Background: an optimization exercise with open tools, aiming at small area. Do not read the settings as production practice.
At most, simulation tests tie the RTL to the original design; equivalence was not proved.
Not every run is shown, and edits may drop behaviour that the tests do not exercise.
No functional check of the RTL was part of runs 4 and 5.

$ cat flow/constraint.sdc
create_clock -name core_clock -period 20.0 [get_ports {clk}]
set_input_delay 4.0000 -clock core_clock [delete_from_list [all_inputs] [get_ports {clk}]]
set_output_delay 4.0000 -clock core_clock [all_outputs]
set_load 0.01 [all_outputs]
$ cat flow/run.sh
#!/bin/bash
# synth_recipe.tcl (not shown) runs the flow's synth.tcl, then flattens the netlist and writes it again
# the make line also repeats each setting of config.mk as NAME=value (left out here)
make -C /OpenROAD-flow-scripts/flow DESIGN_CONFIG=/design/flow/config.mk WORK_HOME=/design/flow/orfs CLKGATE_MAP_FILE= SYNTH_SCRIPT=/design/flow/synth_recipe.tcl finish
$ cat flow/config.mk
export PLATFORM = sky130hd
export DESIGN_NAME = snake_game
export DESIGN_NICKNAME = snake_game
export VERILOG_FILES = /design/flow/design.v
export SDC_FILE = /design/flow/constraint.sdc
export NUM_CORES = 4
export LEC_CHECK = 0
export CAP_MARGIN = 20
export CORE_MARGIN = 2
export CORE_UTILIZATION = 40
export PLACE_DENSITY = 0.6
export SLEW_MARGIN = 20
$ cat flow/design.v
`timescale 1ns / 1ps
module snake_game(
    input clk,
    input resetButton,
    input palette,
    input step,
    input up, down, left, right,
    output [3:0]r,
    output [3:0]g,
    output [3:0]b,
    output vsync,
    output hsync,
    output [7:0]anode,
    output wire A,
    output wire B,
    output wire C,
    output wire D,
    output wire E,
    output wire F,
    output wire G,
    output wire [7:0] score_cnt
    );
    reg [5:0] col;    
    reg [4:0] xm;     
    reg [4:0] row;    
    reg [4:0] ym;     
    wire xm_end = (xm == 5'd19);
    wire line_end = xm_end && (col == 6'd39);
    always @(posedge clk) begin
        if (resetButton) begin
            col <= 0; xm <= 0; row <= 0; ym <= 0;
        end else begin
            if (xm_end) begin
                xm <= 0;
                if (col == 6'd39) begin
                    col <= 0;
                    if (row == 5'd26 && ym == 5'd4) begin
                        row <= 0; ym <= 0;
                    end else if (ym == 5'd19) begin
                        ym <= 0; row <= row + 1'b1;
                    end else
                        ym <= ym + 1'b1;
                end else
                    col <= col + 1'b1;
            end else
                xm <= xm + 1'b1;
        end
    end
    wire hs_on = ((col > 6'd33) || (col == 6'd33 && xm >= 5'd9)) &&
                 ((col < 6'd38) || (col == 6'd38 && xm <= 5'd4));
    assign hsync = ~hs_on;
    assign vsync = ~(row == 5'd24 && (ym == 5'd17 || ym == 5'd18));
    wire di = (col < 6'd32) && (row < 5'd24);
    reg [3:0] btn_d;           
    reg       pend_v;          
    reg [1:0] pend_c;
    reg       dir_none;        
    reg [1:0] dir_c;           
    wire [3:0] btn = {up, down, left, right};
    wire [3:0] clean = btn & btn_d;
    always @(posedge clk) begin
        btn_d <= btn;
        pend_v <= |clean;
        pend_c <= clean[3] ? 2'b11 : clean[2] ? 2'b10 : clean[1] ? 2'b01 : 2'b00;
        if (resetButton)
            dir_none <= 1'b1;
        else if (pend_v) begin
            dir_none <= 1'b0;
            dir_c <= pend_c;
        end
    end
    reg [4:0] hc, hr;           
    reg [39:0] mv;              
    reg [7:0] score;            
    reg endgame;
    reg [7:0] ascore;           
    reg [4:0] ac, ar;           
    assign score_cnt = score;
    wire restart = resetButton || (step && (endgame || dir_none));
    always @(posedge clk) begin
        if (restart) begin
            hc <= 5'd19; hr <= 5'd14;
            mv[3:0] <= 4'b0000;
            score <= 0;
        end else if (step) begin
            case (dir_c)
                2'b00: hc <= hc + 1'b1;
                2'b01: hc <= hc - 1'b1;
                2'b10: hr <= hr - 1'b1;
                2'b11: hr <= hr + 1'b1;
            endcase
            mv <= {mv[37:0], dir_c};
            score <= ascore;
        end
    end
    wire [4:0] dx0 = hc - col[4:0];
    wire [4:0] dy0 = hr - row;
    function [4:0] incdec(input [4:0] x, input e, input s);
        integer j;
        reg c;
        begin
            c = e;
            for (j = 0; j < 5; j = j + 1) begin
                incdec[j] = x[j] ^ c;
                c = c & ~(x[j] ^ s);
            end
        end
    endfunction
    wire [4:0] tx [0:20];
    wire [4:0] ty [0:20];
    assign tx[0] = dx0;
    assign ty[0] = dy0;
    wire [19:0] hit;       
    wire [19:0] bump;      
    genvar i;
    generate
        for (i = 0; i < 20; i = i + 1) begin : chain
            wire [1:0] m = mv[2*i+1:2*i];
            assign tx[i+1] = incdec(tx[i], ~m[1], m[0]);
            assign ty[i+1] = incdec(ty[i], m[1], ~m[0]);
            wire vis;
            if (i < 2) begin : v0
                assign vis = 1'b1;
            end else begin : v1
                assign vis = (score > i - 2);
            end
            assign hit[i] = vis && (tx[i+1] == 5'd0) && (ty[i+1] == 5'd0);
            if (i % 2 == 1) begin : b1
                assign bump[i] = vis && (tx[i+1] == dx0) && (ty[i+1] == dy0);
            end else begin : b0
                assign bump[i] = 1'b0;
            end
        end
    endgenerate
    wire border_hit = (hc == 5'd0) || (hc == 5'd31) || (hr == 5'd0) || (hr == 5'd23);
    always @(posedge clk)
        endgame <= border_hit || (|bump);
    reg [4:0] q;
    reg [4:0] c28;    
    reg [4:0] c20;    
    wire eat = (hc == ac) && (hr == ar);
    always @(posedge clk) begin
        if (resetButton || endgame) begin
            ac <= 5'd10; ar <= 5'd12;
            q <= 5'd14; c28 <= 5'd15; c20 <= 5'd3;
            ascore <= 0;
        end else begin
            if (q == 5'd28 && c28 == 5'd27 && c20 == 5'd3) begin
                q <= 0; c28 <= 5'd3; c20 <= 5'd3;
            end else begin
                c28 <= (c28 == 5'd30) ? 5'd3 : c28 + 1'b1;
                c20 <= (c20 == 5'd22) ? 5'd3 : c20 + 1'b1;
                if (c28 == 5'd30 && c20 == 5'd22)
                    q <= q + 1'b1;
            end
            if (eat) begin
                ascore <= ascore + 1'b1;
                ac <= c28;
                ar <= c20;
            end
        end
    end
    wire apple_pix = (col[4:0] == ac) && (row == ar);
    wire head_pix = (dx0 == 5'd0) && (dy0 == 5'd0);
    wire border_pix = (col == 6'd0 && xm < 5'd10) || (col == 6'd31 && xm > 5'd10) ||
                      (row == 5'd0 && ym < 5'd10) || (row == 5'd23 && ym > 5'd10);
    wire grid_pix = (xm == 5'd0) || (ym == 5'd0);
    reg [11:0] seg_rgb;
    reg seg_any;
    integer k;
    always @(*) begin
        seg_rgb = 12'h000;
        seg_any = 1'b0;
        for (k = 19; k >= 0; k = k - 1) begin
            if (hit[k]) begin
                seg_any = 1'b1;
                if (palette)
                    seg_rgb = (k % 2 == 0) ? 12'h690 : 12'h390;
                else
                    seg_rgb = (k % 3 == 0) ? 12'hF00 : (k % 3 == 1) ? 12'hEE2 : 12'h000;
            end
        end
    end
    reg [11:0] rgb_n;
    always @(*) begin
        if (!di) rgb_n = 12'h000;
        else if (endgame) rgb_n = 12'h800;
        else if (apple_pix) rgb_n = palette ? 12'hF00 : 12'h951;
        else if (head_pix) rgb_n = palette ? 12'hC00 : 12'h000;
        else if (seg_any) rgb_n = seg_rgb;
        else if (border_pix) rgb_n = palette ? 12'hB52 : 12'h600;
        else if (grid_pix) rgb_n = palette ? 12'h136 : 12'h875;
        else rgb_n = palette ? 12'h060 : 12'hBA6;
    end
    reg [11:0] rgb;
    always @(posedge clk) rgb <= rgb_n;
    assign r = rgb[11:8];
    assign g = rgb[7:4];
    assign b = rgb[3:0];
    reg [2:0] refcnt;
    reg [2:0] row5;
    always @(*) begin
        case (row)
            5'd0, 5'd5, 5'd10, 5'd15, 5'd20, 5'd25: row5 = 3'd0;
            5'd1, 5'd6, 5'd11, 5'd16, 5'd21, 5'd26: row5 = 3'd1;
            5'd2, 5'd7, 5'd12, 5'd17, 5'd22: row5 = 3'd2;
            5'd3, 5'd8, 5'd13, 5'd18, 5'd23: row5 = 3'd3;
            default: row5 = 3'd4;
        endcase
    end
    wire tick_line = (row5 == 3'd0 && ym == 5'd12) || (row5 == 3'd1 && ym == 5'd17) ||
                     (row5 == 3'd3 && ym == 5'd2) || (row5 == 3'd4 && ym == 5'd7);
    wire tick = tick_line && col == 6'd19 && xm_end;
    always @(posedge clk)
        if (resetButton) refcnt <= 0;
        else if (tick) refcnt <= refcnt + 1'b1;
    assign anode = ~(8'd1 << refcnt);
    reg [6:0] seg7;    
    reg [3:0] ones;
    always @(*) begin
        ones = score % 10;
        case (refcnt)
            3'd0: case (ones)
                4'd0: seg7 = 7'b1111110;
                4'd1: seg7 = 7'b0110000;
                4'd2: seg7 = 7'b1101101;
                4'd3: seg7 = 7'b1111001;
                4'd4: seg7 = 7'b0110011;
                4'd5: seg7 = 7'b1011011;
                4'd6: seg7 = 7'b1011111;
                4'd7: seg7 = 7'b1110000;
                4'd8: seg7 = 7'b1111111;
                default: seg7 = 7'b1111011;
            endcase
            3'd1: begin
                if (score > 8'd59) seg7 = 7'b1011111;
                else if (score > 8'd49) seg7 = 7'b1011011;
                else if (score > 8'd39) seg7 = 7'b0110011;
                else if (score > 8'd29) seg7 = 7'b1111001;
                else if (score > 8'd19) seg7 = 7'b1101101;
                else if (score > 8'd9) seg7 = 7'b0110000;
                else seg7 = 7'b0000000;
            end
            3'd2: seg7 = 7'b0000001;
            3'd3: seg7 = 7'b1001111;
            3'd4: seg7 = 7'b1000110;
            3'd5: seg7 = 7'b1111110;
            3'd6: seg7 = 7'b1001110;
            default: seg7 = 7'b1011011;
        endcase
    end
    assign {A, B, C, D, E, F, G} = ~seg7;
endmodule
==> results.txt, run 1 <==
Top-Level Pins 45; post-synthesis compound-gate area fraction 0.155; vias in the first global route 15600; layout cell share with drive strength beyond 1 0.0815; Final Setup Violations 0; outcome no timing/DRC/antenna violations; drt pass-1 iters 5; WP data arrival 6.84 ns; Main synth FF type dfxtp_1; Clock transition at path regs 0.07 ns; syn avg cell area 8.13 um2; Final Cell Area 19800 um2; final WL 54100 um; Period minus WS final 10.84 ns; placed cell count 2802; worst-path cell chain nor2_1, inv_1, ha_1, nor3_1, o21ai_0, a21boi_0, nand2b_1, nand2b_1, mux2_2, o2111ai_1, o311ai_0, a21oi_1, and3_1, o21ai_0, or2_2, a221oi_1, a211oi_1, xnor2_1, ha_1, nor2_1, nor2_1, a21oi_1, a2111oi_0, clkdlybuf4s50_1; post-CTS setup buffer count 0; CP dominant cell by count nor2_1; Min-Delay Path Class reg2reg; worst path required time 16.00 ns; Clock Latency Late Sink 0.49 ns; f_max 92.3 MHz; CTS tree built; Max Cap Violations 0; first-pass GRT wire length 86200 um; final setup TNS 0 ns; CP endpoint kind output port; vias per inst 5.79; core area 45400 um2; CP max FO 19; Die ar. 47600 um2; CP startpoint kind flop; Synth Area in Adders 0.0403; CTS Root Cell clkbuf_16; count of cell types in the netlist 127; Nets 2285; Final Non-Filler Cells 2834; yosys warns 1; post-synthesis register bit count 140; GPL Wtd Cong 0.917; slowest CP cell dfxtp_1; Crit path max-delay family compound AO/OA/AOI/OAI gates; initial antenna violation count 0; Post-DRT Antenna Nets 0; max-slew violation count 0; class of the most critical setup path reg2out; drt initial violations 1381; largest family of logic cells by synthesized area XOR/XNOR gates; Longest Clk Path Bufs 2; Core Util, Final 0.435; gr ovfl total 0; number of synthesized flops with an enable pin 38; clk_skew 0.0258 ns; Final Hold Fails 0; asr flop ratio synth 0; IO buf count 43; XOR/XNOR Fraction of Synth Area 0.278; drt drc 0; CP peak stage delay 0.69 ns; Initial Util 0.405; Slew @ Worst Pin 1.14 ns; post-synthesis simple-gate area fraction 0.251; # hold bufs at CTS 0; Synth-to-Final Area Change 7.63%; largest net degree at the start of global routing 37; clk sinks 140; net count after synthesis 2323; # resized after CTS 0; DPL Wire Length 40400 um; Site Rows 78; Ant. Diodes 0; unrepaired setup endpoints after global routing no; H-tree lvl count 4; area post-placement 19200 um2; Gate Count Post-Synth 2259; Vias 16400; Fillers 4537; synthesized area 18400 um2; Die W 218 um; crit share post-route 0.542; Slew HR 0.233; Vert. Die Dim 218 um; post-synthesis mux area share 0.0579; Worst Path Buf+Inv 2; sequential element share of the synthesized area 0.173
run 1: flip-flops by register name (all words and copies together), names as in the netlist, 6 cells and up:
register  count
mv           40
rgb          11
ascore        8
score         8
col           6
run 1: area by class of cell:
cell class | count | area, um2 | share of cell area
multi-input combinational | 1916 | 14400 | 0.727
clock buffer | 18 | 429 | 0.0217
sequential | 140 | 3180 | 0.161
inverter | 83 | 312 | 0.0158
tap | 600 | 751 | 0.0380
timing repair buffer | 63 | 581 | 0.0294
clock inverter | 14 | 130 | 0.00659
run 1: per-stage QoR:
stage               worst slack, ns  hold WS, ns
floorplan                     10.89        0.386
global placement               9.97        0.394
detailed placement             9.75        0.389
CTS                            9.15        0.421
global route                   8.34        0.424
finish                         9.16        0.417
run 1: final timing paths:
| kind | startpoint | endpoint | slack, ns | depth (start not counted) |
|---|---|---|---|---|
| min reg2reg | pend_c[1]$_SDFF_PP1_ | dir_c[1]$_DFFE_PP_ | 0.42 | 0 |
| min | pend_c[1]$_SDFF_PP1_ | dir_c[1]$_DFFE_PP_ | 0.42 | 0 |
| max | score[5]$_SDFFE_PP0P_ | G | 9.16 | 24 |
| max reg2reg | hc[0]$_SDFFE_PP1P_ | rgb[4]$_SDFF_PP0_ | 10.13 | 28 |
run 1: cell families (layout without fill, tap and decap cells):
logic type	Yosys count	in the layout
AOI/OAI and AO/OA	417	417
xor gates and xnor gates	451	451
adders and majority gates	57	57
buffers and inverters	203	178
DFF	140	140
muxes	100	100
other	1	1
and+or+nand+nor	890	890
run 1: metal layers:
metal | vias to the layer above | track usage | share of wire
met5 | - | 0 | 0
met4 | 0 | 0.0771 | 0.026
met3 | 84 | 0.0349 | 0.055
met2 | 537 | 0.377 | 0.47
met1 | 7814 | 0.299 | 0.45
li1 | 7986 | - | -
run 1: cells in the mapped netlist, types with 9 or more instances:
cell       instances  area [um2]
a2111oi_0          9        78.8
a211oi_1          10        75.1
a21o_1            15         113
a21oi_1          106         531
a22oi_1            9        67.6
a31oi_1           22         138
and2_1            25         156
and3_1            22         138
and4_1            10        87.6
buf_1             11        41.3
buf_2             18        90.1
clkbuf_1          83         312
dfxtp_1          102        2040
edfxtp_1          38        1140
ha_1              52         651
inv_1             78         293
mux2_2            13         146
mux2i_1           82         821
nand2_1          182         683
nand2b_1          43         269
nand3_1           81         405
nand3b_1          15         113
nand4_1           34         213
nor2_1           214         803
nor2b_1           23         144
nor3_1            91         455
nor3b_1           18         135
nor4_1            33         206
o211ai_1          15         113
o21ai_0           77         385
o21ai_1           13        65.1
o22ai_1           17         106
o31ai_1           14         105
or2_2             11        68.8
or3_1             32         200
or4_1             13        97.6
xnor2_1          237        2080
xnor2_2           25         407
xnor2_4           12         330
xnor3_1           31         698
xor2_1           121        1060
xor2_2            12         195
run 1: layout by cell type, fill, tap and decap left out, drive strengths merged, types with 14 or more instances in the layout:
| cell | netlist | final |
|---|---|---|
| xnor2 | 274 | 274 |
| nor2 | 217 | 217 |
| nand2 | 186 | 186 |
| xor2 | 138 | 138 |
| a21oi | 110 | 110 |
| dfxtp | 102 | 102 |
| nor3 | 93 | 93 |
| o21ai | 90 | 90 |
| inv | 80 | 89 |
| mux2i | 86 | 86 |
| nand3 | 82 | 82 |
| ha | 52 | 52 |
| nand2b | 43 | 43 |
| clkdlybuf4s50 | 0 | 43 |
| edfxtp | 38 | 38 |
| nand4 | 35 | 35 |
| nor4 | 35 | 35 |
| xnor3 | 35 | 35 |
| or3 | 32 | 32 |
| and2 | 26 | 26 |
| nor2b | 23 | 23 |
| a31oi | 22 | 22 |
| and3 | 22 | 22 |
| buf | 37 | 20 |
| nor3b | 18 | 18 |
| o22ai | 18 | 18 |
| clkbuf | 83 | 18 |
| nand3b | 15 | 15 |
| o211ai | 15 | 15 |
| a21o | 15 | 15 |
| or2 | 15 | 15 |
| o31ai | 14 | 14 |
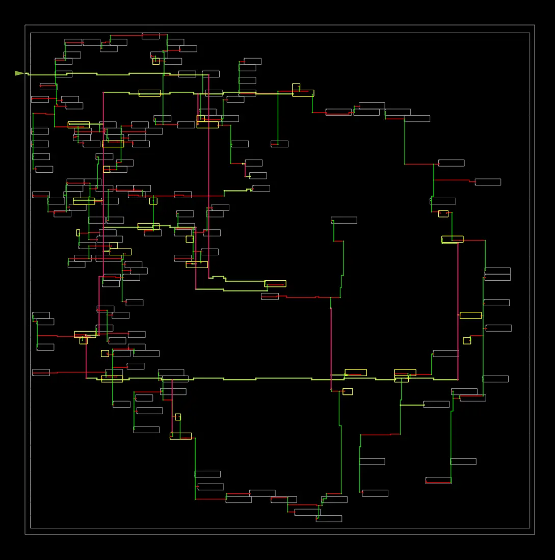
Figure 1: run 1, clock routing.
Num CTS Buffers: 17
number of clock buffers in the layout: 18

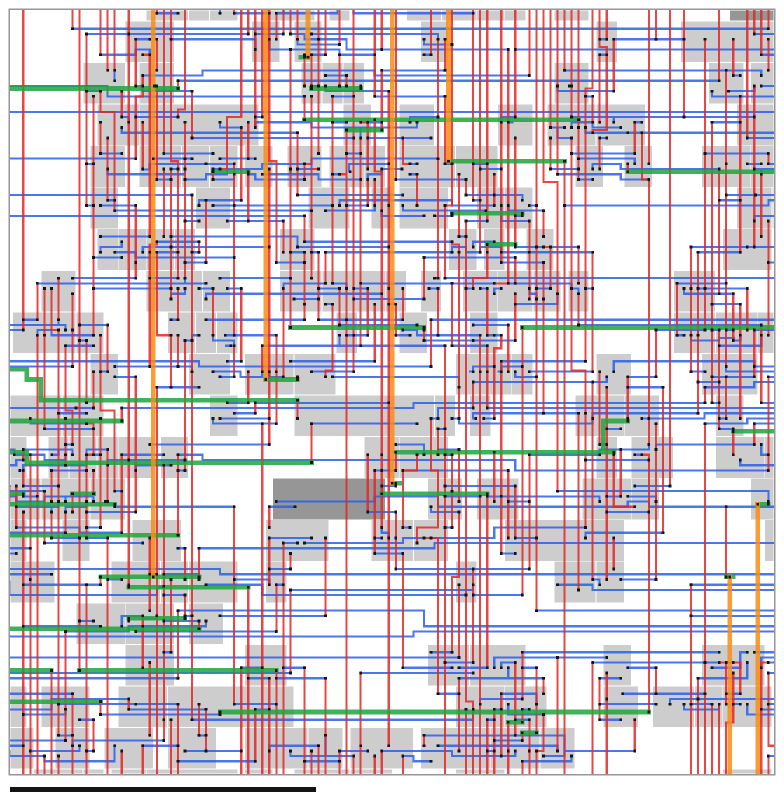
Figure 2: run 1, zoomed window.
Bar = 20 um. Region (84, 84) to (134, 134) um. Cells in grey, sequential cells in the stronger grey; small squares are vias.
| layer | colour |
|---|---|
| metal 3 | green |
| metal 4 | orange |
| metal 2 | red |
| metal 1 | blue |
sequential cells in the window: 1
most frequent: a21oi_1 (11), nor2_1 (10), nand2_1 (9)
cells with their middle in the window: 154
netlist names of flops here include: `endgame` (1)

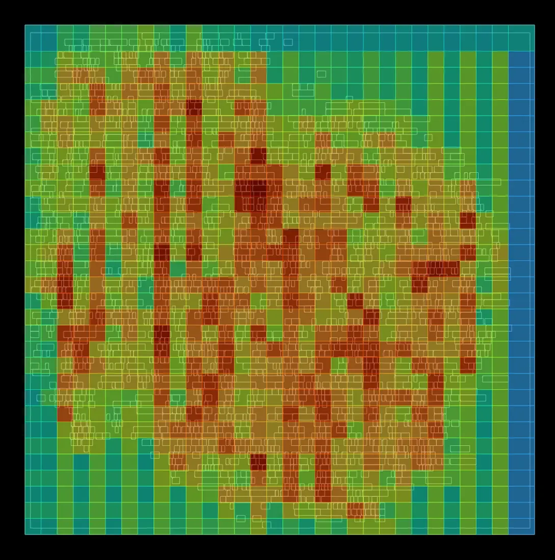
Figure 3: run 1, routing congestion map.
drt wl/cell: 19.1 um
gr usage total: 0.227
global routing met3 resource utilization: 0.0349
GRT met2 Usage: 0.377
global route hottest layer: met2

==> run 1 -> run 2 <==
--- a/flow/design.v
+++ b/flow/design.v
@@ -77,2 +77,4 @@
     reg [4:0] ac, ar;           
+    reg [3:0] aones;            
+    reg [3:0] dones;            
     assign score_cnt = score;
@@ -84,2 +86,3 @@
             score <= 0;
+            dones <= 0;
         end else if (step) begin
@@ -93,2 +96,3 @@
             score <= ascore;
+            dones <= aones;
         end
@@ -97,13 +101,2 @@
     wire [4:0] dy0 = hr - row;
-    function [4:0] incdec(input [4:0] x, input e, input s);
-        integer j;
-        reg c;
-        begin
-            c = e;
-            for (j = 0; j < 5; j = j + 1) begin
-                incdec[j] = x[j] ^ c;
-                c = c & ~(x[j] ^ s);
-            end
-        end
-    endfunction
     wire [4:0] tx [0:20];
@@ -118,4 +111,3 @@
             wire [1:0] m = mv[2*i+1:2*i];
-            assign tx[i+1] = incdec(tx[i], ~m[1], m[0]);
-            assign ty[i+1] = incdec(ty[i], m[1], ~m[0]);
+            snake_step st(.tx(tx[i]), .ty(ty[i]), .m(m), .ox(tx[i+1]), .oy(ty[i+1]));
             wire vis;
@@ -146,2 +138,3 @@
             ascore <= 0;
+            aones <= 0;
         end else begin
@@ -157,2 +150,3 @@
                 ascore <= ascore + 1'b1;
+                aones <= (ascore == 8'd255 || aones == 4'd9) ? 4'd0 : aones + 1'b1;
                 ac <= c28;
@@ -167,31 +161,34 @@
     wire grid_pix = (xm == 5'd0) || (ym == 5'd0);
-    reg [11:0] seg_rgb;
-    reg seg_any;
+    reg seg_any, fpar;
+    reg [1:0] fm3;
     integer k;
     always @(*) begin
-        seg_rgb = 12'h000;
-        seg_any = 1'b0;
-        for (k = 19; k >= 0; k = k - 1) begin
+        seg_any = 1'b0; fpar = 1'b0; fm3 = 2'd0;
+        for (k = 19; k >= 0; k = k - 1)
             if (hit[k]) begin
-                seg_any = 1'b1;
-                if (palette)
-                    seg_rgb = (k % 2 == 0) ? 12'h690 : 12'h390;
-                else
-                    seg_rgb = (k % 3 == 0) ? 12'hF00 : (k % 3 == 1) ? 12'hEE2 : 12'h000;
-            end
-        end
-    end
-    reg [11:0] rgb_n;
-    always @(*) begin
-        if (!di) rgb_n = 12'h000;
-        else if (endgame) rgb_n = 12'h800;
-        else if (apple_pix) rgb_n = palette ? 12'hF00 : 12'h951;
-        else if (head_pix) rgb_n = palette ? 12'hC00 : 12'h000;
-        else if (seg_any) rgb_n = seg_rgb;
-        else if (border_pix) rgb_n = palette ? 12'hB52 : 12'h600;
-        else if (grid_pix) rgb_n = palette ? 12'h136 : 12'h875;
-        else rgb_n = palette ? 12'h060 : 12'hBA6;
-    end
+                seg_any = 1'b1; fpar = k % 2; fm3 = k % 3;
+            end
+    end
+    reg [3:0] code_n;
+    always @(*) begin
+        if (!di) code_n = 4'd0;
+        else if (endgame) code_n = 4'd1;
+        else if (apple_pix) code_n = palette ? 4'd2 : 4'd3;
+        else if (head_pix) code_n = palette ? 4'd4 : 4'd0;
+        else if (seg_any) code_n = palette ? (fpar ? 4'd6 : 4'd5) :
+                                   (fm3 == 2'd0 ? 4'd2 : fm3 == 2'd1 ? 4'd7 : 4'd0);
+        else if (border_pix) code_n = palette ? 4'd8 : 4'd9;
+        else if (grid_pix) code_n = palette ? 4'd10 : 4'd11;
+        else code_n = palette ? 4'd12 : 4'd13;
+    end
+    reg [3:0] code;
+    always @(posedge clk) code <= code_n;
     reg [11:0] rgb;
-    always @(posedge clk) rgb <= rgb_n;
+    always @(*)
+        case (code)
+            4'd0: rgb = 12'h000;  4'd1: rgb = 12'h800;  4'd2: rgb = 12'hF00;  4'd3: rgb = 12'h951;
+            4'd4: rgb = 12'hC00;  4'd5: rgb = 12'h690;  4'd6: rgb = 12'h390;  4'd7: rgb = 12'hEE2;
+            4'd8: rgb = 12'hB52;  4'd9: rgb = 12'h600;  4'd10: rgb = 12'h136; 4'd11: rgb = 12'h875;
+            4'd12: rgb = 12'h060; 4'd13: rgb = 12'hBA6; default: rgb = 12'h000;
+        endcase
     assign r = rgb[11:8];
@@ -220,3 +217,3 @@
     always @(*) begin
-        ones = score % 10;
+        ones = dones;
         case (refcnt)
@@ -253 +250,20 @@
 endmodule
+module snake_step(
+    input [4:0] tx, ty,
+    input [1:0] m,
+    output [4:0] ox, oy
+    );
+    function [4:0] incdec(input [4:0] x, input e, input s);
+        integer j;
+        reg c;
+        begin
+            c = e;
+            for (j = 0; j < 5; j = j + 1) begin
+                incdec[j] = x[j] ^ c;
+                c = c & ~(x[j] ^ s);
+            end
+        end
+    endfunction
+    assign ox = incdec(tx, ~m[1], m[0]);
+    assign oy = incdec(ty, m[1], ~m[0]);
+endmodule
--- a/flow/config.mk
+++ b/flow/config.mk
@@ -12 +12,2 @@
 export SLEW_MARGIN = 20
+export SYNTH_HIERARCHICAL = 1
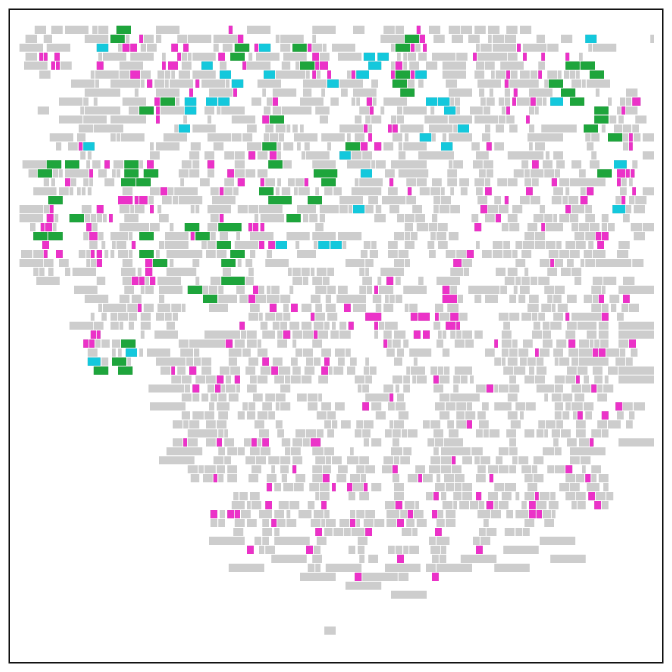
Figure 4: run 2, gate families picked out.
| family | colour | cells | most used |
|---|---|---|---|
| multiplexers | cyan | 36 | mux2i_1 |
| adder and majority cells | green | 62 | ha_1 |
| NAND gates | magenta | 249 | nand2_1 |
commonest non-fill, non-tap cell in the layout: xor2_1
multi-input gate share of total cell area: 0.675
Final Non-Filler Cells: 2280

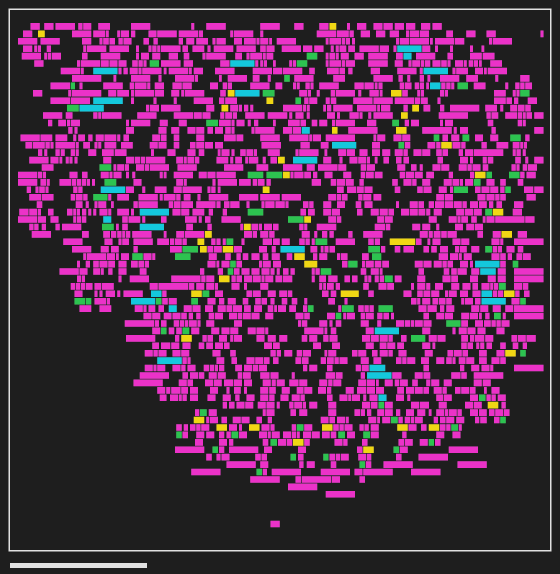
Figure 5: run 2, cells by drive strength.
Bar = 50 um.
| size | colour | cells |
|---|---|---|
| _6 and larger | cyan | 29 |
| _0 and _1 cells | magenta | 1662 |
| _3 and _4 cells | yellow | 41 |
| _2 cells | green | 80 |
Synth-to-Final Area Change: 8.35%
Buffers, non-clock: 57

==> results.txt, run 2 <==
gr ovfl total 0; Longest Clk Path Bufs 2; Setup crit start hr[0]$_SDFFE_PP0P_; syn avg cell area 8.28 um2; # resized after CTS 0; Gate Count Post-Synth 1814; Multi-input gate area 11000 um2; clk sinks 148; most frequent cell after synthesis xor2_1; Max Cap Violations 0; Slew @ Worst Pin 0.984 ns; DPL Wire Length 29000 um; gr usage total 0.205; WHS 0.411 ns; Num CTS Buffers 17; WP data arrival 15.39 ns; CP peak stage delay 0.95 ns; post-synth top area cell dfxtp_1; CP startpoint kind flop; CP endpoint kind flop; core area 36800 um2; Clock transition at path regs 0.07 ns; max-slew violation count 0; class of the most critical setup path reg2reg; net count after synthesis 1884; Top-Level Pins 45; Final Setup Violations 0; drt pass-1 iters 5; slowest CP cell ha_1; vias in the first global route 12000; H-tree lvl count 4; drt wl/cell 17.3 um; drt drc 0; Die W 198 um; Fillers 3626; drt initial violations 838; CP dominant cell by count xor2_1; number of synthesized flops with an enable pin 38; Crit path max-delay family XOR/XNOR gates; Nets 1869; Clock Latency Late Sink 0.46 ns; flop2flop setup slack 4.99 ns; Vert. Die Dim 198 um; final setup TNS 0 ns; IO buf count 43; initial antenna violation count 0; worst r2r src hr[0]$_SDFFE_PP0P_; first-pass GRT wire length 63700 um; f_max 66.6 MHz; synthesized area 15000 um2; # hold bufs at CTS 0; post-synthesis register bit count 148; largest net degree at the start of global routing 37; clk_skew 0.0107 ns; Worst Path Buf+Inv 2; outcome no timing/DRC/antenna violations; Synth area leaders dfxtp_1 (15%), xor2_1 (12%), xnor2_1 (12%); most frequent cells in the layout xor2_1 (209), xnor2_1 (198), nor2_1 (143); sequential element share of the synthesized area 0.223; post-CTS setup buffer count 0; Final Hold Fails 0; Initial Util 0.408; Slew HR 0.344; Site Rows 70; max FFs per register 40; vias per inst 5.65; area post-placement 15700 um2; GPL Wtd Cong 0.843; Largest regs mv x40, ascore x8, score x8; count of cell types in the netlist 81; yosys warns 8; Ant. Diodes 0; Post-DRT Antenna Nets 0; CP max FO 11; Top reg by flops mv; asr flop ratio synth 0; worst path required time 20.39 ns; Period minus WS final 15.01 ns; Final Cell Area 16300 um2; Die ar. 39100 um2; crit share post-route 0.750; CTS Root Cell clkbuf_16; hold path start pend_c[0]$_SDFF_PP1_; unrepaired setup endpoints after global routing no; Synth top area share 0.147; Min-Delay Path Class reg2reg; layout cell share with drive strength beyond 1 0.0828; CTS tree built; Post-synth top cells xor2_1 (209), xnor2_1 (204), nor2_1 (143), dfxtp_1 (110), nand2_1 (96); register area 3340 um2; Main synth FF type dfxtp_1
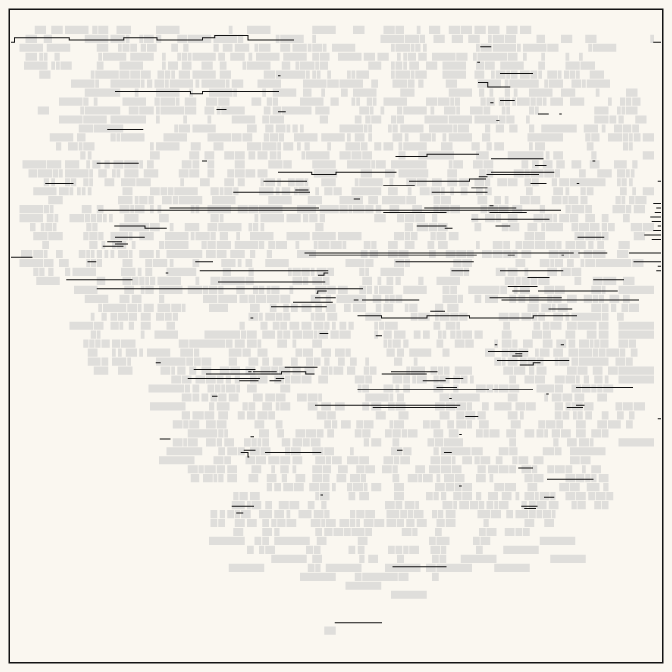
Figure 6: run 2, signal wires on met3.
nets with wire on the layer: 113
longest straight run: 140 um
main direction: horizontal
share of all routed wire: 4.8%
final WL: 39400 um
global routing met3 resource utilization: 0.0380
Vias: 12900

run 2: changes by cell type in the layout (fill, tap and decap cells not counted), sizes merged, moves of 21 or more:
cell / before / now
a21oi: 110 / 77
and3b: 0 / 22
inv: 89 / 65
mux2i: 86 / 30
nand2: 186 / 96
nand3: 82 / 55
nand4: 35 / 57
nor2: 217 / 144
nor3: 93 / 24
nor4: 35 / 56
xnor2: 274 / 204
xnor3: 35 / 0
xor2: 138 / 209
run 2: kinds of logic (layout without fill, tap and decap cells):
logic type / count (synthesis) / after routing / synth area share
adders and majority gates: 62 / 62 / 0.0536
xor gates and xnor gates: 413 / 413 / 0.241
buffers and inverters: 147 / 145 / 0.0498
other: 1 / 1 / 0.000250
and+or+nand+nor: 708 / 708 / 0.279
AOI/OAI and AO/OA: 299 / 299 / 0.130
muxes: 36 / 36 / 0.0245
DFF: 148 / 148 / 0.223
run 2: layer usage:
metal	track usage	part of all wire
met5	0	0
met3	0.0380	0.048
met4	0.0674	0.021
met1	0.273	0.47
met2	0.332	0.46
run 2: modules after synthesis (local to each module, per instance):
module,times used,cells inside,area [um2],flip-flops and latches
snake_step,20,34,253,0
snake_game,1,1134,9960,148
run 2: path summary, 6_finish.rpt:
check | cells past startpoint | end
setup reg to reg | 38 | code[2]$_SDFF_PP0_
setup / recovery | 38 | code[2]$_SDFF_PP0_
hold / removal | 0 | dir_c[0]$_DFFE_PP_
hold reg to reg | 0 | dir_c[0]$_DFFE_PP_
run 2: layout make-up:
cell class / instances / share of cell area
multi-input combinational: 1519 / 0.675
sequential: 148 / 0.205
tap: 468 / 0.0360
timing repair buffer: 57 / 0.0329
clock buffer: 17 / 0.0261
inverter: 56 / 0.0129
clock inverter: 15 / 0.0116
run 2: per-stage QoR:
stage               worst slack [ns]  cells   util
floorplan                       8.66   1814      -
finish                          4.99   2280  0.442
detailed placement              5.35   2248  0.426
global placement                5.50   2248  0.426
CTS                             5.28   2280  0.442
global route                    3.71   2280  0.442
run 2: worst register-to-register path: cells and delay by family, from the launching register on:
family / cells / cell delay [ns]
xor gates and xnor gates: 21 / 10.51
AOI/OAI and AO/OA: 8 / 1.32
and+or+nand+nor: 6 / 1.22
adders and majority gates: 1 / 0.95
buffers and inverters: 2 / 0.47
DFF: 1 / 0.47
## Run 3: files that changed since run 2, shown whole
==> flow/design.v <==
`timescale 1ns / 1ps
module snake_game(
    input clk,
    input resetButton,
    input palette,
    input step,
    input up, down, left, right,
    output [3:0]r,
    output [3:0]g,
    output [3:0]b,
    output vsync,
    output hsync,
    output [7:0]anode,
    output wire A,
    output wire B,
    output wire C,
    output wire D,
    output wire E,
    output wire F,
    output wire G,
    output wire [7:0] score_cnt
    );
    reg [5:0] col;    
    reg [4:0] xm;     
    reg [4:0] row;    
    reg [4:0] ym;     
    wire xm_end = (xm == 5'd19);
    always @(posedge clk) begin
        if (resetButton) begin
            col <= 0; xm <= 0; row <= 0; ym <= 0;
        end else begin
            if (xm_end) begin
                xm <= 0;
                if (col == 6'd39) begin
                    col <= 0;
                    if (row == 5'd26 && ym == 5'd4) begin
                        row <= 0; ym <= 0;
                    end else if (ym == 5'd19) begin
                        ym <= 0; row <= row + 1'b1;
                    end else
                        ym <= ym + 1'b1;
                end else
                    col <= col + 1'b1;
            end else
                xm <= xm + 1'b1;
        end
    end
    wire hs_on = ((col > 6'd33) || (col == 6'd33 && xm >= 5'd9)) &&
                 ((col < 6'd38) || (col == 6'd38 && xm <= 5'd4));
    assign hsync = ~hs_on;
    assign vsync = ~(row == 5'd24 && (ym == 5'd17 || ym == 5'd18));
    wire di = (col < 6'd32) && (row < 5'd24);
    reg [3:0] btn_d;           
    reg       pend_v;          
    reg [1:0] pend_c;
    reg       dir_none;        
    reg [1:0] dir_c;           
    wire [3:0] btn = {up, down, left, right};
    wire [3:0] clean = btn & btn_d;
    always @(posedge clk) begin
        btn_d <= btn;
        pend_v <= |clean;
        pend_c <= clean[3] ? 2'b11 : clean[2] ? 2'b10 : clean[1] ? 2'b01 : 2'b00;
        if (resetButton)
            dir_none <= 1'b1;
        else if (pend_v) begin
            dir_none <= 1'b0;
            dir_c <= pend_c;
        end
    end
    reg [4:0] hc, hr;           
    reg [39:0] mv;              
    reg [7:0] score;            
    reg [3:0] dones;            
    reg endgame;
    reg [1:0] delta;            
    reg [4:0] ac, ar;           
    assign score_cnt = score;
    wire restart = resetButton || (step && (endgame || dir_none));
    wire [8:0] nscore = {1'b0, score} + {7'b0, delta};
    wire [3:0] sones = dones + {2'b0, delta};
    wire [3:0] nones = nscore[8] ? {2'b0, nscore[1:0]} :
                       (sones >= 4'd10) ? sones - 4'd10 : sones;
    always @(posedge clk) begin
        if (restart) begin
            hc <= 5'd19; hr <= 5'd14;
            mv[3:0] <= 4'b0000;
            score <= 0;
            dones <= 0;
        end else if (step) begin
            case (dir_c)
                2'b00: hc <= hc + 1'b1;
                2'b01: hc <= hc - 1'b1;
                2'b10: hr <= hr - 1'b1;
                2'b11: hr <= hr + 1'b1;
            endcase
            mv <= {mv[37:0], dir_c};
            score <= nscore[7:0];
            dones <= nones;
        end
    end
    wire [4:0] dx0 = hc - col[4:0];
    wire [4:0] dy0 = hr - row;
    wire [4:0] ux [0:10];
    wire [4:0] uy [0:10];
    assign ux[0] = dx0;
    assign uy[0] = dy0;
    wire [19:0] hit;       
    wire [19:0] bump;      
    wire [19:0] vis;
    genvar i;
    generate
        for (i = 0; i < 20; i = i + 1) begin : vg
            if (i < 2) begin : v0
                assign vis[i] = 1'b1;
            end else begin : v1
                assign vis[i] = (score > i - 2);
            end
        end
        for (i = 0; i < 10; i = i + 1) begin : chain
            wire [1:0] ma = mv[4*i+1:4*i];
            snake_link2 link(.tx(ux[i]), .ty(uy[i]), .ma(ma), .mb(mv[4*i+3:4*i+2]),
                .ox(ux[i+1]), .oy(uy[i+1]));
            wire [4:0] vx = ma[1] ? 5'd0 : (ma[0] ? 5'b11111 : 5'd1);
            wire [4:0] vy = ma[1] ? (ma[0] ? 5'd1 : 5'b11111) : 5'd0;
            assign hit[2*i] = vis[2*i] && (ux[i] == vx) && (uy[i] == vy);
            assign hit[2*i+1] = vis[2*i+1] && (ux[i+1] == 5'd0) && (uy[i+1] == 5'd0);
            assign bump[2*i] = 1'b0;
            assign bump[2*i+1] = vis[2*i+1] && (ux[i+1] == dx0) && (uy[i+1] == dy0);
        end
    endgenerate
    wire border_hit = (hc == 5'd0) || (hc == 5'd31) || (hr == 5'd0) || (hr == 5'd23);
    always @(posedge clk)
        endgame <= border_hit || (|bump);
    reg [4:0] q;
    reg [4:0] c28;    
    reg [4:0] c20;    
    wire eat = (hc == ac) && (hr == ar);
    always @(posedge clk) begin
        if (resetButton || endgame) begin
            ac <= 5'd10; ar <= 5'd12;
            q <= 5'd14; c28 <= 5'd15; c20 <= 5'd3;
            delta <= 0;
        end else begin
            if (q == 5'd28 && c28 == 5'd27 && c20 == 5'd3) begin
                q <= 0; c28 <= 5'd3; c20 <= 5'd3;
            end else begin
                c28 <= (c28 == 5'd30) ? 5'd3 : c28 + 1'b1;
                c20 <= (c20 == 5'd22) ? 5'd3 : c20 + 1'b1;
                if (c28 == 5'd30 && c20 == 5'd22)
                    q <= q + 1'b1;
            end
            delta <= (step ? 2'd0 : delta) + eat;
            if (eat) begin
                ac <= c28;
                ar <= c20;
            end
        end
    end
    wire apple_pix = (col[4:0] == ac) && (row == ar);
    wire head_pix = (dx0 == 5'd0) && (dy0 == 5'd0);
    wire border_pix = (col == 6'd0 && xm < 5'd10) || (col == 6'd31 && xm > 5'd10) ||
                      (row == 5'd0 && ym < 5'd10) || (row == 5'd23 && ym > 5'd10);
    wire grid_pix = (xm == 5'd0) || (ym == 5'd0);
    wire [3:0] code_n;
    snake_colour colour(.di(di), .endgame(endgame), .apple_pix(apple_pix), .head_pix(head_pix),
        .border_pix(border_pix), .grid_pix(grid_pix), .palette(palette), .hit(hit), .code(code_n));
    reg [3:0] code;
    always @(posedge clk) code <= code_n;
    snake_rgb rgbdec(.code(code), .r(r), .g(g), .b(b));
    reg [2:0] refcnt;
    reg [2:0] row5;
    always @(*) begin
        case (row)
            5'd0, 5'd5, 5'd10, 5'd15, 5'd20, 5'd25: row5 = 3'd0;
            5'd1, 5'd6, 5'd11, 5'd16, 5'd21, 5'd26: row5 = 3'd1;
            5'd2, 5'd7, 5'd12, 5'd17, 5'd22: row5 = 3'd2;
            5'd3, 5'd8, 5'd13, 5'd18, 5'd23: row5 = 3'd3;
            default: row5 = 3'd4;
        endcase
    end
    wire tick_line = (row5 == 3'd0 && ym == 5'd12) || (row5 == 3'd1 && ym == 5'd17) ||
                     (row5 == 3'd3 && ym == 5'd2) || (row5 == 3'd4 && ym == 5'd7);
    wire tick = tick_line && col == 6'd19 && xm_end;
    always @(posedge clk)
        if (resetButton) refcnt <= 0;
        else if (tick) refcnt <= refcnt + 1'b1;
    assign anode = ~(8'd1 << refcnt);
    snake_seg7 seg7(.refcnt(refcnt), .score(score), .ones(dones), .seg({A, B, C, D, E, F, G}));
endmodule
module snake_link2(
    input [4:0] tx, ty,
    input [1:0] ma, mb,
    output [4:0] ox, oy
    );
    function [2:0] negvx(input [1:0] m);
        negvx = m[1] ? 3'd0 : (m[0] ? 3'd1 : 3'b111);
    endfunction
    function [2:0] negvy(input [1:0] m);
        negvy = m[1] ? (m[0] ? 3'b111 : 3'd1) : 3'd0;
    endfunction
    wire [2:0] dx = negvx(ma) + negvx(mb);
    wire [2:0] dy = negvy(ma) + negvy(mb);
    assign ox = tx + {{2{dx[2]}}, dx};
    assign oy = ty + {{2{dy[2]}}, dy};
endmodule
module snake_colour(
    input di, endgame, apple_pix, head_pix, border_pix, grid_pix, palette,
    input [19:0] hit,
    output reg [3:0] code
    );
    reg seg_any, fpar;
    reg [1:0] fm3;
    integer k;
    always @(*) begin
        seg_any = 1'b0; fpar = 1'b0; fm3 = 2'd0;
        for (k = 19; k >= 0; k = k - 1)
            if (hit[k]) begin
                seg_any = 1'b1; fpar = k % 2; fm3 = k % 3;
            end
    end
    always @(*) begin
        if (!di) code = 4'd0;
        else if (endgame) code = 4'd1;
        else if (apple_pix) code = palette ? 4'd2 : 4'd3;
        else if (head_pix) code = palette ? 4'd4 : 4'd0;
        else if (seg_any) code = palette ? (fpar ? 4'd6 : 4'd5) :
                                 (fm3 == 2'd0 ? 4'd2 : fm3 == 2'd1 ? 4'd7 : 4'd0);
        else if (border_pix) code = palette ? 4'd8 : 4'd9;
        else if (grid_pix) code = palette ? 4'd10 : 4'd11;
        else code = palette ? 4'd12 : 4'd13;
    end
endmodule
module snake_rgb(
    input [3:0] code,
    output [3:0] r, g, b
    );
    reg [11:0] rgb;
    always @(*)
        case (code)
            4'd0: rgb = 12'h000;  4'd1: rgb = 12'h800;  4'd2: rgb = 12'hF00;  4'd3: rgb = 12'h951;
            4'd4: rgb = 12'hC00;  4'd5: rgb = 12'h690;  4'd6: rgb = 12'h390;  4'd7: rgb = 12'hEE2;
            4'd8: rgb = 12'hB52;  4'd9: rgb = 12'h600;  4'd10: rgb = 12'h136; 4'd11: rgb = 12'h875;
            4'd12: rgb = 12'h060; 4'd13: rgb = 12'hBA6; default: rgb = 12'h000;
        endcase
    assign r = rgb[11:8];
    assign g = rgb[7:4];
    assign b = rgb[3:0];
endmodule
module snake_seg7(
    input [2:0] refcnt,
    input [7:0] score,
    input [3:0] ones,
    output [6:0] seg
    );
    reg [6:0] lit;    
    always @(*) begin
        case (refcnt)
            3'd0: case (ones)
                4'd0: lit = 7'b1111110;
                4'd1: lit = 7'b0110000;
                4'd2: lit = 7'b1101101;
                4'd3: lit = 7'b1111001;
                4'd4: lit = 7'b0110011;
                4'd5: lit = 7'b1011011;
                4'd6: lit = 7'b1011111;
                4'd7: lit = 7'b1110000;
                4'd8: lit = 7'b1111111;
                default: lit = 7'b1111011;
            endcase
            3'd1: begin
                if (score > 8'd59) lit = 7'b1011111;
                else if (score > 8'd49) lit = 7'b1011011;
                else if (score > 8'd39) lit = 7'b0110011;
                else if (score > 8'd29) lit = 7'b1111001;
                else if (score > 8'd19) lit = 7'b1101101;
                else if (score > 8'd9) lit = 7'b0110000;
                else lit = 7'b0000000;
            end
            3'd2: lit = 7'b0000001;
            3'd3: lit = 7'b1001111;
            3'd4: lit = 7'b1000110;
            3'd5: lit = 7'b1111110;
            3'd6: lit = 7'b1001110;
            default: lit = 7'b1011011;
        endcase
    end
    assign seg = ~lit;
endmodule
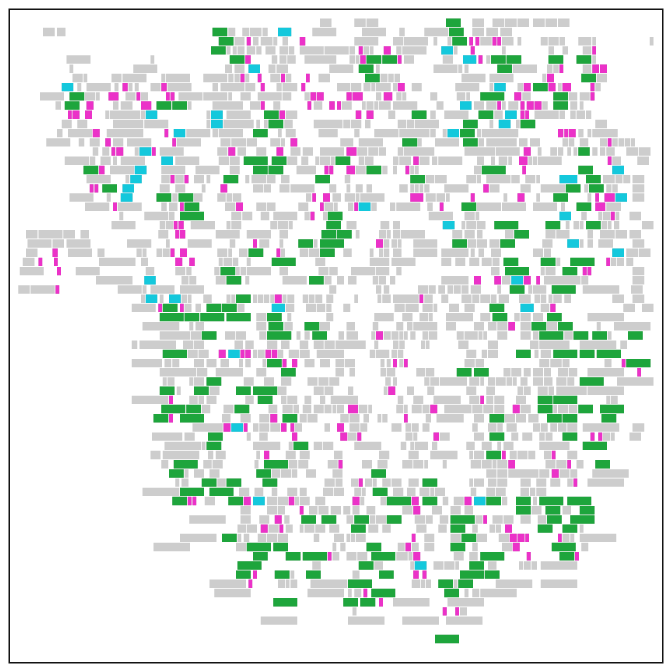
Figure 7: run 3, gate families picked out.
| family | colour | cells | most used |
|---|---|---|---|
| adder and majority cells | green | 212 | ha_1 |
| NAND gates | magenta | 210 | nand2_1 |
| multiplexers | cyan | 39 | mux2i_1 |
commonest non-fill, non-tap cell in the layout: ha_1
Final Non-Filler Cells: 2094

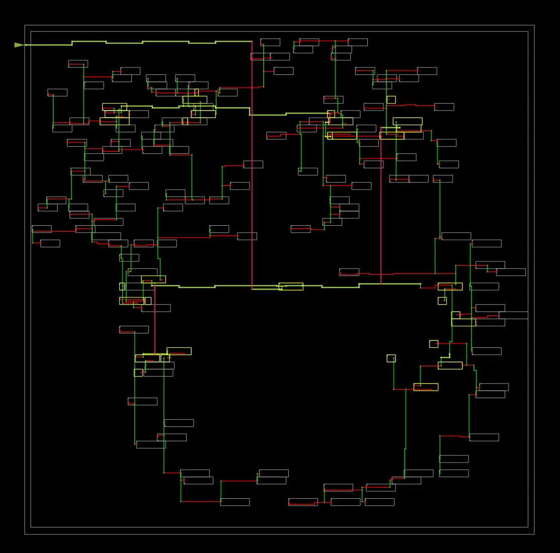
Figure 8: run 3, clock routing.
Clock Latency Late Sink: 0.44 ns
clk sinks: 131
seq_cells: 131
clk_skew: 0.0154 ns

==> results.txt, run 3 <==
H-tree lvl count 4; Final Hold Fails 0; drt initial violations 857; worst slack, placed 8.07 ns; Post-DRT Antenna Nets 0; Clock transition at path regs 0.07 ns; drt drc 0; Setup crit start col[2]$_SDFFE_PP0N_; Vias 11700; Synth area leaders ha_1 (14%), dfxtp_1 (13%), xnor2_1 (8.5%); most frequent cell after synthesis ha_1; Nets 1839; Longest Clk Path Bufs 2; outcome no timing/DRC/antenna violations; number of synthesized flops with an enable pin 38; vias in the first global route 11200; Vert. Die Dim 193 um; slowest CP cell or4_4; Site Rows 69; Initial Util 0.404; Final Setup Violations 0; post-CTS setup buffer count 0; metal1 wirelength 17600 um; final setup TNS 0 ns; Die ar. 37200 um2; # hold bufs at CTS 0; Synth top area share 0.145; max-slew violation count 0; Top reg by flops mv; asr flop ratio synth 0; Top-Level Pins 45; CTS Root Cell clkbuf_16; Die W 193 um; final worst slack 8.35 ns; CTS tree built; WHS 0.404 ns; layout cell share with drive strength beyond 1 0.0741; first-pass GRT wire length 59900 um; core area 35300 um2
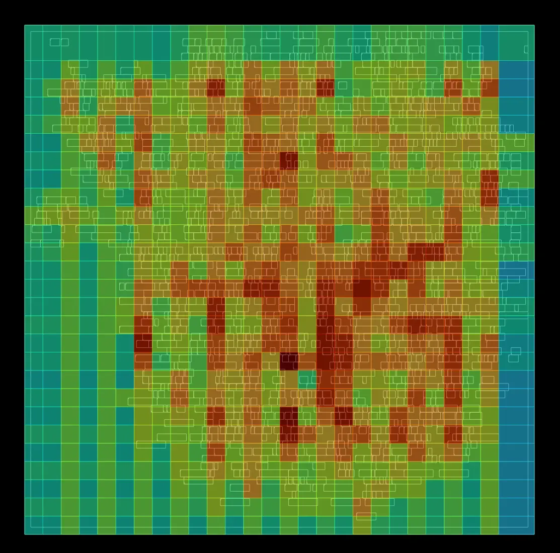
Figure 9: run 3, routing congestion map.
GRT met2 Usage: 0.325
global routing met3 resource utilization: 0.0340
met1 usage: 0.285
Core Util, Final: 0.443
drt wl/cell: 17.6 um

## run 3: final timing paths
check	to	slack [ns]	depth (start not counted)
setup / recovery	code[1]$_DFF_P_	8.35	33
hold reg to reg	dir_c[0]$_DFFE_PP_	0.40	0
hold / removal	dir_c[0]$_DFFE_PP_	0.40	0
setup reg to reg	code[1]$_DFF_P_	8.35	33
## run 3: layout make-up
cell class | instances | area, um2 | share of cell area
multi-input cells | 1301 | 10500 | 0.674
well taps | 461 | 577 | 0.0368
flip-flops and latches | 131 | 3000 | 0.192
repair buffers | 56 | 528 | 0.0337
inverters | 113 | 424 | 0.0271
clock inverters | 14 | 150 | 0.00959
clock buffers | 18 | 429 | 0.0274
## run 3: cell families (layout without fill, tap and decap cells)
kind of cell / after synthesis / after routing / share of synthesized area
other: 1 / 1 / 0.000263
buffers and inverters: 157 / 201 / 0.0503
XOR/XNOR: 231 / 231 / 0.155
AND/OR/NAND/NOR: 531 / 531 / 0.208
flip-flops: 131 / 131 / 0.211
adder cells (fa/ha/maj): 212 / 212 / 0.210
multiplexers: 39 / 39 / 0.0281
AO/OA/AOI/OAI: 287 / 287 / 0.137
## run 3: per-module statistics from Yosys (local to each module, per instance)
module | cells inside | copies in the design
snake_seg7 | 67 | 1
snake_link2 | 38 | 10
snake_game | 1025 | 1
snake_rgb | 53 | 1
snake_colour | 64 | 1
## run 3: stage by stage
stage,std cells
6_report,2094
5_1_grt,2094
4_1_cts,2093
3_5_place_dp,2061
3_3_place_gp,2061
2_1_floorplan,1589
## run 3: layer usage
layer / vias up / track usage
met2: 299 / 0.325
met5: - / 0
met3: 43 / 0.0340
met1: 5564 / 0.285
li1: 5746 / -
met4: 0 / 0.0619
==> run 3 -> run 4 <==
--- a/flow/design.v
+++ b/flow/design.v
@@ -109,11 +109,16 @@
     wire [19:0] bump;      
-    wire [19:0] vis;
+    wire [10:0] fx0, fxp, fxm, fy0, fyp, fym;
     genvar i;
     generate
-        for (i = 0; i < 20; i = i + 1) begin : vg
-            if (i < 2) begin : v0
-                assign vis[i] = 1'b1;
-            end else begin : v1
-                assign vis[i] = (score > i - 2);
-            end
+        for (i = 0; i < 11; i = i + 1) begin : fl
+            wire xh0 = (ux[i][4:1] == 4'd0);
+            wire xh1 = (ux[i][4:1] == 4'hF);
+            wire yh0 = (uy[i][4:1] == 4'd0);
+            wire yh1 = (uy[i][4:1] == 4'hF);
+            assign fx0[i] = xh0 & ~ux[i][0];
+            assign fxp[i] = xh0 & ux[i][0];
+            assign fxm[i] = xh1 & ux[i][0];
+            assign fy0[i] = yh0 & ~uy[i][0];
+            assign fyp[i] = yh0 & uy[i][0];
+            assign fym[i] = yh1 & uy[i][0];
         end
@@ -123,8 +128,11 @@
                 .ox(ux[i+1]), .oy(uy[i+1]));
-            wire [4:0] vx = ma[1] ? 5'd0 : (ma[0] ? 5'b11111 : 5'd1);
-            wire [4:0] vy = ma[1] ? (ma[0] ? 5'd1 : 5'b11111) : 5'd0;
-            assign hit[2*i] = vis[2*i] && (ux[i] == vx) && (uy[i] == vy);
-            assign hit[2*i+1] = vis[2*i+1] && (ux[i+1] == 5'd0) && (uy[i+1] == 5'd0);
+            assign hit[2*i] = ma[1] ? (fx0[i] & (ma[0] ? fyp[i] : fym[i])) :
+                                      (fy0[i] & (ma[0] ? fxm[i] : fxp[i]));
+            assign hit[2*i+1] = fx0[i+1] & fy0[i+1];
             assign bump[2*i] = 1'b0;
-            assign bump[2*i+1] = vis[2*i+1] && (ux[i+1] == dx0) && (uy[i+1] == dy0);
+            if (i == 0) begin : b0
+                assign bump[1] = (mv[1] == mv[3]) && (mv[0] != mv[2]);
+            end else begin : b1
+                assign bump[2*i+1] = (score > 2*i - 1) && (ux[i+1] == dx0) && (uy[i+1][4:1] == dy0[4:1]);
+            end
         end
@@ -160,3 +168,3 @@
     wire apple_pix = (col[4:0] == ac) && (row == ar);
-    wire head_pix = (dx0 == 5'd0) && (dy0 == 5'd0);
+    wire head_pix = fx0[0] & fy0[0];
     wire border_pix = (col == 6'd0 && xm < 5'd10) || (col == 6'd31 && xm > 5'd10) ||
@@ -166,3 +174,3 @@
     snake_colour colour(.di(di), .endgame(endgame), .apple_pix(apple_pix), .head_pix(head_pix),
-        .border_pix(border_pix), .grid_pix(grid_pix), .palette(palette), .hit(hit), .code(code_n));
+        .border_pix(border_pix), .grid_pix(grid_pix), .palette(palette), .hit(hit), .score(score), .code(code_n));
     reg [3:0] code;
@@ -209,14 +217,17 @@
     input [19:0] hit,
+    input [7:0] score,
     output reg [3:0] code
     );
-    reg seg_any, fpar;
+    reg hit_any, fpar;
     reg [1:0] fm3;
+    reg [4:0] fidx;
     integer k;
     always @(*) begin
-        seg_any = 1'b0; fpar = 1'b0; fm3 = 2'd0;
+        hit_any = 1'b0; fpar = 1'b0; fm3 = 2'd0; fidx = 5'd0;
         for (k = 19; k >= 0; k = k - 1)
             if (hit[k]) begin
-                seg_any = 1'b1; fpar = k % 2; fm3 = k % 3;
-            end
-    end
+                hit_any = 1'b1; fpar = k % 2; fm3 = k % 3; fidx = k;
+            end
+    end
+    wire seg_any = hit_any && (fidx < 5'd2 || {3'b0, fidx} <= score + 8'd1);
     always @(*) begin
==> flow/flow/run.sh (new file) <==
#!/bin/bash
# Layout flow: the standard ORFS flow (standard.sh), with two changes:
#  - ABC maps the logic with an area-oriented script (Yosys, registers and
#    everything else in synthesis unchanged);
#  - ports are buffered with sky130_fd_sc_hd__buf_1.
# Each tool's output goes to orfs/logs/ as usual; make's output to flow.log.
set -euo pipefail
W=$(pwd)
rm -rf "$W/scripts"
cp -r "$FLOW_HOME/scripts" "$W/scripts"
cat > "$W/scripts/abc_speed.script" <<'ABC'
&get -n
&st
&syn2
&dch
&nf -R 1000 -p
&st
&syn2
&dch
&nf -R 1000 -p
&put
ABC
export SCRIPTS_DIR="$W/scripts"
export BUFFER_PORTS_ARGS="-buffer_cell sky130_fd_sc_hd__buf_1"
bash standard.sh > "$W/flow.log" 2>&1
==> flow/standard.sh (new file) <==
#!/bin/bash
# synth_recipe.tcl (not shown) runs the flow's synth.tcl, then flattens the netlist and writes it again
# the make line also repeats each setting of config.mk as NAME=value (left out here)
make -C /OpenROAD-flow-scripts/flow DESIGN_CONFIG=/design/flow/config.mk WORK_HOME=/design/flow/orfs CLKGATE_MAP_FILE= SYNTH_SCRIPT=/design/flow/synth_recipe.tcl "${@:-finish}"
--- a/flow/config.mk
+++ b/flow/config.mk
@@ -10,2 +10,3 @@
 export CORE_UTILIZATION = 40
+export CTS_BUF_LIST = sky130_fd_sc_hd__clkbuf_8
 export PLACE_DENSITY = 0.6
removed: flow/run.sh
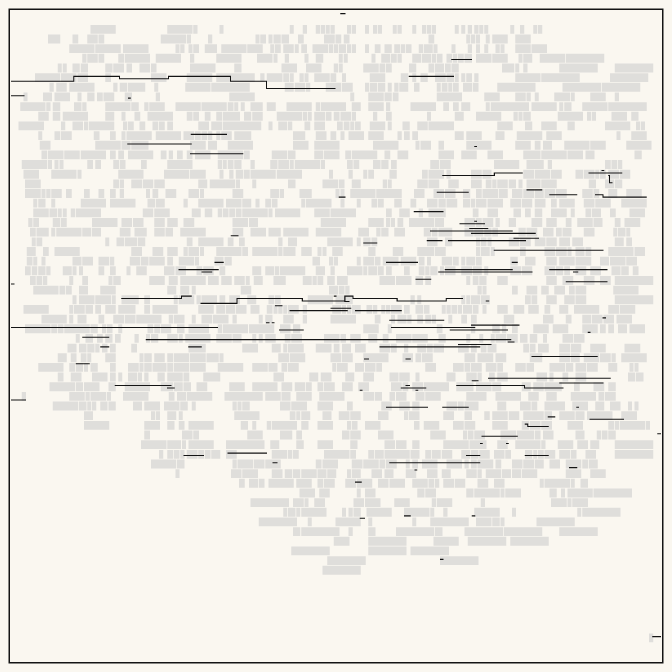
Figure 10: run 4, signal wires on met3.
longest straight run: 103 um
share of all routed wire: 3.5%
final WL: 32900 um
global routing met3 resource utilization: 0.0353
Vias: 10900

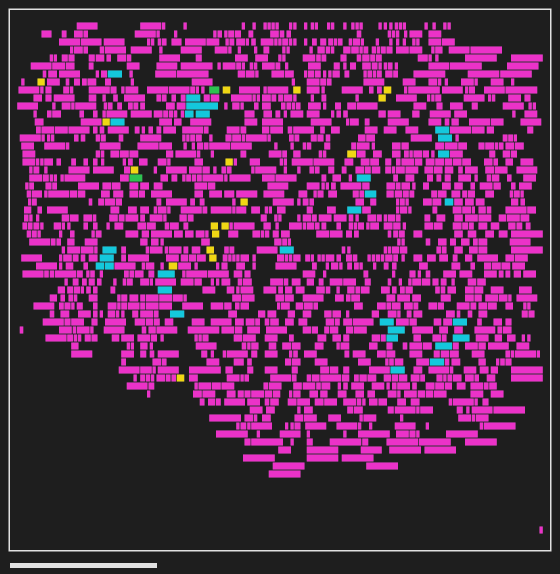
Figure 11: run 4, cells by drive strength.
Bar = 50 um.
| size | colour | cells |
|---|---|---|
| _0 and _1 cells | magenta | 1520 |
| _2 cells | green | 2 |
| _3 and _4 cells | yellow | 17 |
| _6 and larger | cyan | 29 |
Final Cell Area: 14100 um2
Synth-to-Final Area Change: 9.27%

==> results.txt, run 4 <==
outcome no timing/DRC/antenna violations; # hold bufs at CTS 0; drt pass-1 iters 5; Setup crit start row[0]$_SDFFE_PP0N_; Main synth FF type dfxtp_1; Post-synth top cells ha_1 (171), xnor2_1 (139), a21oi_1 (118), clkinv_1 (113), nand2_1 (103); Worst Reg-to-Reg Cells 55; CTS Root Cell clkbuf_8; CP max FO 8; Ant. Diodes 0; Synth top area share 0.166; net count after synthesis 1705; worst slack, placed 7.22 ns; Post-DRT Antenna Nets 0; Initial Util 0.408; Period minus WS final 13.08 ns; clk sinks 131; Final Hold Fails 0; largest net degree at the start of global routing 37; # resized after CTS 0; Worst Path Buf+Inv 3; first-pass GRT wire length 54000 um; drt wl/cell 16.7 um; drt initial violations 641; worst r2r src row[0]$_SDFFE_PP0N_; reg2reg end code[1]$_DFF_P_; post-synthesis register bit count 131; GPL Wtd Cong 0.829; post-CTS setup buffer count 0; vias in the first global route 10600; Largest regs mv x40, score x8, col x6; CP peak stage delay 0.53 ns; count of cell types in the netlist 58; Final Setup Violations 0; Clock transition at path regs 0.11 ns; end of the critical path code[1]$_DFF_P_; worst path required time 20.42 ns; Crit path max-delay family adder cells; layout cell share with drive strength beyond 1 0.0306; Num CTS Buffers 17; CP dominant cell by count ha_1; Clock Latency Late Sink 0.49 ns; IO buf count 43; DPL Wire Length 25300 um; instance count on the critical path 55; asr flop ratio synth 0; flop2flop setup slack 6.92 ns; synthesized area 12900 um2; Slew @ Worst Pin 1.03 ns; H-tree lvl count 4; commonest non-fill, non-tap cell in the layout ha_1; WP data arrival 13.50 ns; Top-Level Pins 45; number of synthesized flops with an enable pin 38; sequential element share of the synthesized area 0.233; CP endpoint kind flop; yosys warns 11; Max Cap Violations 0; Fillers 3135; Vert. Die Dim 184 um; post-synth top area cell ha_1; vias per inst 5.55; Slew HR 0.311; Site Rows 65; Longest Clk Path Bufs 2; class of the most critical setup path reg2reg; slowest CP cell dfxtp_1; f_max 76.5 MHz; CTS tree built; initial antenna violation count 1; Top reg by flops mv; Gate Count Post-Synth 1480; core area 31600 um2; global route hottest layer met2; clk_skew 0.0260 ns; area post-placement 13700 um2; Multi-input gate area 9480 um2; WHS 0.411 ns; final worst slack 6.92 ns; max-slew violation count 0; Die W 184 um; gr ovfl total 0; register area 3000 um2; Synth area leaders ha_1 (17%), dfxtp_1 (14%), xnor2_1 (9.4%); Nets 1780; syn avg cell area 8.72 um2; hold path start pend_c[0]$_SDFF_PP1_; most frequent cells in the layout ha_1 (171), xnor2_1 (139), a21oi_1 (118); most frequent cell after synthesis ha_1; max FFs per register 40; Min-Delay Path Class reg2reg; drt drc 0; final setup TNS 0 ns; CP startpoint kind flop; gr usage total 0.200; unrepaired setup endpoints after global routing no
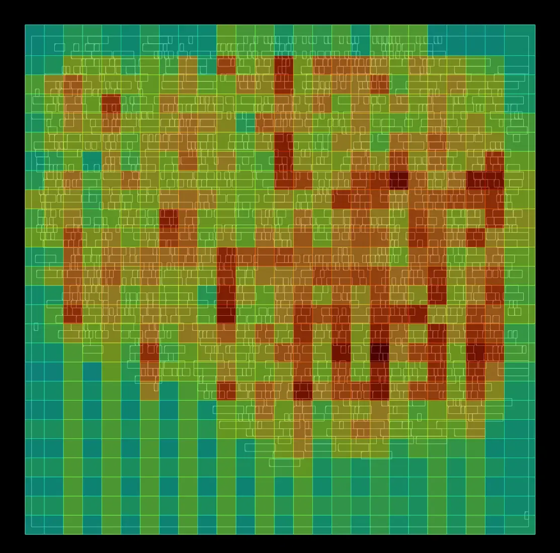
Figure 12: run 4, routing congestion map.
GRT met2 Usage: 0.348
met1 usage: 0.251
Core Util, Final: 0.446

[run 4: how the worst min path moves through the flow]
stage,slack [ns],to,depth (start not counted)
final,0.41,dir_c[0]$_DFFE_PP_,0
after global routing,0.42,dir_c[0]$_DFFE_PP_,0
after CTS,0.41,dir_c[0]$_DFFE_PP_,0
after detailed placement,0.39,dir_c[0]$_DFFE_PP_,0
after global placement,0.39,dir_c[1]$_DFFE_PP_,0
after floorplan,0.39,dir_c[0]$_DFFE_PP_,0
[run 4: worst reg2reg max path, delay by kind of cell, from the launching register on]
family | cells | cell delay, ns
XOR/XNOR | 11 | 3.76
flip-flops | 1 | 0.53
buffers and inverters | 3 | 0.67
AO/OA/AOI/OAI | 9 | 1.31
adder cells (fa/ha/maj) | 13 | 4.30
AND/OR/NAND/NOR | 19 | 2.44
[run 4: area by class of cell]
class                           instances  area share
Inverter                              113      0.0301
Multi-Input combinational cell       1235       0.672
Timing Repair Buffer                   57      0.0189
Sequential cell                       131       0.213
Clock inverter                         15      0.0134
Tap cell                              402      0.0357
Clock buffer                           17      0.0166
[run 4: per-layer routing]
| layer | vias to the layer above | share of wire |
|---|---|---|
| met5 | - | 0.00052 |
| met4 | 2 | 0.022 |
| met3 | 52 | 0.035 |
| met2 | 167 | 0.49 |
| met1 | 5208 | 0.46 |
| li1 | 5501 | - |
[run 4: stage by stage]
step           std cells  utilization
5_1_grt             1970        0.446
4_1_cts             1970        0.446
2_1_floorplan       1480            -
6_report            1970        0.446
3_3_place_gp        1938        0.432
3_5_place_dp        1938        0.432
[run 4: modules after synthesis, one instance, submodules excluded]
module / cells inside / area, um2
snake_seg7: 61 / 364
snake_game: 886 / 8030
snake_colour: 105 / 598
snake_rgb: 48 / 303
snake_link2: 38 / 360
[run 4: kinds of logic (layout without fill, tap and decap cells)]
family                   after synthesis  after routing  share of synthesized area
AND/OR/NAND/NOR                      447            447                      0.176
AO/OA/AOI/OAI                        351            351                      0.170
adder cells (fa/ha/maj)              217            217                      0.237
XOR/XNOR                             210            210                      0.143
flip-flops                           131            131                      0.233
buffers and inverters                114            202                     0.0335
multiplexers                           9              9                    0.00698
other                                  1              1                   0.000291
==> run 4 -> run 5 <==
--- a/flow/design.v
+++ b/flow/design.v
@@ -26,2 +26,3 @@
     reg [4:0] ym;     
+    reg [2:0] row5;   
     wire xm_end = (xm == 5'd19);
@@ -29,3 +30,3 @@
         if (resetButton) begin
-            col <= 0; xm <= 0; row <= 0; ym <= 0;
+            col <= 0; xm <= 0; row <= 0; ym <= 0; row5 <= 0;
         end else begin
@@ -36,5 +37,6 @@
                     if (row == 5'd26 && ym == 5'd4) begin
-                        row <= 0; ym <= 0;
+                        row <= 0; ym <= 0; row5 <= 0;
                     end else if (ym == 5'd19) begin
                         ym <= 0; row <= row + 1'b1;
+                        row5 <= (row5 == 3'd4) ? 3'd0 : row5 + 1'b1;
                     end else
@@ -135,3 +137,5 @@
             end else begin : b1
-                assign bump[2*i+1] = (score > 2*i - 1) && (ux[i+1] == dx0) && (uy[i+1][4:1] == dy0[4:1]);
+                localparam W = (2*i + 2 < 8) ? 3 : (2*i + 2 < 16) ? 4 : 5;
+                assign bump[2*i+1] = (score > 2*i - 1) && (ux[i+1][W-1:0] == dx0[W-1:0]) &&
+                                     (uy[i+1][W-1:1] == dy0[W-1:1]);
             end
@@ -179,12 +183,2 @@
     reg [2:0] refcnt;
-    reg [2:0] row5;
-    always @(*) begin
-        case (row)
-            5'd0, 5'd5, 5'd10, 5'd15, 5'd20, 5'd25: row5 = 3'd0;
-            5'd1, 5'd6, 5'd11, 5'd16, 5'd21, 5'd26: row5 = 3'd1;
-            5'd2, 5'd7, 5'd12, 5'd17, 5'd22: row5 = 3'd2;
-            5'd3, 5'd8, 5'd13, 5'd18, 5'd23: row5 = 3'd3;
-            default: row5 = 3'd4;
-        endcase
-    end
     wire tick_line = (row5 == 3'd0 && ym == 5'd12) || (row5 == 3'd1 && ym == 5'd17) ||
@@ -233,11 +227,11 @@
     always @(*) begin
-        if (!di) code = 4'd0;
-        else if (endgame) code = 4'd1;
-        else if (apple_pix) code = palette ? 4'd2 : 4'd3;
-        else if (head_pix) code = palette ? 4'd4 : 4'd0;
-        else if (seg_any) code = palette ? (fpar ? 4'd6 : 4'd5) :
-                                 (fm3 == 2'd0 ? 4'd2 : fm3 == 2'd1 ? 4'd7 : 4'd0);
-        else if (border_pix) code = palette ? 4'd8 : 4'd9;
-        else if (grid_pix) code = palette ? 4'd10 : 4'd11;
-        else code = palette ? 4'd12 : 4'd13;
+        if (!di) code = 4'd8;
+        else if (endgame) code = 4'd9;
+        else if (apple_pix) code = palette ? 4'd0 : 4'd1;
+        else if (head_pix) code = palette ? 4'd4 : 4'd8;
+        else if (seg_any) code = palette ? (fpar ? 4'd13 : 4'd12) :
+                                 (fm3 == 2'd0 ? 4'd0 : fm3 == 2'd1 ? 4'd11 : 4'd8);
+        else if (border_pix) code = palette ? 4'd2 : 4'd10;
+        else if (grid_pix) code = palette ? 4'd15 : 4'd3;
+        else code = palette ? 4'd7 : 4'd5;
     end
@@ -251,6 +245,17 @@
         case (code)
-            4'd0: rgb = 12'h000;  4'd1: rgb = 12'h800;  4'd2: rgb = 12'hF00;  4'd3: rgb = 12'h951;
-            4'd4: rgb = 12'hC00;  4'd5: rgb = 12'h690;  4'd6: rgb = 12'h390;  4'd7: rgb = 12'hEE2;
-            4'd8: rgb = 12'hB52;  4'd9: rgb = 12'h600;  4'd10: rgb = 12'h136; 4'd11: rgb = 12'h875;
-            4'd12: rgb = 12'h060; 4'd13: rgb = 12'hBA6; default: rgb = 12'h000;
+            4'd0: rgb = 12'hF00;
+            4'd1: rgb = 12'h951;
+            4'd2: rgb = 12'hB52;
+            4'd3: rgb = 12'h875;
+            4'd4: rgb = 12'hC00;
+            4'd5: rgb = 12'hBA6;
+            4'd7: rgb = 12'h060;
+            4'd8: rgb = 12'h000;
+            4'd9: rgb = 12'h800;
+            4'd10: rgb = 12'h600;
+            4'd11: rgb = 12'hEE2;
+            4'd12: rgb = 12'h690;
+            4'd13: rgb = 12'h390;
+            4'd15: rgb = 12'h136;
+            default: rgb = 12'h000;
         endcase
--- a/flow/flow/run.sh
+++ b/flow/flow/run.sh
@@ -1,6 +1,7 @@
 #!/bin/bash
-# Layout flow: the standard ORFS flow (standard.sh), with two changes:
+# Layout flow: the standard ORFS flow (standard.sh), with these changes:
 #  - ABC maps the logic with an area-oriented script (Yosys, registers and
 #    everything else in synthesis unchanged);
-#  - ports are buffered with sky130_fd_sc_hd__buf_1.
+#  - ports are buffered with sky130_fd_sc_hd__buf_1;
+#  - clock tree: clkbuf_8 buffers, no dummy loads.
 # Each tool's output goes to orfs/logs/ as usual; make's output to flow.log.
@@ -24,2 +25,3 @@
 export BUFFER_PORTS_ARGS="-buffer_cell sky130_fd_sc_hd__buf_1"
+export CTS_ARGS="-sink_clustering_enable -repair_clock_nets -dont_use_dummy_load -buf_list sky130_fd_sc_hd__clkbuf_8"
 bash standard.sh > "$W/flow.log" 2>&1
--- a/flow/config.mk
+++ b/flow/config.mk
@@ -10,3 +10,3 @@
 export CORE_UTILIZATION = 40
-export CTS_BUF_LIST = sky130_fd_sc_hd__clkbuf_8
+export GPL_TIMING_DRIVEN = 0
 export PLACE_DENSITY = 0.6
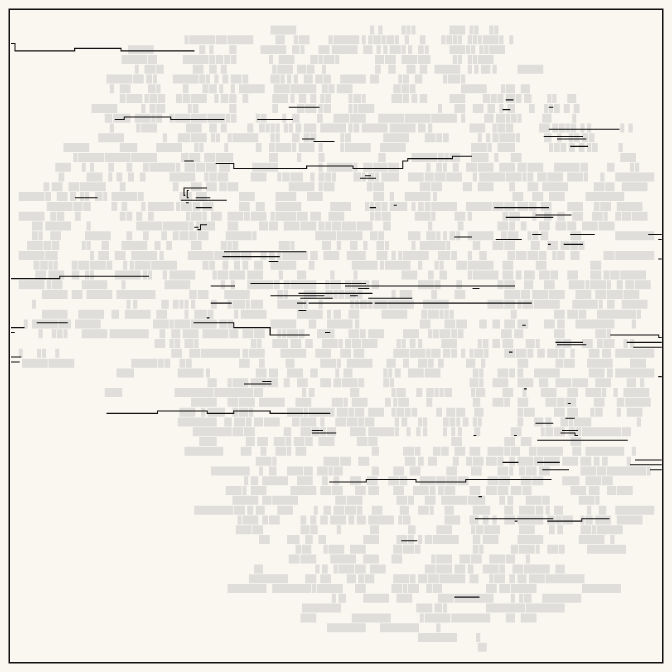
Figure 13: run 5, signal wires on met3.
nets with wire on the layer: 78
wire length on this layer: 1030 um
main direction: horizontal
global routing met3 resource utilization: 0.0335
final WL: 30000 um
Vias: 10400

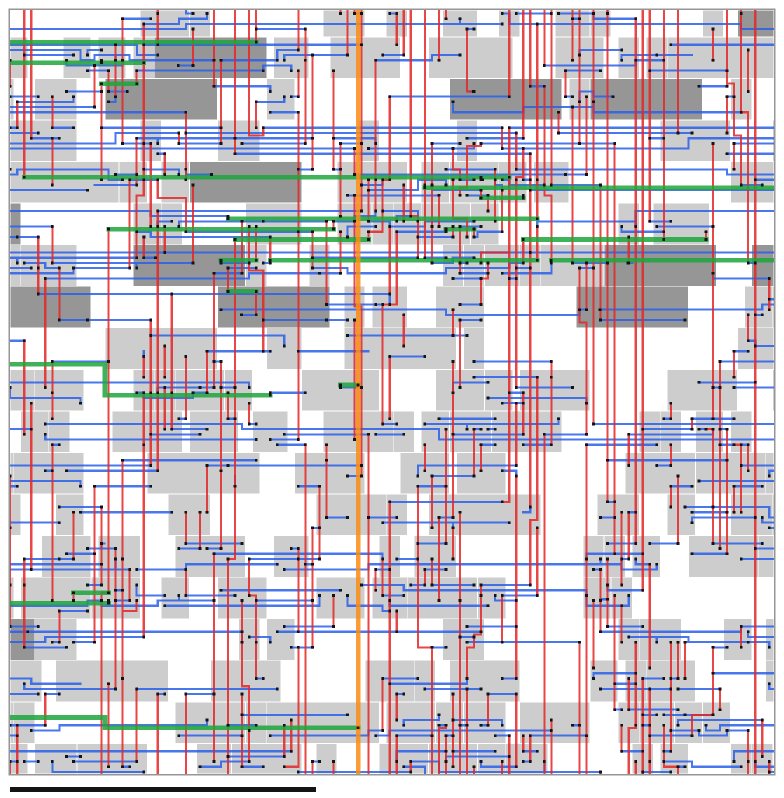
Figure 14: run 5, zoomed window.
Bar = 20 um. Region (66, 66) to (116, 116) um. Cells in grey, sequential cells in the stronger grey; small squares are vias.
| layer | colour |
|---|---|
| metal 1 | blue |
| metal 3 | green |
| metal 2 | red |
| metal 4 | orange |
sequential cells in the window: 10
most frequent: ha_1 (24), clkinv_1 (19), nor2_1 (18)
netlist names of flops here include: `hr` (3), `mv` (3), `delta` (2)
cells with their middle in the window: 178

==> results.txt, run 5 <==
outcome no timing/DRC/antenna violations; Post-DRT Antenna Nets 0; core area 30700 um2; Top-Level Pins 45; Ant. Diodes 0; unrepaired setup endpoints after global routing no; post-synth top area cell ha_1; Gate Count Post-Synth 1433; Initial Util 0.408; syn avg cell area 8.75 um2; Clock transition at path regs 0.08 ns; H-tree lvl count 4; Final Non-Filler Cells 1898; drt pass-1 iters 5; # hold bufs at CTS 0; Post-synth top cells ha_1 (164), xnor2_1 (123), a21oi_1 (113), nor2_1 (108), nand2_1 (107); CTS Root Cell clkbuf_8; # resized after CTS 0; gr ovfl total 0; clk sinks 131; max FFs per register 40; Largest regs mv x40, score x8, col x6; Slew HR 0.336; class of the most critical setup path reg2reg; first-pass GRT wire length 50900 um; most frequent cells in the layout ha_1 (164), xnor2_1 (122), a21oi_1 (113); CP endpoint kind flop; drt drc 0; synthesized area 12500 um2; Die ar. 32800 um2; Synth area leaders ha_1 (16%), dfxtp_1 (15%), edfxtp_1 (9.1%); slowest CP cell fa_1; Min-Delay Path Class reg2reg; Longest Clk Path Bufs 2; GRT met2 Usage 0.330; flop2flop setup slack 6.54 ns; f_max 74.3 MHz; placed cell count 1881; Fillers 3055; most frequent cell after synthesis ha_1; CP dominant cell by count nor2_1; vias in the first global route 10300; post-synthesis register bit count 131; yosys warns 11; crit share post-route 0.673; Worst Reg-to-Reg Cells 50; Period minus WS final 13.46 ns; Synth top area share 0.164; Main synth FF type dfxtp_1; Site Rows 64; number of synthesized flops with an enable pin 38; CTS tree built; Worst Path Buf+Inv 1; reg2reg end code[3]$_DFF_P_; Worst Hold Depth 0; CP max FO 13; vias per inst 5.48; worst path required time 20.35 ns; Die W 181 um; CP startpoint kind flop; post-CTS setup buffer count 0; Vert. Die Dim 181 um; count of cell types in the netlist 59; global route hottest layer met2; drt wl/cell 15.8 um; Synth-to-Final Area Change 8.09%; gr usage total 0.190; Crit path max-delay family adder cells; worst r2r src row[0]$_SDFFE_PP0P_; worst slack, placed 6.61 ns; Max Cap Violations 0; commonest non-fill, non-tap cell in the layout ha_1; layout cell share with drive strength beyond 1 0.0226; asr flop ratio synth 0; drt initial violations 565; hold path start pend_c[0]$_SDFF_PP1_; Clock Latency Late Sink 0.48 ns; clk_skew 0.0292 ns; IO buf count 43; WP data arrival 13.81 ns; Num CTS Buffers 17; Final Hold Fails 0; initial antenna violation count 0; CP peak stage delay 1.15 ns; final worst slack 6.54 ns; sequential element share of the synthesized area 0.240; largest net degree at the start of global routing 25; Slew @ Worst Pin 0.994 ns; net count after synthesis 1651; final setup TNS 0 ns; Top reg by flops mv; Final Setup Violations 0
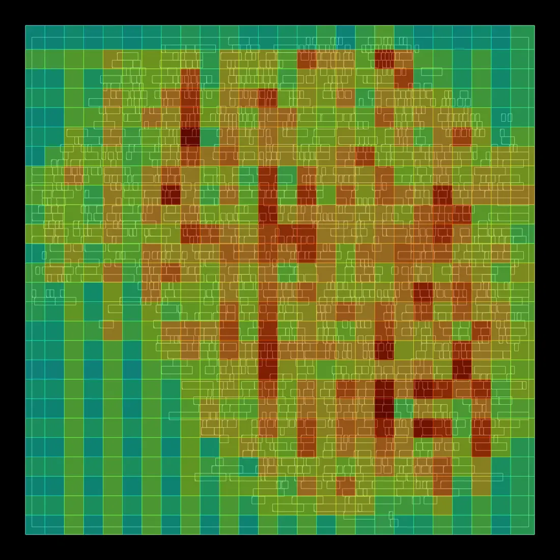
Figure 15: run 5, routing congestion map.
Core Util, Final: 0.441
met1 usage: 0.245

[run 5: layout make-up]
cell class,count,area (um2),area share
Clock buffer,17,234,0.0173
Timing Repair Buffer,52,243,0.0179
Tap cell,396,495,0.0366
Inverter,102,383,0.0283
Buffer,1,7.51,0.000554
Sequential cell,131,3000,0.222
Multi-Input combinational cell,1199,9180,0.678
[run 5: cell families after synthesis]
group,count (synthesis),synth area share
and+or+nand+nor,465,0.188
buffers and inverters,103,0.0312
xor gates and xnor gates,205,0.143
other,1,0.000299
AOI/OAI and AO/OA,309,0.153
muxes,9,0.00719
adders and majority gates,210,0.237
DFF,131,0.240
[run 5: worst max path at each step]
| stage | to | slack (ns) | startpoint | depth (start not counted) |
|---|---|---|---|---|
| finish | code[3]$_DFF_P_ | 6.54 | row[0]$_SDFFE_PP0P_ | 50 |
| global route | code[3]$_DFF_P_ | 5.59 | row[0]$_SDFFE_PP0P_ | 50 |
| CTS | code[3]$_DFF_P_ | 6.50 | row[0]$_SDFFE_PP0P_ | 50 |
| detailed placement | code[3]$_DFF_P_ | 6.61 | row[0]$_SDFFE_PP0P_ | 50 |
| global placement | code[3]$_DFF_P_ | 5.92 | row[0]$_SDFFE_PP0P_ | 52 |
| floorplan | code[3]$_DFF_P_ | 9.01 | hr[0]$_SDFFE_PP0P_ | 53 |
[run 5: routing by layer]
| layer | wire (um) | vias up |
|---|---|---|
| met5 | 0 | - |
| met4 | 440 | 0 |
| met3 | 1030 | 29 |
| met2 | 14400 | 175 |
| met1 | 14100 | 4932 |
| li1 | - | 5259 |
[run 5: modules after synthesis, one instance, submodules excluded]
module	area, um2	flip-flops and latches
snake_colour	627	0
snake_rgb	200	0
snake_game	7730	131
snake_link2	360	0
snake_seg7	372	0
[run 5: stage by stage]
step / hold slack, ns / instance area, um2 / util
finish: 0.393 / 13500 / 0.441
global route: 0.406 / 13500 / 0.441
CTS: 0.391 / 13500 / 0.441
detailed placement: 0.389 / 13300 / 0.433
global placement: 0.392 / 13200 / 0.429
floorplan: 0.386 / 12500 / -
==> run 5 -> run 6 <==
--- a/flow/design.v
+++ b/flow/design.v
@@ -103,11 +103,14 @@
     end
-    wire [4:0] dx0 = hc - col[4:0];
-    wire [4:0] dy0 = hr - row;
-    wire [4:0] ux [0:10];
-    wire [4:0] uy [0:10];
-    assign ux[0] = dx0;
-    assign uy[0] = dy0;
+    wire [5:0] dx6 = {1'b0, hc} - col;
+    wire [5:0] dy6 = {1'b0, hr} - {1'b0, row};
+    wire [5:0] dp = dx6 + dy6;
+    wire [5:0] dq = dx6 - dy6;
+    wire rp = dp[0];
+    wire [4:0] cp [0:10];
+    wire [4:0] cq [0:10];
+    assign cp[0] = dp[5:1];
+    assign cq[0] = dq[5:1];
     wire [19:0] hit;       
     wire [19:0] bump;      
-    wire [10:0] fx0, fxp, fxm, fy0, fyp, fym;
+    wire [10:0] fp0, fp1, fq0, fq1;
     genvar i;
@@ -115,12 +118,6 @@
         for (i = 0; i < 11; i = i + 1) begin : fl
-            wire xh0 = (ux[i][4:1] == 4'd0);
-            wire xh1 = (ux[i][4:1] == 4'hF);
-            wire yh0 = (uy[i][4:1] == 4'd0);
-            wire yh1 = (uy[i][4:1] == 4'hF);
-            assign fx0[i] = xh0 & ~ux[i][0];
-            assign fxp[i] = xh0 & ux[i][0];
-            assign fxm[i] = xh1 & ux[i][0];
-            assign fy0[i] = yh0 & ~uy[i][0];
-            assign fyp[i] = yh0 & uy[i][0];
-            assign fym[i] = yh1 & uy[i][0];
+            assign fp0[i] = (cp[i] == 5'd0);
+            assign fp1[i] = (cp[i] == 5'h1F);
+            assign fq0[i] = (cq[i] == 5'd0);
+            assign fq1[i] = (cq[i] == 5'h1F);
         end
@@ -128,7 +125,6 @@
             wire [1:0] ma = mv[4*i+1:4*i];
-            snake_link2 link(.tx(ux[i]), .ty(uy[i]), .ma(ma), .mb(mv[4*i+3:4*i+2]),
-                .ox(ux[i+1]), .oy(uy[i+1]));
-            assign hit[2*i] = ma[1] ? (fx0[i] & (ma[0] ? fyp[i] : fym[i])) :
-                                      (fy0[i] & (ma[0] ? fxm[i] : fxp[i]));
-            assign hit[2*i+1] = fx0[i+1] & fy0[i+1];
+            snake_link2 link(.tp(cp[i]), .tq(cq[i]), .ma(ma), .mb(mv[4*i+3:4*i+2]),
+                .op(cp[i+1]), .oq(cq[i+1]));
+            assign hit[2*i] = rp & ((ma[1] == ma[0]) ? fp0[i] : fp1[i]) & (ma[0] ? fq1[i] : fq0[i]);
+            assign hit[2*i+1] = ~rp & fp0[i+1] & fq0[i+1];
             assign bump[2*i] = 1'b0;
@@ -137,5 +133,5 @@
             end else begin : b1
-                localparam W = (2*i + 2 < 8) ? 3 : (2*i + 2 < 16) ? 4 : 5;
-                assign bump[2*i+1] = (score > 2*i - 1) && (ux[i+1][W-1:0] == dx0[W-1:0]) &&
-                                     (uy[i+1][W-1:1] == dy0[W-1:1]);
+                localparam W = (i + 1 < 4) ? 2 : (i + 1 < 8) ? 3 : 4;
+                assign bump[2*i+1] = (score > 2*i - 1) && (cp[i+1][W-1:0] == cp[0][W-1:0]) &&
+                                     (cq[i+1][W-1:0] == cq[0][W-1:0]);
             end
@@ -172,3 +168,3 @@
     wire apple_pix = (col[4:0] == ac) && (row == ar);
-    wire head_pix = fx0[0] & fy0[0];
+    wire head_pix = ~rp & fp0[0] & fq0[0];
     wire border_pix = (col == 6'd0 && xm < 5'd10) || (col == 6'd31 && xm > 5'd10) ||
@@ -193,16 +189,20 @@
 module snake_link2(
-    input [4:0] tx, ty,
+    input [4:0] tp, tq,
     input [1:0] ma, mb,
-    output [4:0] ox, oy
+    output [4:0] op, oq
     );
-    function [2:0] negvx(input [1:0] m);
-        negvx = m[1] ? 3'd0 : (m[0] ? 3'd1 : 3'b111);
-    endfunction
-    function [2:0] negvy(input [1:0] m);
-        negvy = m[1] ? (m[0] ? 3'b111 : 3'd1) : 3'd0;
+    function [4:0] incdec(input [4:0] x, input e, input s);
+        integer j;
+        reg c;
+        begin
+            c = e;
+            for (j = 0; j < 5; j = j + 1) begin
+                incdec[j] = x[j] ^ c;
+                c = c & ~(x[j] ^ s);
+            end
+        end
     endfunction
-    wire [2:0] dx = negvx(ma) + negvx(mb);
-    wire [2:0] dy = negvy(ma) + negvy(mb);
-    assign ox = tx + {{2{dx[2]}}, dx};
-    assign oy = ty + {{2{dy[2]}}, dy};
+    wire pa = (ma[1] == ma[0]), pb = (mb[1] == mb[0]);
+    assign op = incdec(tp, pa == pb, ~pa);
+    assign oq = incdec(tq, ma[0] == mb[0], ma[0]);
 endmodule
--- a/flow/flow/run.sh
+++ b/flow/flow/run.sh
@@ -5,3 +5,3 @@
 #  - ports are buffered with sky130_fd_sc_hd__buf_1;
-#  - clock tree: clkbuf_8 buffers, no dummy loads.
+#  - clock tree: clkbuf_8 buffers in clusters of up to 40 flip-flops, no dummy loads.
 # Each tool's output goes to orfs/logs/ as usual; make's output to flow.log.
@@ -25,3 +25,3 @@
 export BUFFER_PORTS_ARGS="-buffer_cell sky130_fd_sc_hd__buf_1"
-export CTS_ARGS="-sink_clustering_enable -repair_clock_nets -dont_use_dummy_load -buf_list sky130_fd_sc_hd__clkbuf_8"
+export CTS_ARGS="-sink_clustering_enable -repair_clock_nets -dont_use_dummy_load -buf_list sky130_fd_sc_hd__clkbuf_8 -sink_clustering_size 40 -sink_clustering_max_diameter 150"
 bash standard.sh > "$W/flow.log" 2>&1
--- a/flow/config.mk
+++ b/flow/config.mk
@@ -7,3 +7,3 @@
 export LEC_CHECK = 0
-export CAP_MARGIN = 20
+export CAP_MARGIN = 0
 export CORE_MARGIN = 2
@@ -12,3 +12,3 @@
 export PLACE_DENSITY = 0.6
-export SLEW_MARGIN = 20
+export SLEW_MARGIN = 0
 export SYNTH_HIERARCHICAL = 1
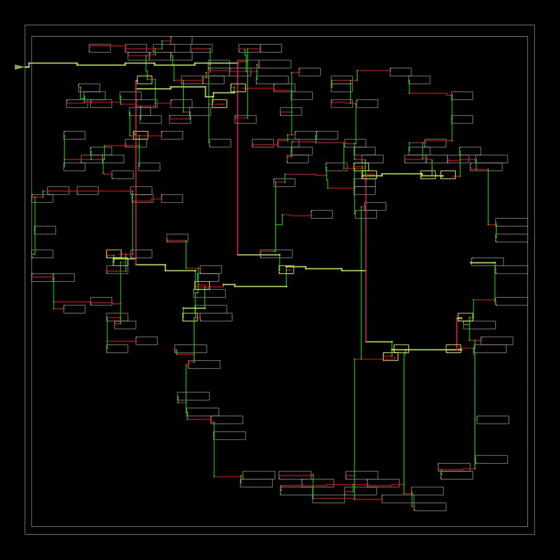
Figure 16: run 6, clock routing.
Clock Latency Late Sink: 0.46 ns
number of clock buffers in the layout: 17

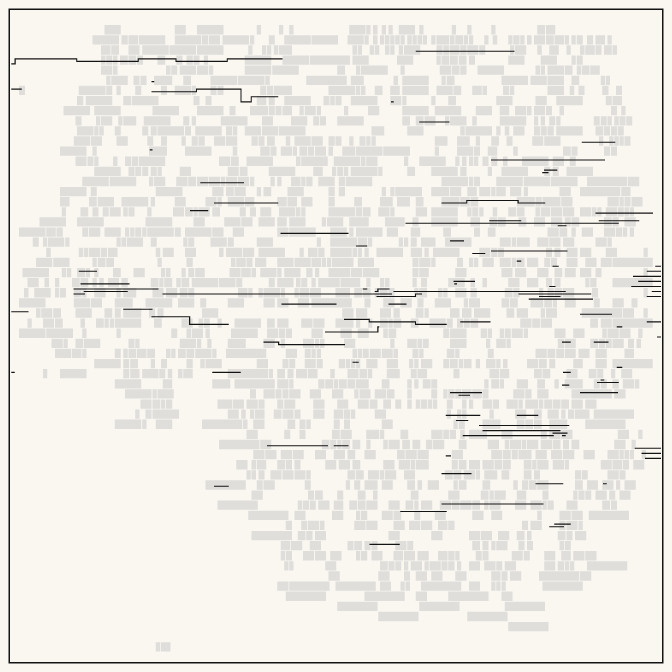
Figure 17: run 6, signal wires on met3.
main direction: horizontal
wire length on this layer: 1050 um
Vias: 10500
global routing met3 resource utilization: 0.0320
final WL: 29600 um

==> results.txt, run 6 <==
outcome no timing/DRC/antenna violations; yosys warns 11; Final Setup Violations 0; post-CTS setup buffer count 0; drt initial violations 613; Min-Delay Path Class reg2reg; GPL Wtd Cong 0.844; count of cell types in the netlist 56; WP data arrival 14.95 ns; Clock transition at path regs 0.09 ns; Period minus WS final 14.62 ns; Fillers 2899; Num CTS Buffers 17; Synth top area share 0.159; post-synthesis register bit count 131; Worst Reg-to-Reg Cells 53; Slew @ Worst Pin 1.10 ns; Top-Level Pins 45; Main synth FF type dfxtp_1; slowest CP cell fa_1; hold path start pend_c[0]$_SDFF_PP1_; # resized after CTS 0; most frequent cell after synthesis xnor2_1; CP startpoint kind flop; synthesized area 11700 um2; Synth-to-Final Area Change 8.44%; initial antenna violation count 0; Max Cap Violations 0; Site Rows 62; CP peak stage delay 1.20 ns; Largest regs mv x40, score x8, col x6; core area 28800 um2; CTS tree built; vias per inst 5.47; Gate Count Post-Synth 1474; layout cell share with drive strength beyond 1 0.0195; CTS Root Cell clkbuf_8; drt pass-1 iters 5; Post-DRT Antenna Nets 0; Die W 175 um; Slew HR 0.264; Longest Clk Path Bufs 2; CP endpoint kind flop; worst path required time 20.34 ns; reg2reg end code[3]$_DFF_P_; Die ar. 30700 um2; class of the most critical setup path reg2reg; Top reg by flops mv; CP dominant cell by count xnor2_1; max-slew violation count 0; clk_skew 0.0239 ns; CP max FO 13
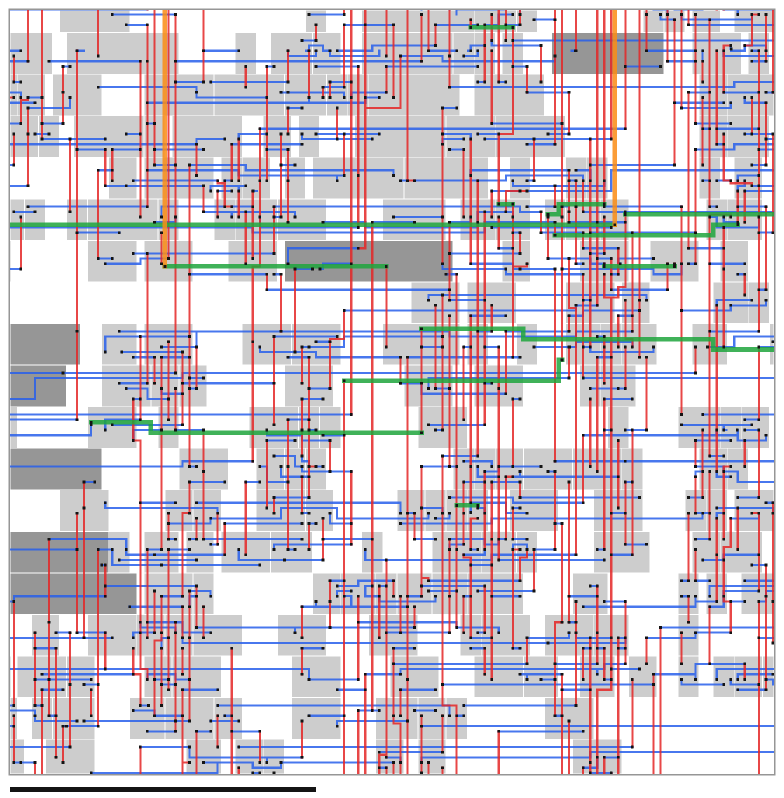
Figure 18: run 6, zoomed window.
Bar = 20 um. Region (63, 63) to (113, 113) um. Cells in grey, sequential cells in the stronger grey; small squares are vias.

-- run 6: changes by cell type after synthesis, sizes merged, moves of 22 or more --
cell | before | now
xor2 | 82 | 110
clkinv | 102 | 79
fa | 46 | 8
nand2 | 107 | 139
nor2 | 108 | 139
or3 | 4 | 30
ha | 164 | 76
nor3 | 39 | 72
xnor2 | 123 | 178
nand3 | 42 | 64
a21o | 54 | 16
-- run 6: layout make-up --
type,count,share of cell area
clock buffers,17,0.0184
multi-input cells,1263,0.665
repair buffers,49,0.0190
flip-flops and latches,131,0.236
well taps,384,0.0377
plain buffers,1,0.000590
inverters,79,0.0233
-- run 6: logic make-up (layout without fill, tap and decap cells) --
kind of cell | after synthesis | in the layout | share of synthesized area
other | 1 | 1 | 0.000319
AND/OR/NAND/NOR | 597 | 597 | 0.251
flip-flops | 131 | 131 | 0.256
buffers and inverters | 80 | 146 | 0.0259
multiplexers | 17 | 17 | 0.0145
AO/OA/AOI/OAI | 276 | 276 | 0.143
XOR/XNOR | 288 | 288 | 0.215
adder cells (fa/ha/maj) | 84 | 84 | 0.0946
-- run 6: layer usage --
metal  global-route usage  share of wire  vias to the layer above
met3               0.0320          0.036                       31
met1                0.262           0.48                     4938
met4               0.0542          0.016                        0
met2                0.329           0.47                      164
met5                    0              0                        -
li1                     -              -                     5397
-- run 6: per-module statistics from Yosys (local to each module, per instance) --
module | times used | flip-flops and latches | area [um2] | cells
snake_colour | 1 | 0 | 627 | 110
snake_game | 1 | 131 | 8110 | 918
snake_link2 | 10 | 0 | 243 | 35
snake_rgb | 1 | 0 | 200 | 32
snake_seg7 | 1 | 0 | 372 | 64
-- run 6: metrics by stage --
step           hold slack (ns)  cells  worst slack (ns)  area (um2)
6_report                 0.392   1924              5.38       12700
5_1_grt                  0.400   1924              3.94       12700
4_1_cts                  0.397   1924              5.46       12700
3_5_place_dp             0.389   1907              5.51       12500
3_3_place_gp             0.391   1901              5.73       12400
2_1_floorplan            0.386   1474              8.42       11700
-- run 6: worst max-delay path, delay by kind of cell (launching register included) --
kind	cells	cell delay [ns]
AO/OA/AOI/OAI	10	1.51
XOR/XNOR	19	7.13
adder cells (fa/ha/maj)	4	2.21
buffers and inverters	2	0.59
flip-flops	1	0.47
AND/OR/NAND/NOR	18	2.54
-- run 6: worst max-delay path by stage --
stage | startpoint | endpoint | slack, ns
global route | hc[0]$_SDFFE_PP1P_ | code[3]$_DFF_P_ | 3.94
finish | hc[0]$_SDFFE_PP1P_ | code[3]$_DFF_P_ | 5.38
CTS | hc[0]$_SDFFE_PP1P_ | code[3]$_DFF_P_ | 5.46
global placement | hc[0]$_SDFFE_PP1P_ | code[3]$_DFF_P_ | 5.73
detailed placement | hc[0]$_SDFFE_PP1P_ | code[3]$_DFF_P_ | 5.51
floorplan | hc[0]$_SDFFE_PP1P_ | code[3]$_DFF_P_ | 8.42
==> run 6 -> run 7 <==
--- a/flow/flow/run.sh
+++ b/flow/flow/run.sh
@@ -5,3 +5,3 @@
 #  - ports are buffered with sky130_fd_sc_hd__buf_1;
-#  - clock tree: clkbuf_8 buffers in clusters of up to 40 flip-flops, no dummy loads.
+#  - clock tree: clkbuf_8 buffers in clusters of up to 25 flip-flops, no dummy loads.
 # Each tool's output goes to orfs/logs/ as usual; make's output to flow.log.
@@ -25,3 +25,3 @@
 export BUFFER_PORTS_ARGS="-buffer_cell sky130_fd_sc_hd__buf_1"
-export CTS_ARGS="-sink_clustering_enable -repair_clock_nets -dont_use_dummy_load -buf_list sky130_fd_sc_hd__clkbuf_8 -sink_clustering_size 40 -sink_clustering_max_diameter 150"
+export CTS_ARGS="-sink_clustering_enable -repair_clock_nets -dont_use_dummy_load -buf_list sky130_fd_sc_hd__clkbuf_8 -sink_clustering_size 25 -sink_clustering_max_diameter 80"
 bash standard.sh > "$W/flow.log" 2>&1
--- a/flow/config.mk
+++ b/flow/config.mk
@@ -7,3 +7,3 @@
 export LEC_CHECK = 0
-export CAP_MARGIN = 0
+export CAP_MARGIN = 20
 export CORE_MARGIN = 2
@@ -12,3 +12,3 @@
 export PLACE_DENSITY = 0.6
-export SLEW_MARGIN = 0
+export SLEW_MARGIN = 20
 export SYNTH_HIERARCHICAL = 1
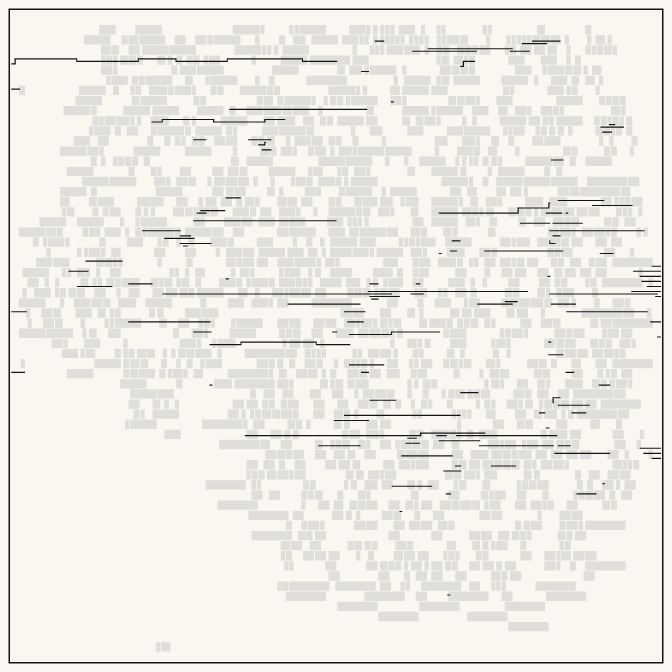
Figure 19: run 7, signal wires on met3.
global routing met3 resource utilization: 0.0333
final WL: 29800 um
Vias: 10600

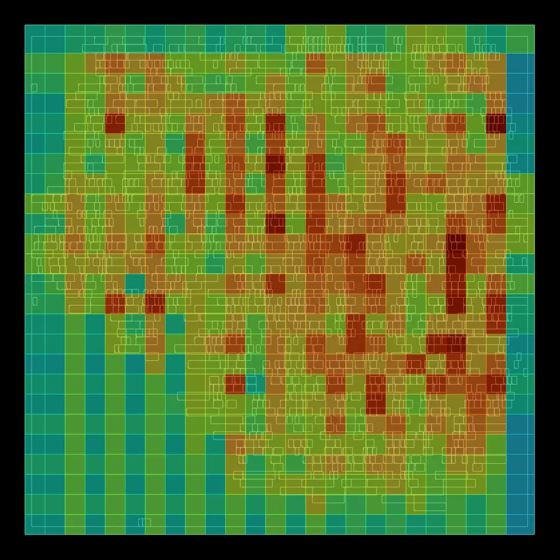
Figure 20: run 7, routing congestion map.
Core Util, Final: 0.442
drt wl/cell: 15.5 um

==> results.txt, run 7 <==
Site Rows 62; core area 28800 um2; hold path start pend_c[0]$_SDFF_PP1_; metal1 wirelength 14300 um; syn avg cell area 7.96 um2; gr usage total 0.199; metal2 WL 13700 um; post-synthesis register bit count 131; Fillers 2909; post-synth top area cell dfxtp_1; placed cell count 1909; vias per inst 5.52; Max Cap Violations 0; drt pass-1 iters 5; CTS tree built; Final Non-Filler Cells 1926; Worst Hold Depth 0; final setup TNS 0 ns; clk sinks 131; layout cell share with drive strength beyond 1 0.0208; Gate Count Post-Synth 1474; # resized after CTS 0; most frequent cells in the layout xnor2_1 (175), nand2_1 (139), nor2_1 (139); CP peak stage delay 1.20 ns; net count after synthesis 1566; sequential element share of the synthesized area 0.256; outcome no timing/DRC/antenna violations; crit share post-route 0.724; CTS Root Cell clkbuf_8; CP endpoint kind flop; CP max FO 13; yosys warns 11; Slew @ Worst Pin 0.992 ns; number of synthesized flops with an enable pin 38; Longest Clk Path Bufs 2; Synth-to-Final Area Change 8.47%; Synth Area in Adders 0.0946; vias in the first global route 9998; Top-Level Pins 45; Top reg by flops mv; Min-Delay Path Class reg2reg; drt initial violations 665; Clock Latency Late Sink 0.46 ns; H-tree lvl count 4; CP dominant cell by count xnor2_1; CP startpoint kind flop; first-pass GRT wire length 49900 um; Die W 175 um; gr ovfl total 0; Main synth FF type dfxtp_1; GPL Wtd Cong 0.844; Initial Util 0.408; max FFs per register 40; reg2reg end code[3]$_DFF_P_; slowest CP cell fa_1; Slew HR 0.334; Largest regs mv x40, score x8, col x6; IO buf count 43; worst r2r src hc[0]$_SDFFE_PP1P_; Period minus WS final 14.49 ns; met3 WL 1160 um; post-synthesis mux area share 0.0145; post-CTS setup buffer count 0; Num CTS Buffers 17; post-synthesis compound-gate area fraction 0.143; max-slew violation count 0; drt drc 0; flop2flop setup slack 5.51 ns; Vert. Die Dim 175 um; Worst Reg-to-Reg Cells 53; Final Hold Fails 0; worst path required time 20.34 ns; Clock transition at path regs 0.09 ns; unrepaired setup endpoints after global routing no; clk_skew 0.0255 ns; post-synthesis simple-gate area fraction 0.251; Nets 1636; largest family of logic cells by synthesized area simple AND/OR/NAND/NOR gates; DR top layer met4; Die ar. 30700 um2; count of cell types in the netlist 56; WP data arrival 14.83 ns; commonest non-fill, non-tap cell in the layout xnor2_1; Synth area leaders dfxtp_1 (16%), xnor2_1 (13%), edfxtp_1 (9.7%); Synth top area share 0.159; hold endpoint dir_c[0]$_DFFE_PP_; Post-synth top cells xnor2_1 (178), nand2_1 (139), nor2_1 (139), xor2_1 (110), a21oi_1 (98); # hold bufs at CTS 0; largest net degree at the start of global routing 27; initial antenna violation count 0; asr flop ratio synth 0; final worst slack 5.51 ns; Final Setup Violations 0; DPL Wire Length 22600 um; class of the most critical setup path reg2reg; Ant. Diodes 0; most frequent cell after synthesis xnor2_1; Post-DRT Antenna Nets 0; worst slack, placed 5.53 ns; synthesized area 11700 um2
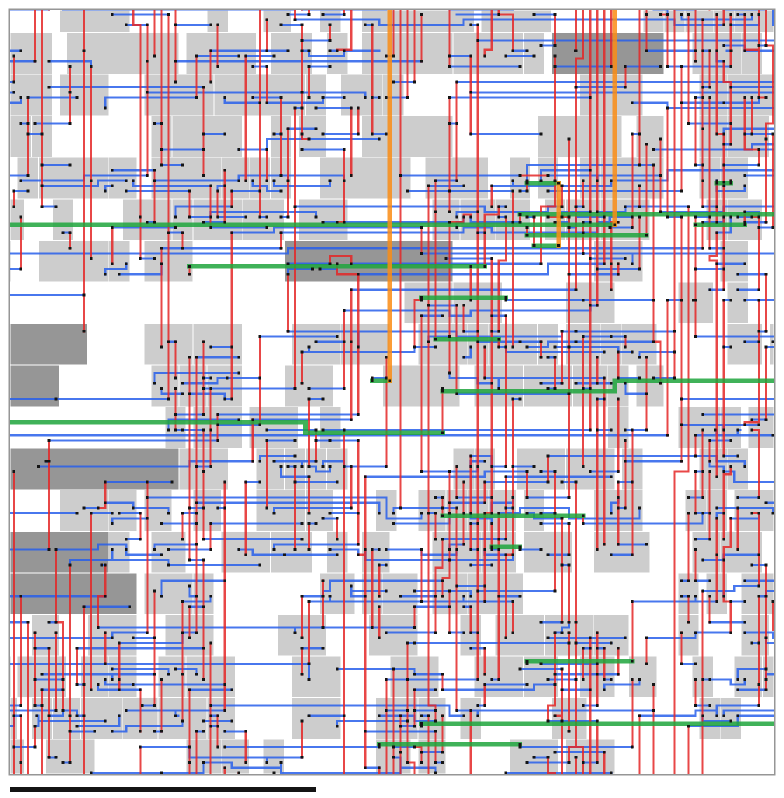
Figure 21: run 7, zoomed window.
Bar = 20 um. Region (63, 63) to (113, 113) um. Cells in grey, sequential cells in the stronger grey; small squares are vias.
| layer | colour |
|---|---|
| metal 4 | orange |
| metal 3 | green |
| metal 1 | blue |
| metal 2 | red |
netlist names of flops here include: `mv` (5), `col` (1)
cells with their middle in the window: 214
sequential cells in the window: 6
most frequent: xnor2_1 (29), nor2_1 (28), nand2_1 (20)

-- run 7: cell counts after synthesis --
No cell type changed its count.
-- run 7: stage by stage --
stage               hold WS, ns  instance area, um2
floorplan                 0.386               11700
global placement          0.391               12400
detailed placement        0.389               12500
CTS                       0.412               12700
global route              0.418               12700
finish                    0.411               12700
-- run 7: critical path, delay by kind of cell (launching register included) --
family / cells / cell delay (ns)
compound gates: 10 / 1.50
xor+xnor: 19 / 7.05
fa+ha+maj: 4 / 2.21
buf+inv: 2 / 0.58
flops: 1 / 0.47
simple gates: 18 / 2.53
-- run 7: worst max-delay path by stage --
| stage | start | to | slack (ns) | depth (start not counted) |
|---|---|---|---|---|
| finish | hc[0]$_SDFFE_PP1P_ | code[3]$_DFF_P_ | 5.51 | 53 |
| detailed placement | hc[0]$_SDFFE_PP1P_ | code[3]$_DFF_P_ | 5.53 | 53 |
| CTS | hc[0]$_SDFFE_PP1P_ | code[3]$_DFF_P_ | 5.47 | 53 |
| floorplan | hc[0]$_SDFFE_PP1P_ | code[3]$_DFF_P_ | 8.42 | 54 |
| global placement | hc[0]$_SDFFE_PP1P_ | code[3]$_DFF_P_ | 5.73 | 53 |
| global route | hc[0]$_SDFFE_PP1P_ | code[3]$_DFF_P_ | 3.87 | 54 |
-- run 7: kinds of logic after synthesis --
kind of cell,Yosys count
other cells,1
compound gates,276
buf+inv,80
simple gates,597
flops,131
xor+xnor,288
fa+ha+maj,84
mux,17
-- run 7: Yosys stat by module (local to each module, per instance) --
module / flip-flops and latches / cells / times used
snake_colour: 0 / 110 / 1
snake_game: 131 / 918 / 1
snake_link2: 0 / 35 / 10
snake_rgb: 0 / 32 / 1
snake_seg7: 0 / 64 / 1
-- run 7: final cells by class --
type	count	area, um2	area share
well taps	384	480	0.0377
plain buffers	1	7.51	0.000590
inverters	79	297	0.0233
flip-flops and latches	131	3000	0.236
repair buffers	51	245	0.0193
multi-input cells	1263	8470	0.665
clock buffers	17	234	0.0184
-- run 7: per-layer routing --
metal / global-route usage / vias up
met5: 0 / -
met4: 0.0622 / 0
met3: 0.0333 / 40
met2: 0.326 / 203
met1: 0.266 / 4988
li1: - / 5408
==> run 7 -> run 8 <==
--- a/flow/design.v
+++ b/flow/design.v
@@ -112,3 +112,3 @@
     assign cq[0] = dq[5:1];
-    wire [19:0] hit;       
+    wire [9:0] phit;       
     wire [19:0] bump;      
@@ -127,4 +127,4 @@
                 .op(cp[i+1]), .oq(cq[i+1]));
-            assign hit[2*i] = rp & ((ma[1] == ma[0]) ? fp0[i] : fp1[i]) & (ma[0] ? fq1[i] : fq0[i]);
-            assign hit[2*i+1] = ~rp & fp0[i+1] & fq0[i+1];
+            assign phit[i] = rp ? (((ma[1] == ma[0]) ? fp0[i] : fp1[i]) & (ma[0] ? fq1[i] : fq0[i])) :
+                                  (fp0[i+1] & fq0[i+1]);
             assign bump[2*i] = 1'b0;
@@ -174,3 +174,3 @@
     snake_colour colour(.di(di), .endgame(endgame), .apple_pix(apple_pix), .head_pix(head_pix),
-        .border_pix(border_pix), .grid_pix(grid_pix), .palette(palette), .hit(hit), .score(score), .code(code_n));
+        .border_pix(border_pix), .grid_pix(grid_pix), .palette(palette), .phit(phit), .odd(~rp), .score(score), .code(code_n));
     reg [3:0] code;
@@ -210,3 +210,4 @@
     input di, endgame, apple_pix, head_pix, border_pix, grid_pix, palette,
-    input [19:0] hit,
+    input [9:0] phit,
+    input odd,
     input [7:0] score,
@@ -214,13 +215,16 @@
     );
-    reg hit_any, fpar;
-    reg [1:0] fm3;
-    reg [4:0] fidx;
+    reg hit_any;
+    reg [3:0] fpair;
     integer k;
     always @(*) begin
-        hit_any = 1'b0; fpar = 1'b0; fm3 = 2'd0; fidx = 5'd0;
-        for (k = 19; k >= 0; k = k - 1)
-            if (hit[k]) begin
-                hit_any = 1'b1; fpar = k % 2; fm3 = k % 3; fidx = k;
+        hit_any = 1'b0; fpair = 4'd0;
+        for (k = 9; k >= 0; k = k - 1)
+            if (phit[k]) begin
+                hit_any = 1'b1; fpair = k;
             end
     end
+    wire [4:0] fidx = {fpair, odd};
+    wire fpar = odd;
+    reg [1:0] fm3;
+    always @(*) fm3 = fidx % 3;
     wire seg_any = hit_any && (fidx < 5'd2 || {3'b0, fidx} <= score + 8'd1);
--- a/flow/flow/run.sh
+++ b/flow/flow/run.sh
@@ -15,7 +15,11 @@
 &syn2
-&dch
+&dch -f
 &nf -R 1000 -p
 &st
-&syn2
-&dch
+&syn4
+&dch -f
+&nf -R 1000 -p
+&st
+&syn4
+&dch -f
 &nf -R 1000 -p
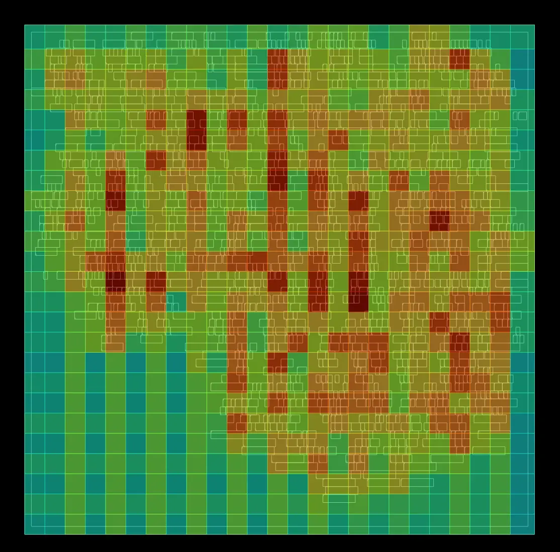
Figure 22: run 8, routing congestion map.
met1 usage: 0.256
GRT met2 Usage: 0.318

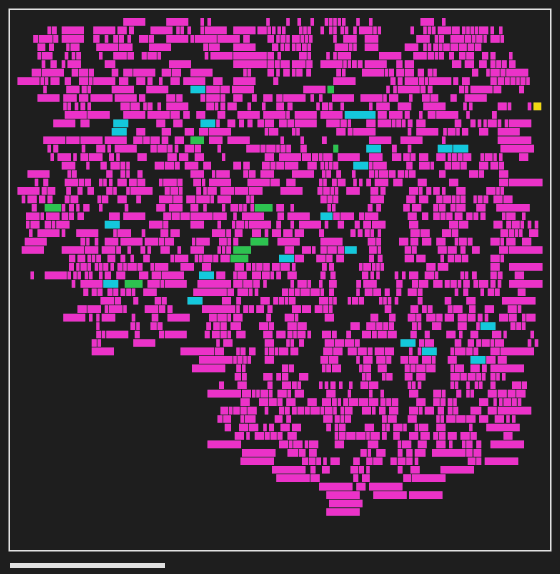
Figure 23: run 8, cells by drive strength.
Bar = 50 um.
| size | colour | cells |
|---|---|---|
| _0 and _1 cells | magenta | 1484 |
| _3 and _4 cells | yellow | 1 |
| _2 cells | green | 9 |
| _6 and larger | cyan | 20 |
final worst slack: 4.25 ns
Synth-to-Final Area Change: 8.49%
Buffers, non-clock: 47

==> results.txt, run 8 <==
final WL 28400 um; CTS Root Cell clkbuf_8; # resized after CTS 0; max-slew violation count 0; first-pass GRT wire length 47400 um; IO buf count 43; Clock transition at path regs 0.08 ns; Clock Latency Late Sink 0.46 ns; post-synth top area cell dfxtp_1; clk_skew 0.0356 ns; Site Rows 62; synthesized area 11500 um2; Final Hold Fails 0; outcome no timing/DRC/antenna violations; Max Cap Violations 0; class of the most critical setup path reg2reg; gr ovfl total 0; DPL Wire Length 21500 um; Nets 1611; Vert. Die Dim 174 um; initial antenna violation count 0; Final Setup Violations 0; Largest regs mv x40, score x8, col x6; max FFs per register 40; Slew @ Worst Pin 1.14 ns; sequential element share of the synthesized area 0.260; Die W 174 um; vias in the first global route 9492; CP dominant cell by count o21ai_0; gr usage total 0.190; CP startpoint kind flop; Top-Level Pins 45; Min-Delay Path Class reg2reg; Vias 10400; drt pass-1 iters 5; Die ar. 30200 um2; Main synth FF type dfxtp_1; WP data arrival 16.01 ns; Longest Clk Path Bufs 2; count of cell types in the netlist 60; post-CTS setup buffer count 0; drt drc 0; Slew HR 0.234; unrepaired setup endpoints after global routing no; Num CTS Buffers 17; Synth top area share 0.161; CP endpoint kind flop; Post-synth top cells nand2_1 (157), nor2_1 (146), xnor2_1 (128), xor2_1 (112), dfxtp_1 (93); Multi-input gate area 8300 um2; Core Util, Final 0.438; CTS tree built; GPL Wtd Cong 0.861; Top reg by flops mv; net count after synthesis 1546; # hold bufs at CTS 0; number of synthesized flops with an enable pin 38; worst slack, placed 4.47 ns; crit share post-route 0.787; Post-DRT Antenna Nets 0; yosys warns 11; most frequent cells in the layout nand2_1 (157), nor2_1 (145), xnor2_1 (125); core area 28500 um2; Synth area leaders dfxtp_1 (16%), edfxtp_1 (9.9%), xnor2_1 (9.7%); f_max 63.5 MHz; Ant. Diodes 0; vias per inst 5.49; syn avg cell area 7.95 um2; layout cell share with drive strength beyond 1 0.0198; most frequent cell after synthesis nand2_1; H-tree lvl count 4; register area 3000 um2; CP peak stage delay 1.14 ns; CP max FO 16; drt wl/cell 15.0 um; Gate Count Post-Synth 1451
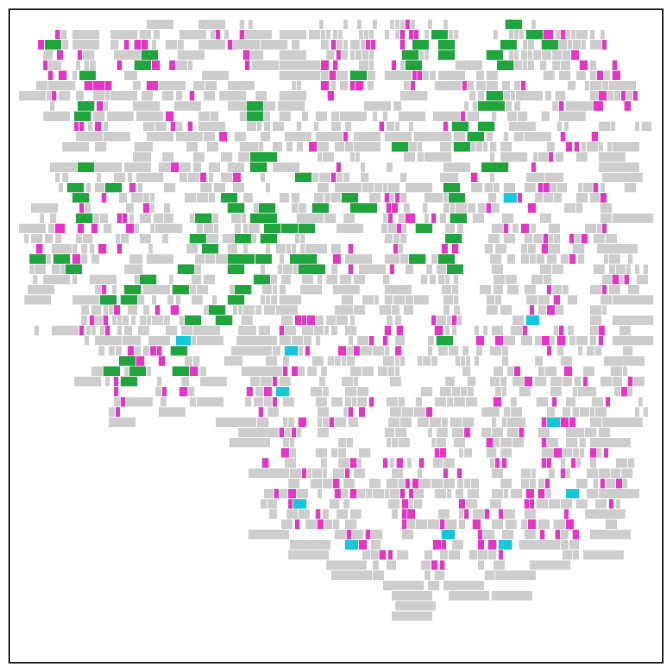
Figure 24: run 8, gate families picked out.
| family | colour | cells | most used |
|---|---|---|---|
| adder and majority cells | green | 87 | ha_1 |
| NAND gates | magenta | 282 | nand2_1 |
| multiplexers | cyan | 11 | mux2i_1 |
Final Non-Filler Cells: 1898
commonest non-fill, non-tap cell in the layout: nand2_1
multi-input gate share of total cell area: 0.663

==> run 8: changes by cell type after synthesis, sizes merged, moves of 9 or more <==
cell     delta
xnor2      -50
a21o       +18
nand2      +18
o21ai      +17
and4       -12
a21oi      -21
a22o       +11
nor4       -14
a21boi     +11
nor3       -26
or3        -10
a2bb2oi    +10
o211ai      +9
==> run 8: per-stage QoR <==
step / instance area (um2) / hold slack [ns]
finish: 12500 / 0.412
CTS: 12500 / 0.414
floorplan: 11500 / 0.386
global route: 12500 / 0.419
global placement: 12200 / 0.386
detailed placement: 12300 / 0.394
==> run 8: critical path: cells and delay by family (launching register included) <==
kind / cells / cell delay, ns
simple gates: 15 / 2.66
buf+inv: 2 / 0.47
xor+xnor: 1 / 0.20
flops: 1 / 0.47
mux: 1 / 0.11
compound gates: 32 / 9.17
fa+ha+maj: 5 / 2.45
==> run 8: layout make-up <==
type	count	share of cell area
Multi-Input combinational cell	1244	0.663
Sequential cell	131	0.240
Tap cell	384	0.0384
Inverter	75	0.0226
Clock buffer	17	0.0187
Timing Repair Buffer	46	0.0169
Buffer	1	0.000600
==> run 8: worst paths after layout <==
kind	startpoint	endpoint	slack [ns]	cells past startpoint
worst max-delay path	hc[0]$_SDFFE_PP1P_	code[3]$_DFF_P_	4.25	56
worst min-delay path	pend_c[0]$_SDFF_PP1_	dir_c[0]$_DFFE_PP_	0.41	0
worst max register to register	hc[0]$_SDFFE_PP1P_	code[3]$_DFF_P_	4.25	56
worst min register to register	pend_c[0]$_SDFF_PP1_	dir_c[0]$_DFFE_PP_	0.41	0
==> run 8: per-module statistics from Yosys (local to each module, per instance) <==
module	cell area [um2]	cells
snake_seg7	377	60
snake_game	8080	919
snake_colour	579	99
snake_rgb	183	33
snake_link2	231	34
==> run 8: cell families after synthesis <==
group,count (synthesis),share of synthesized area
buffers and inverters,76,0.0251
adders and majority gates,87,0.0996
other,1,0.000325
DFF,131,0.260
xor gates and xnor gates,240,0.182
and+or+nand+nor,566,0.232
AOI/OAI and AO/OA,339,0.191
muxes,11,0.00965
==> run 8: per-layer routing <==
layer	track usage	share of wire	up-vias	routed length (um)
met5	0	0	-	0
met4	0.0494	0.015	0	431
li1	-	-	5357	-
met3	0.0268	0.038	25	1070
met2	0.318	0.47	192	13200
met1	0.256	0.48	4849	13700

## Gallery

Signal wires on met3.
panel A
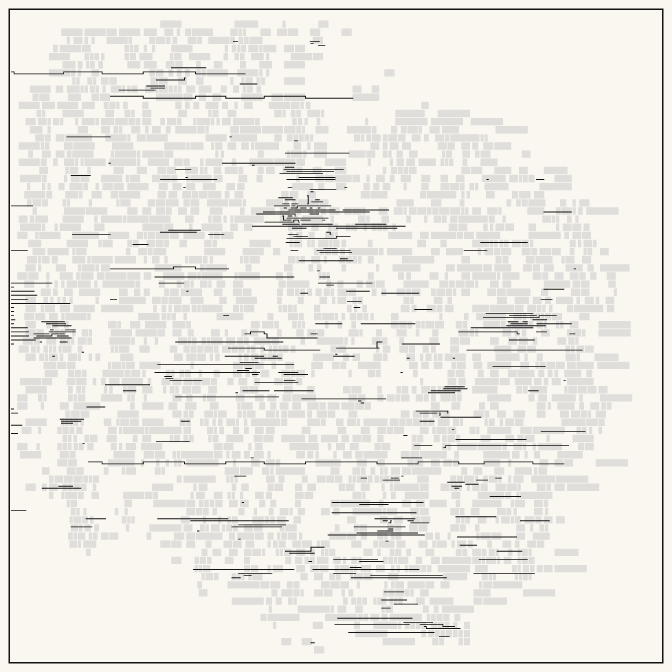
panel B
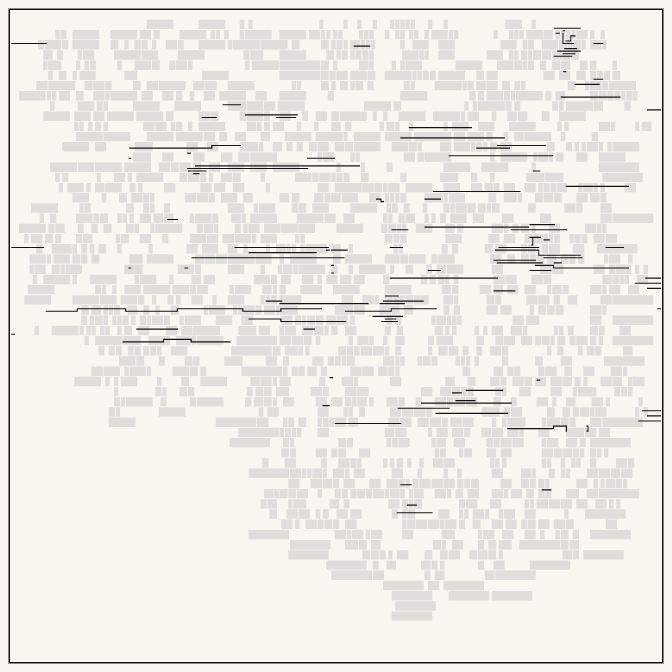
panel C
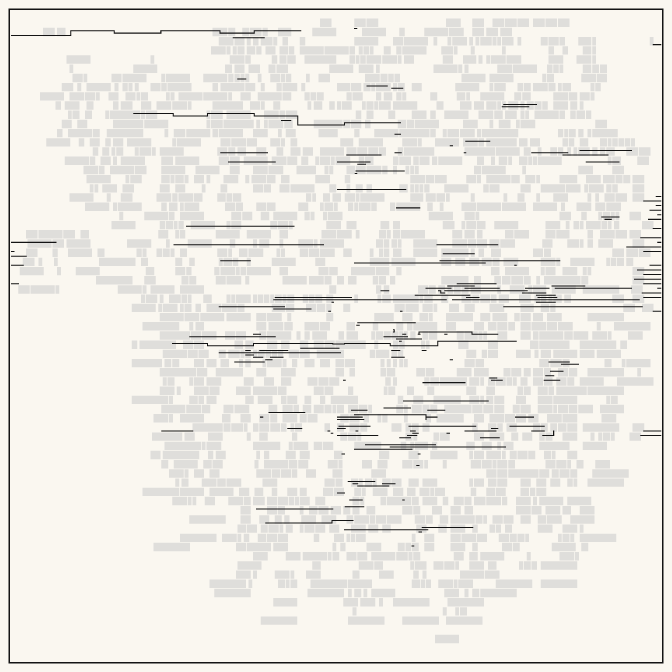
- run 1 = panel A
- run 8 = panel B
- run 3 = panel C

Key to panel B:
main direction: horizontal
longest straight run: 43.7 um
nets with wire on the layer: 75
wire length on this layer: 1070 um

[re-timing with driven ports]
The results above use ideal ports. As a check the final layouts listed here were re-extracted and re-timed, cells and wires unchanged. Step 1 (the two cells are an assumption about what drives the block):
set clk [get_ports {clk}]
set_driving_cell -lib_cell sky130_fd_sc_hd__clkbuf_16 $clk
set_driving_cell -lib_cell sky130_fd_sc_hd__buf_2 [delete_from_list [all_inputs] $clk]
Step 2, shift: input delay + t, output delay - t, t = (earliest + latest rising clock arrival at the registers) / 2. This alone moves slack from input paths to output paths. Three values: ideal, step 1, step 2; two values: the first two.
| run | shift t [ns] | slack for setup (ns) | worst setup path at the end | slew at the worst register clock pin (ns) | worst data-port slew with drivers (ns) |
|---|---|---|---|---|---|
| run 1 | 0.535 | 9.161 / 9.105 / 9.640 | register to output | 0.09 / 0.09 | 0.04 |
| run 2 | 0.510 | 4.991 / 4.991 / 4.991 | register to register | 0.07 / 0.07 | 0.03 |
| run 3 | 0.487 | 8.346 / 8.346 / 8.346 | register to register | 0.07 / 0.07 | 0.03 |
| run 4 | 0.529 | 6.924 / 6.924 / 6.924 | register to register | 0.11 / 0.11 | 0.08 |
| run 5 | 0.510 | 6.541 / 6.541 / 6.541 | register to register | 0.09 / 0.09 | 0.05 |
| run 6 | 0.497 | 5.384 / 5.384 / 5.384 | register to register | 0.09 / 0.09 | 0.07 |
| run 7 | 0.497 | 5.514 / 5.514 / 5.514 | register to register | 0.09 / 0.09 | 0.07 |
| run 8 | 0.492 | 4.252 / 4.252 / 4.252 | register to register | 0.09 / 0.09 | 0.05 |
After both steps setup and hold are still met in every run listed.
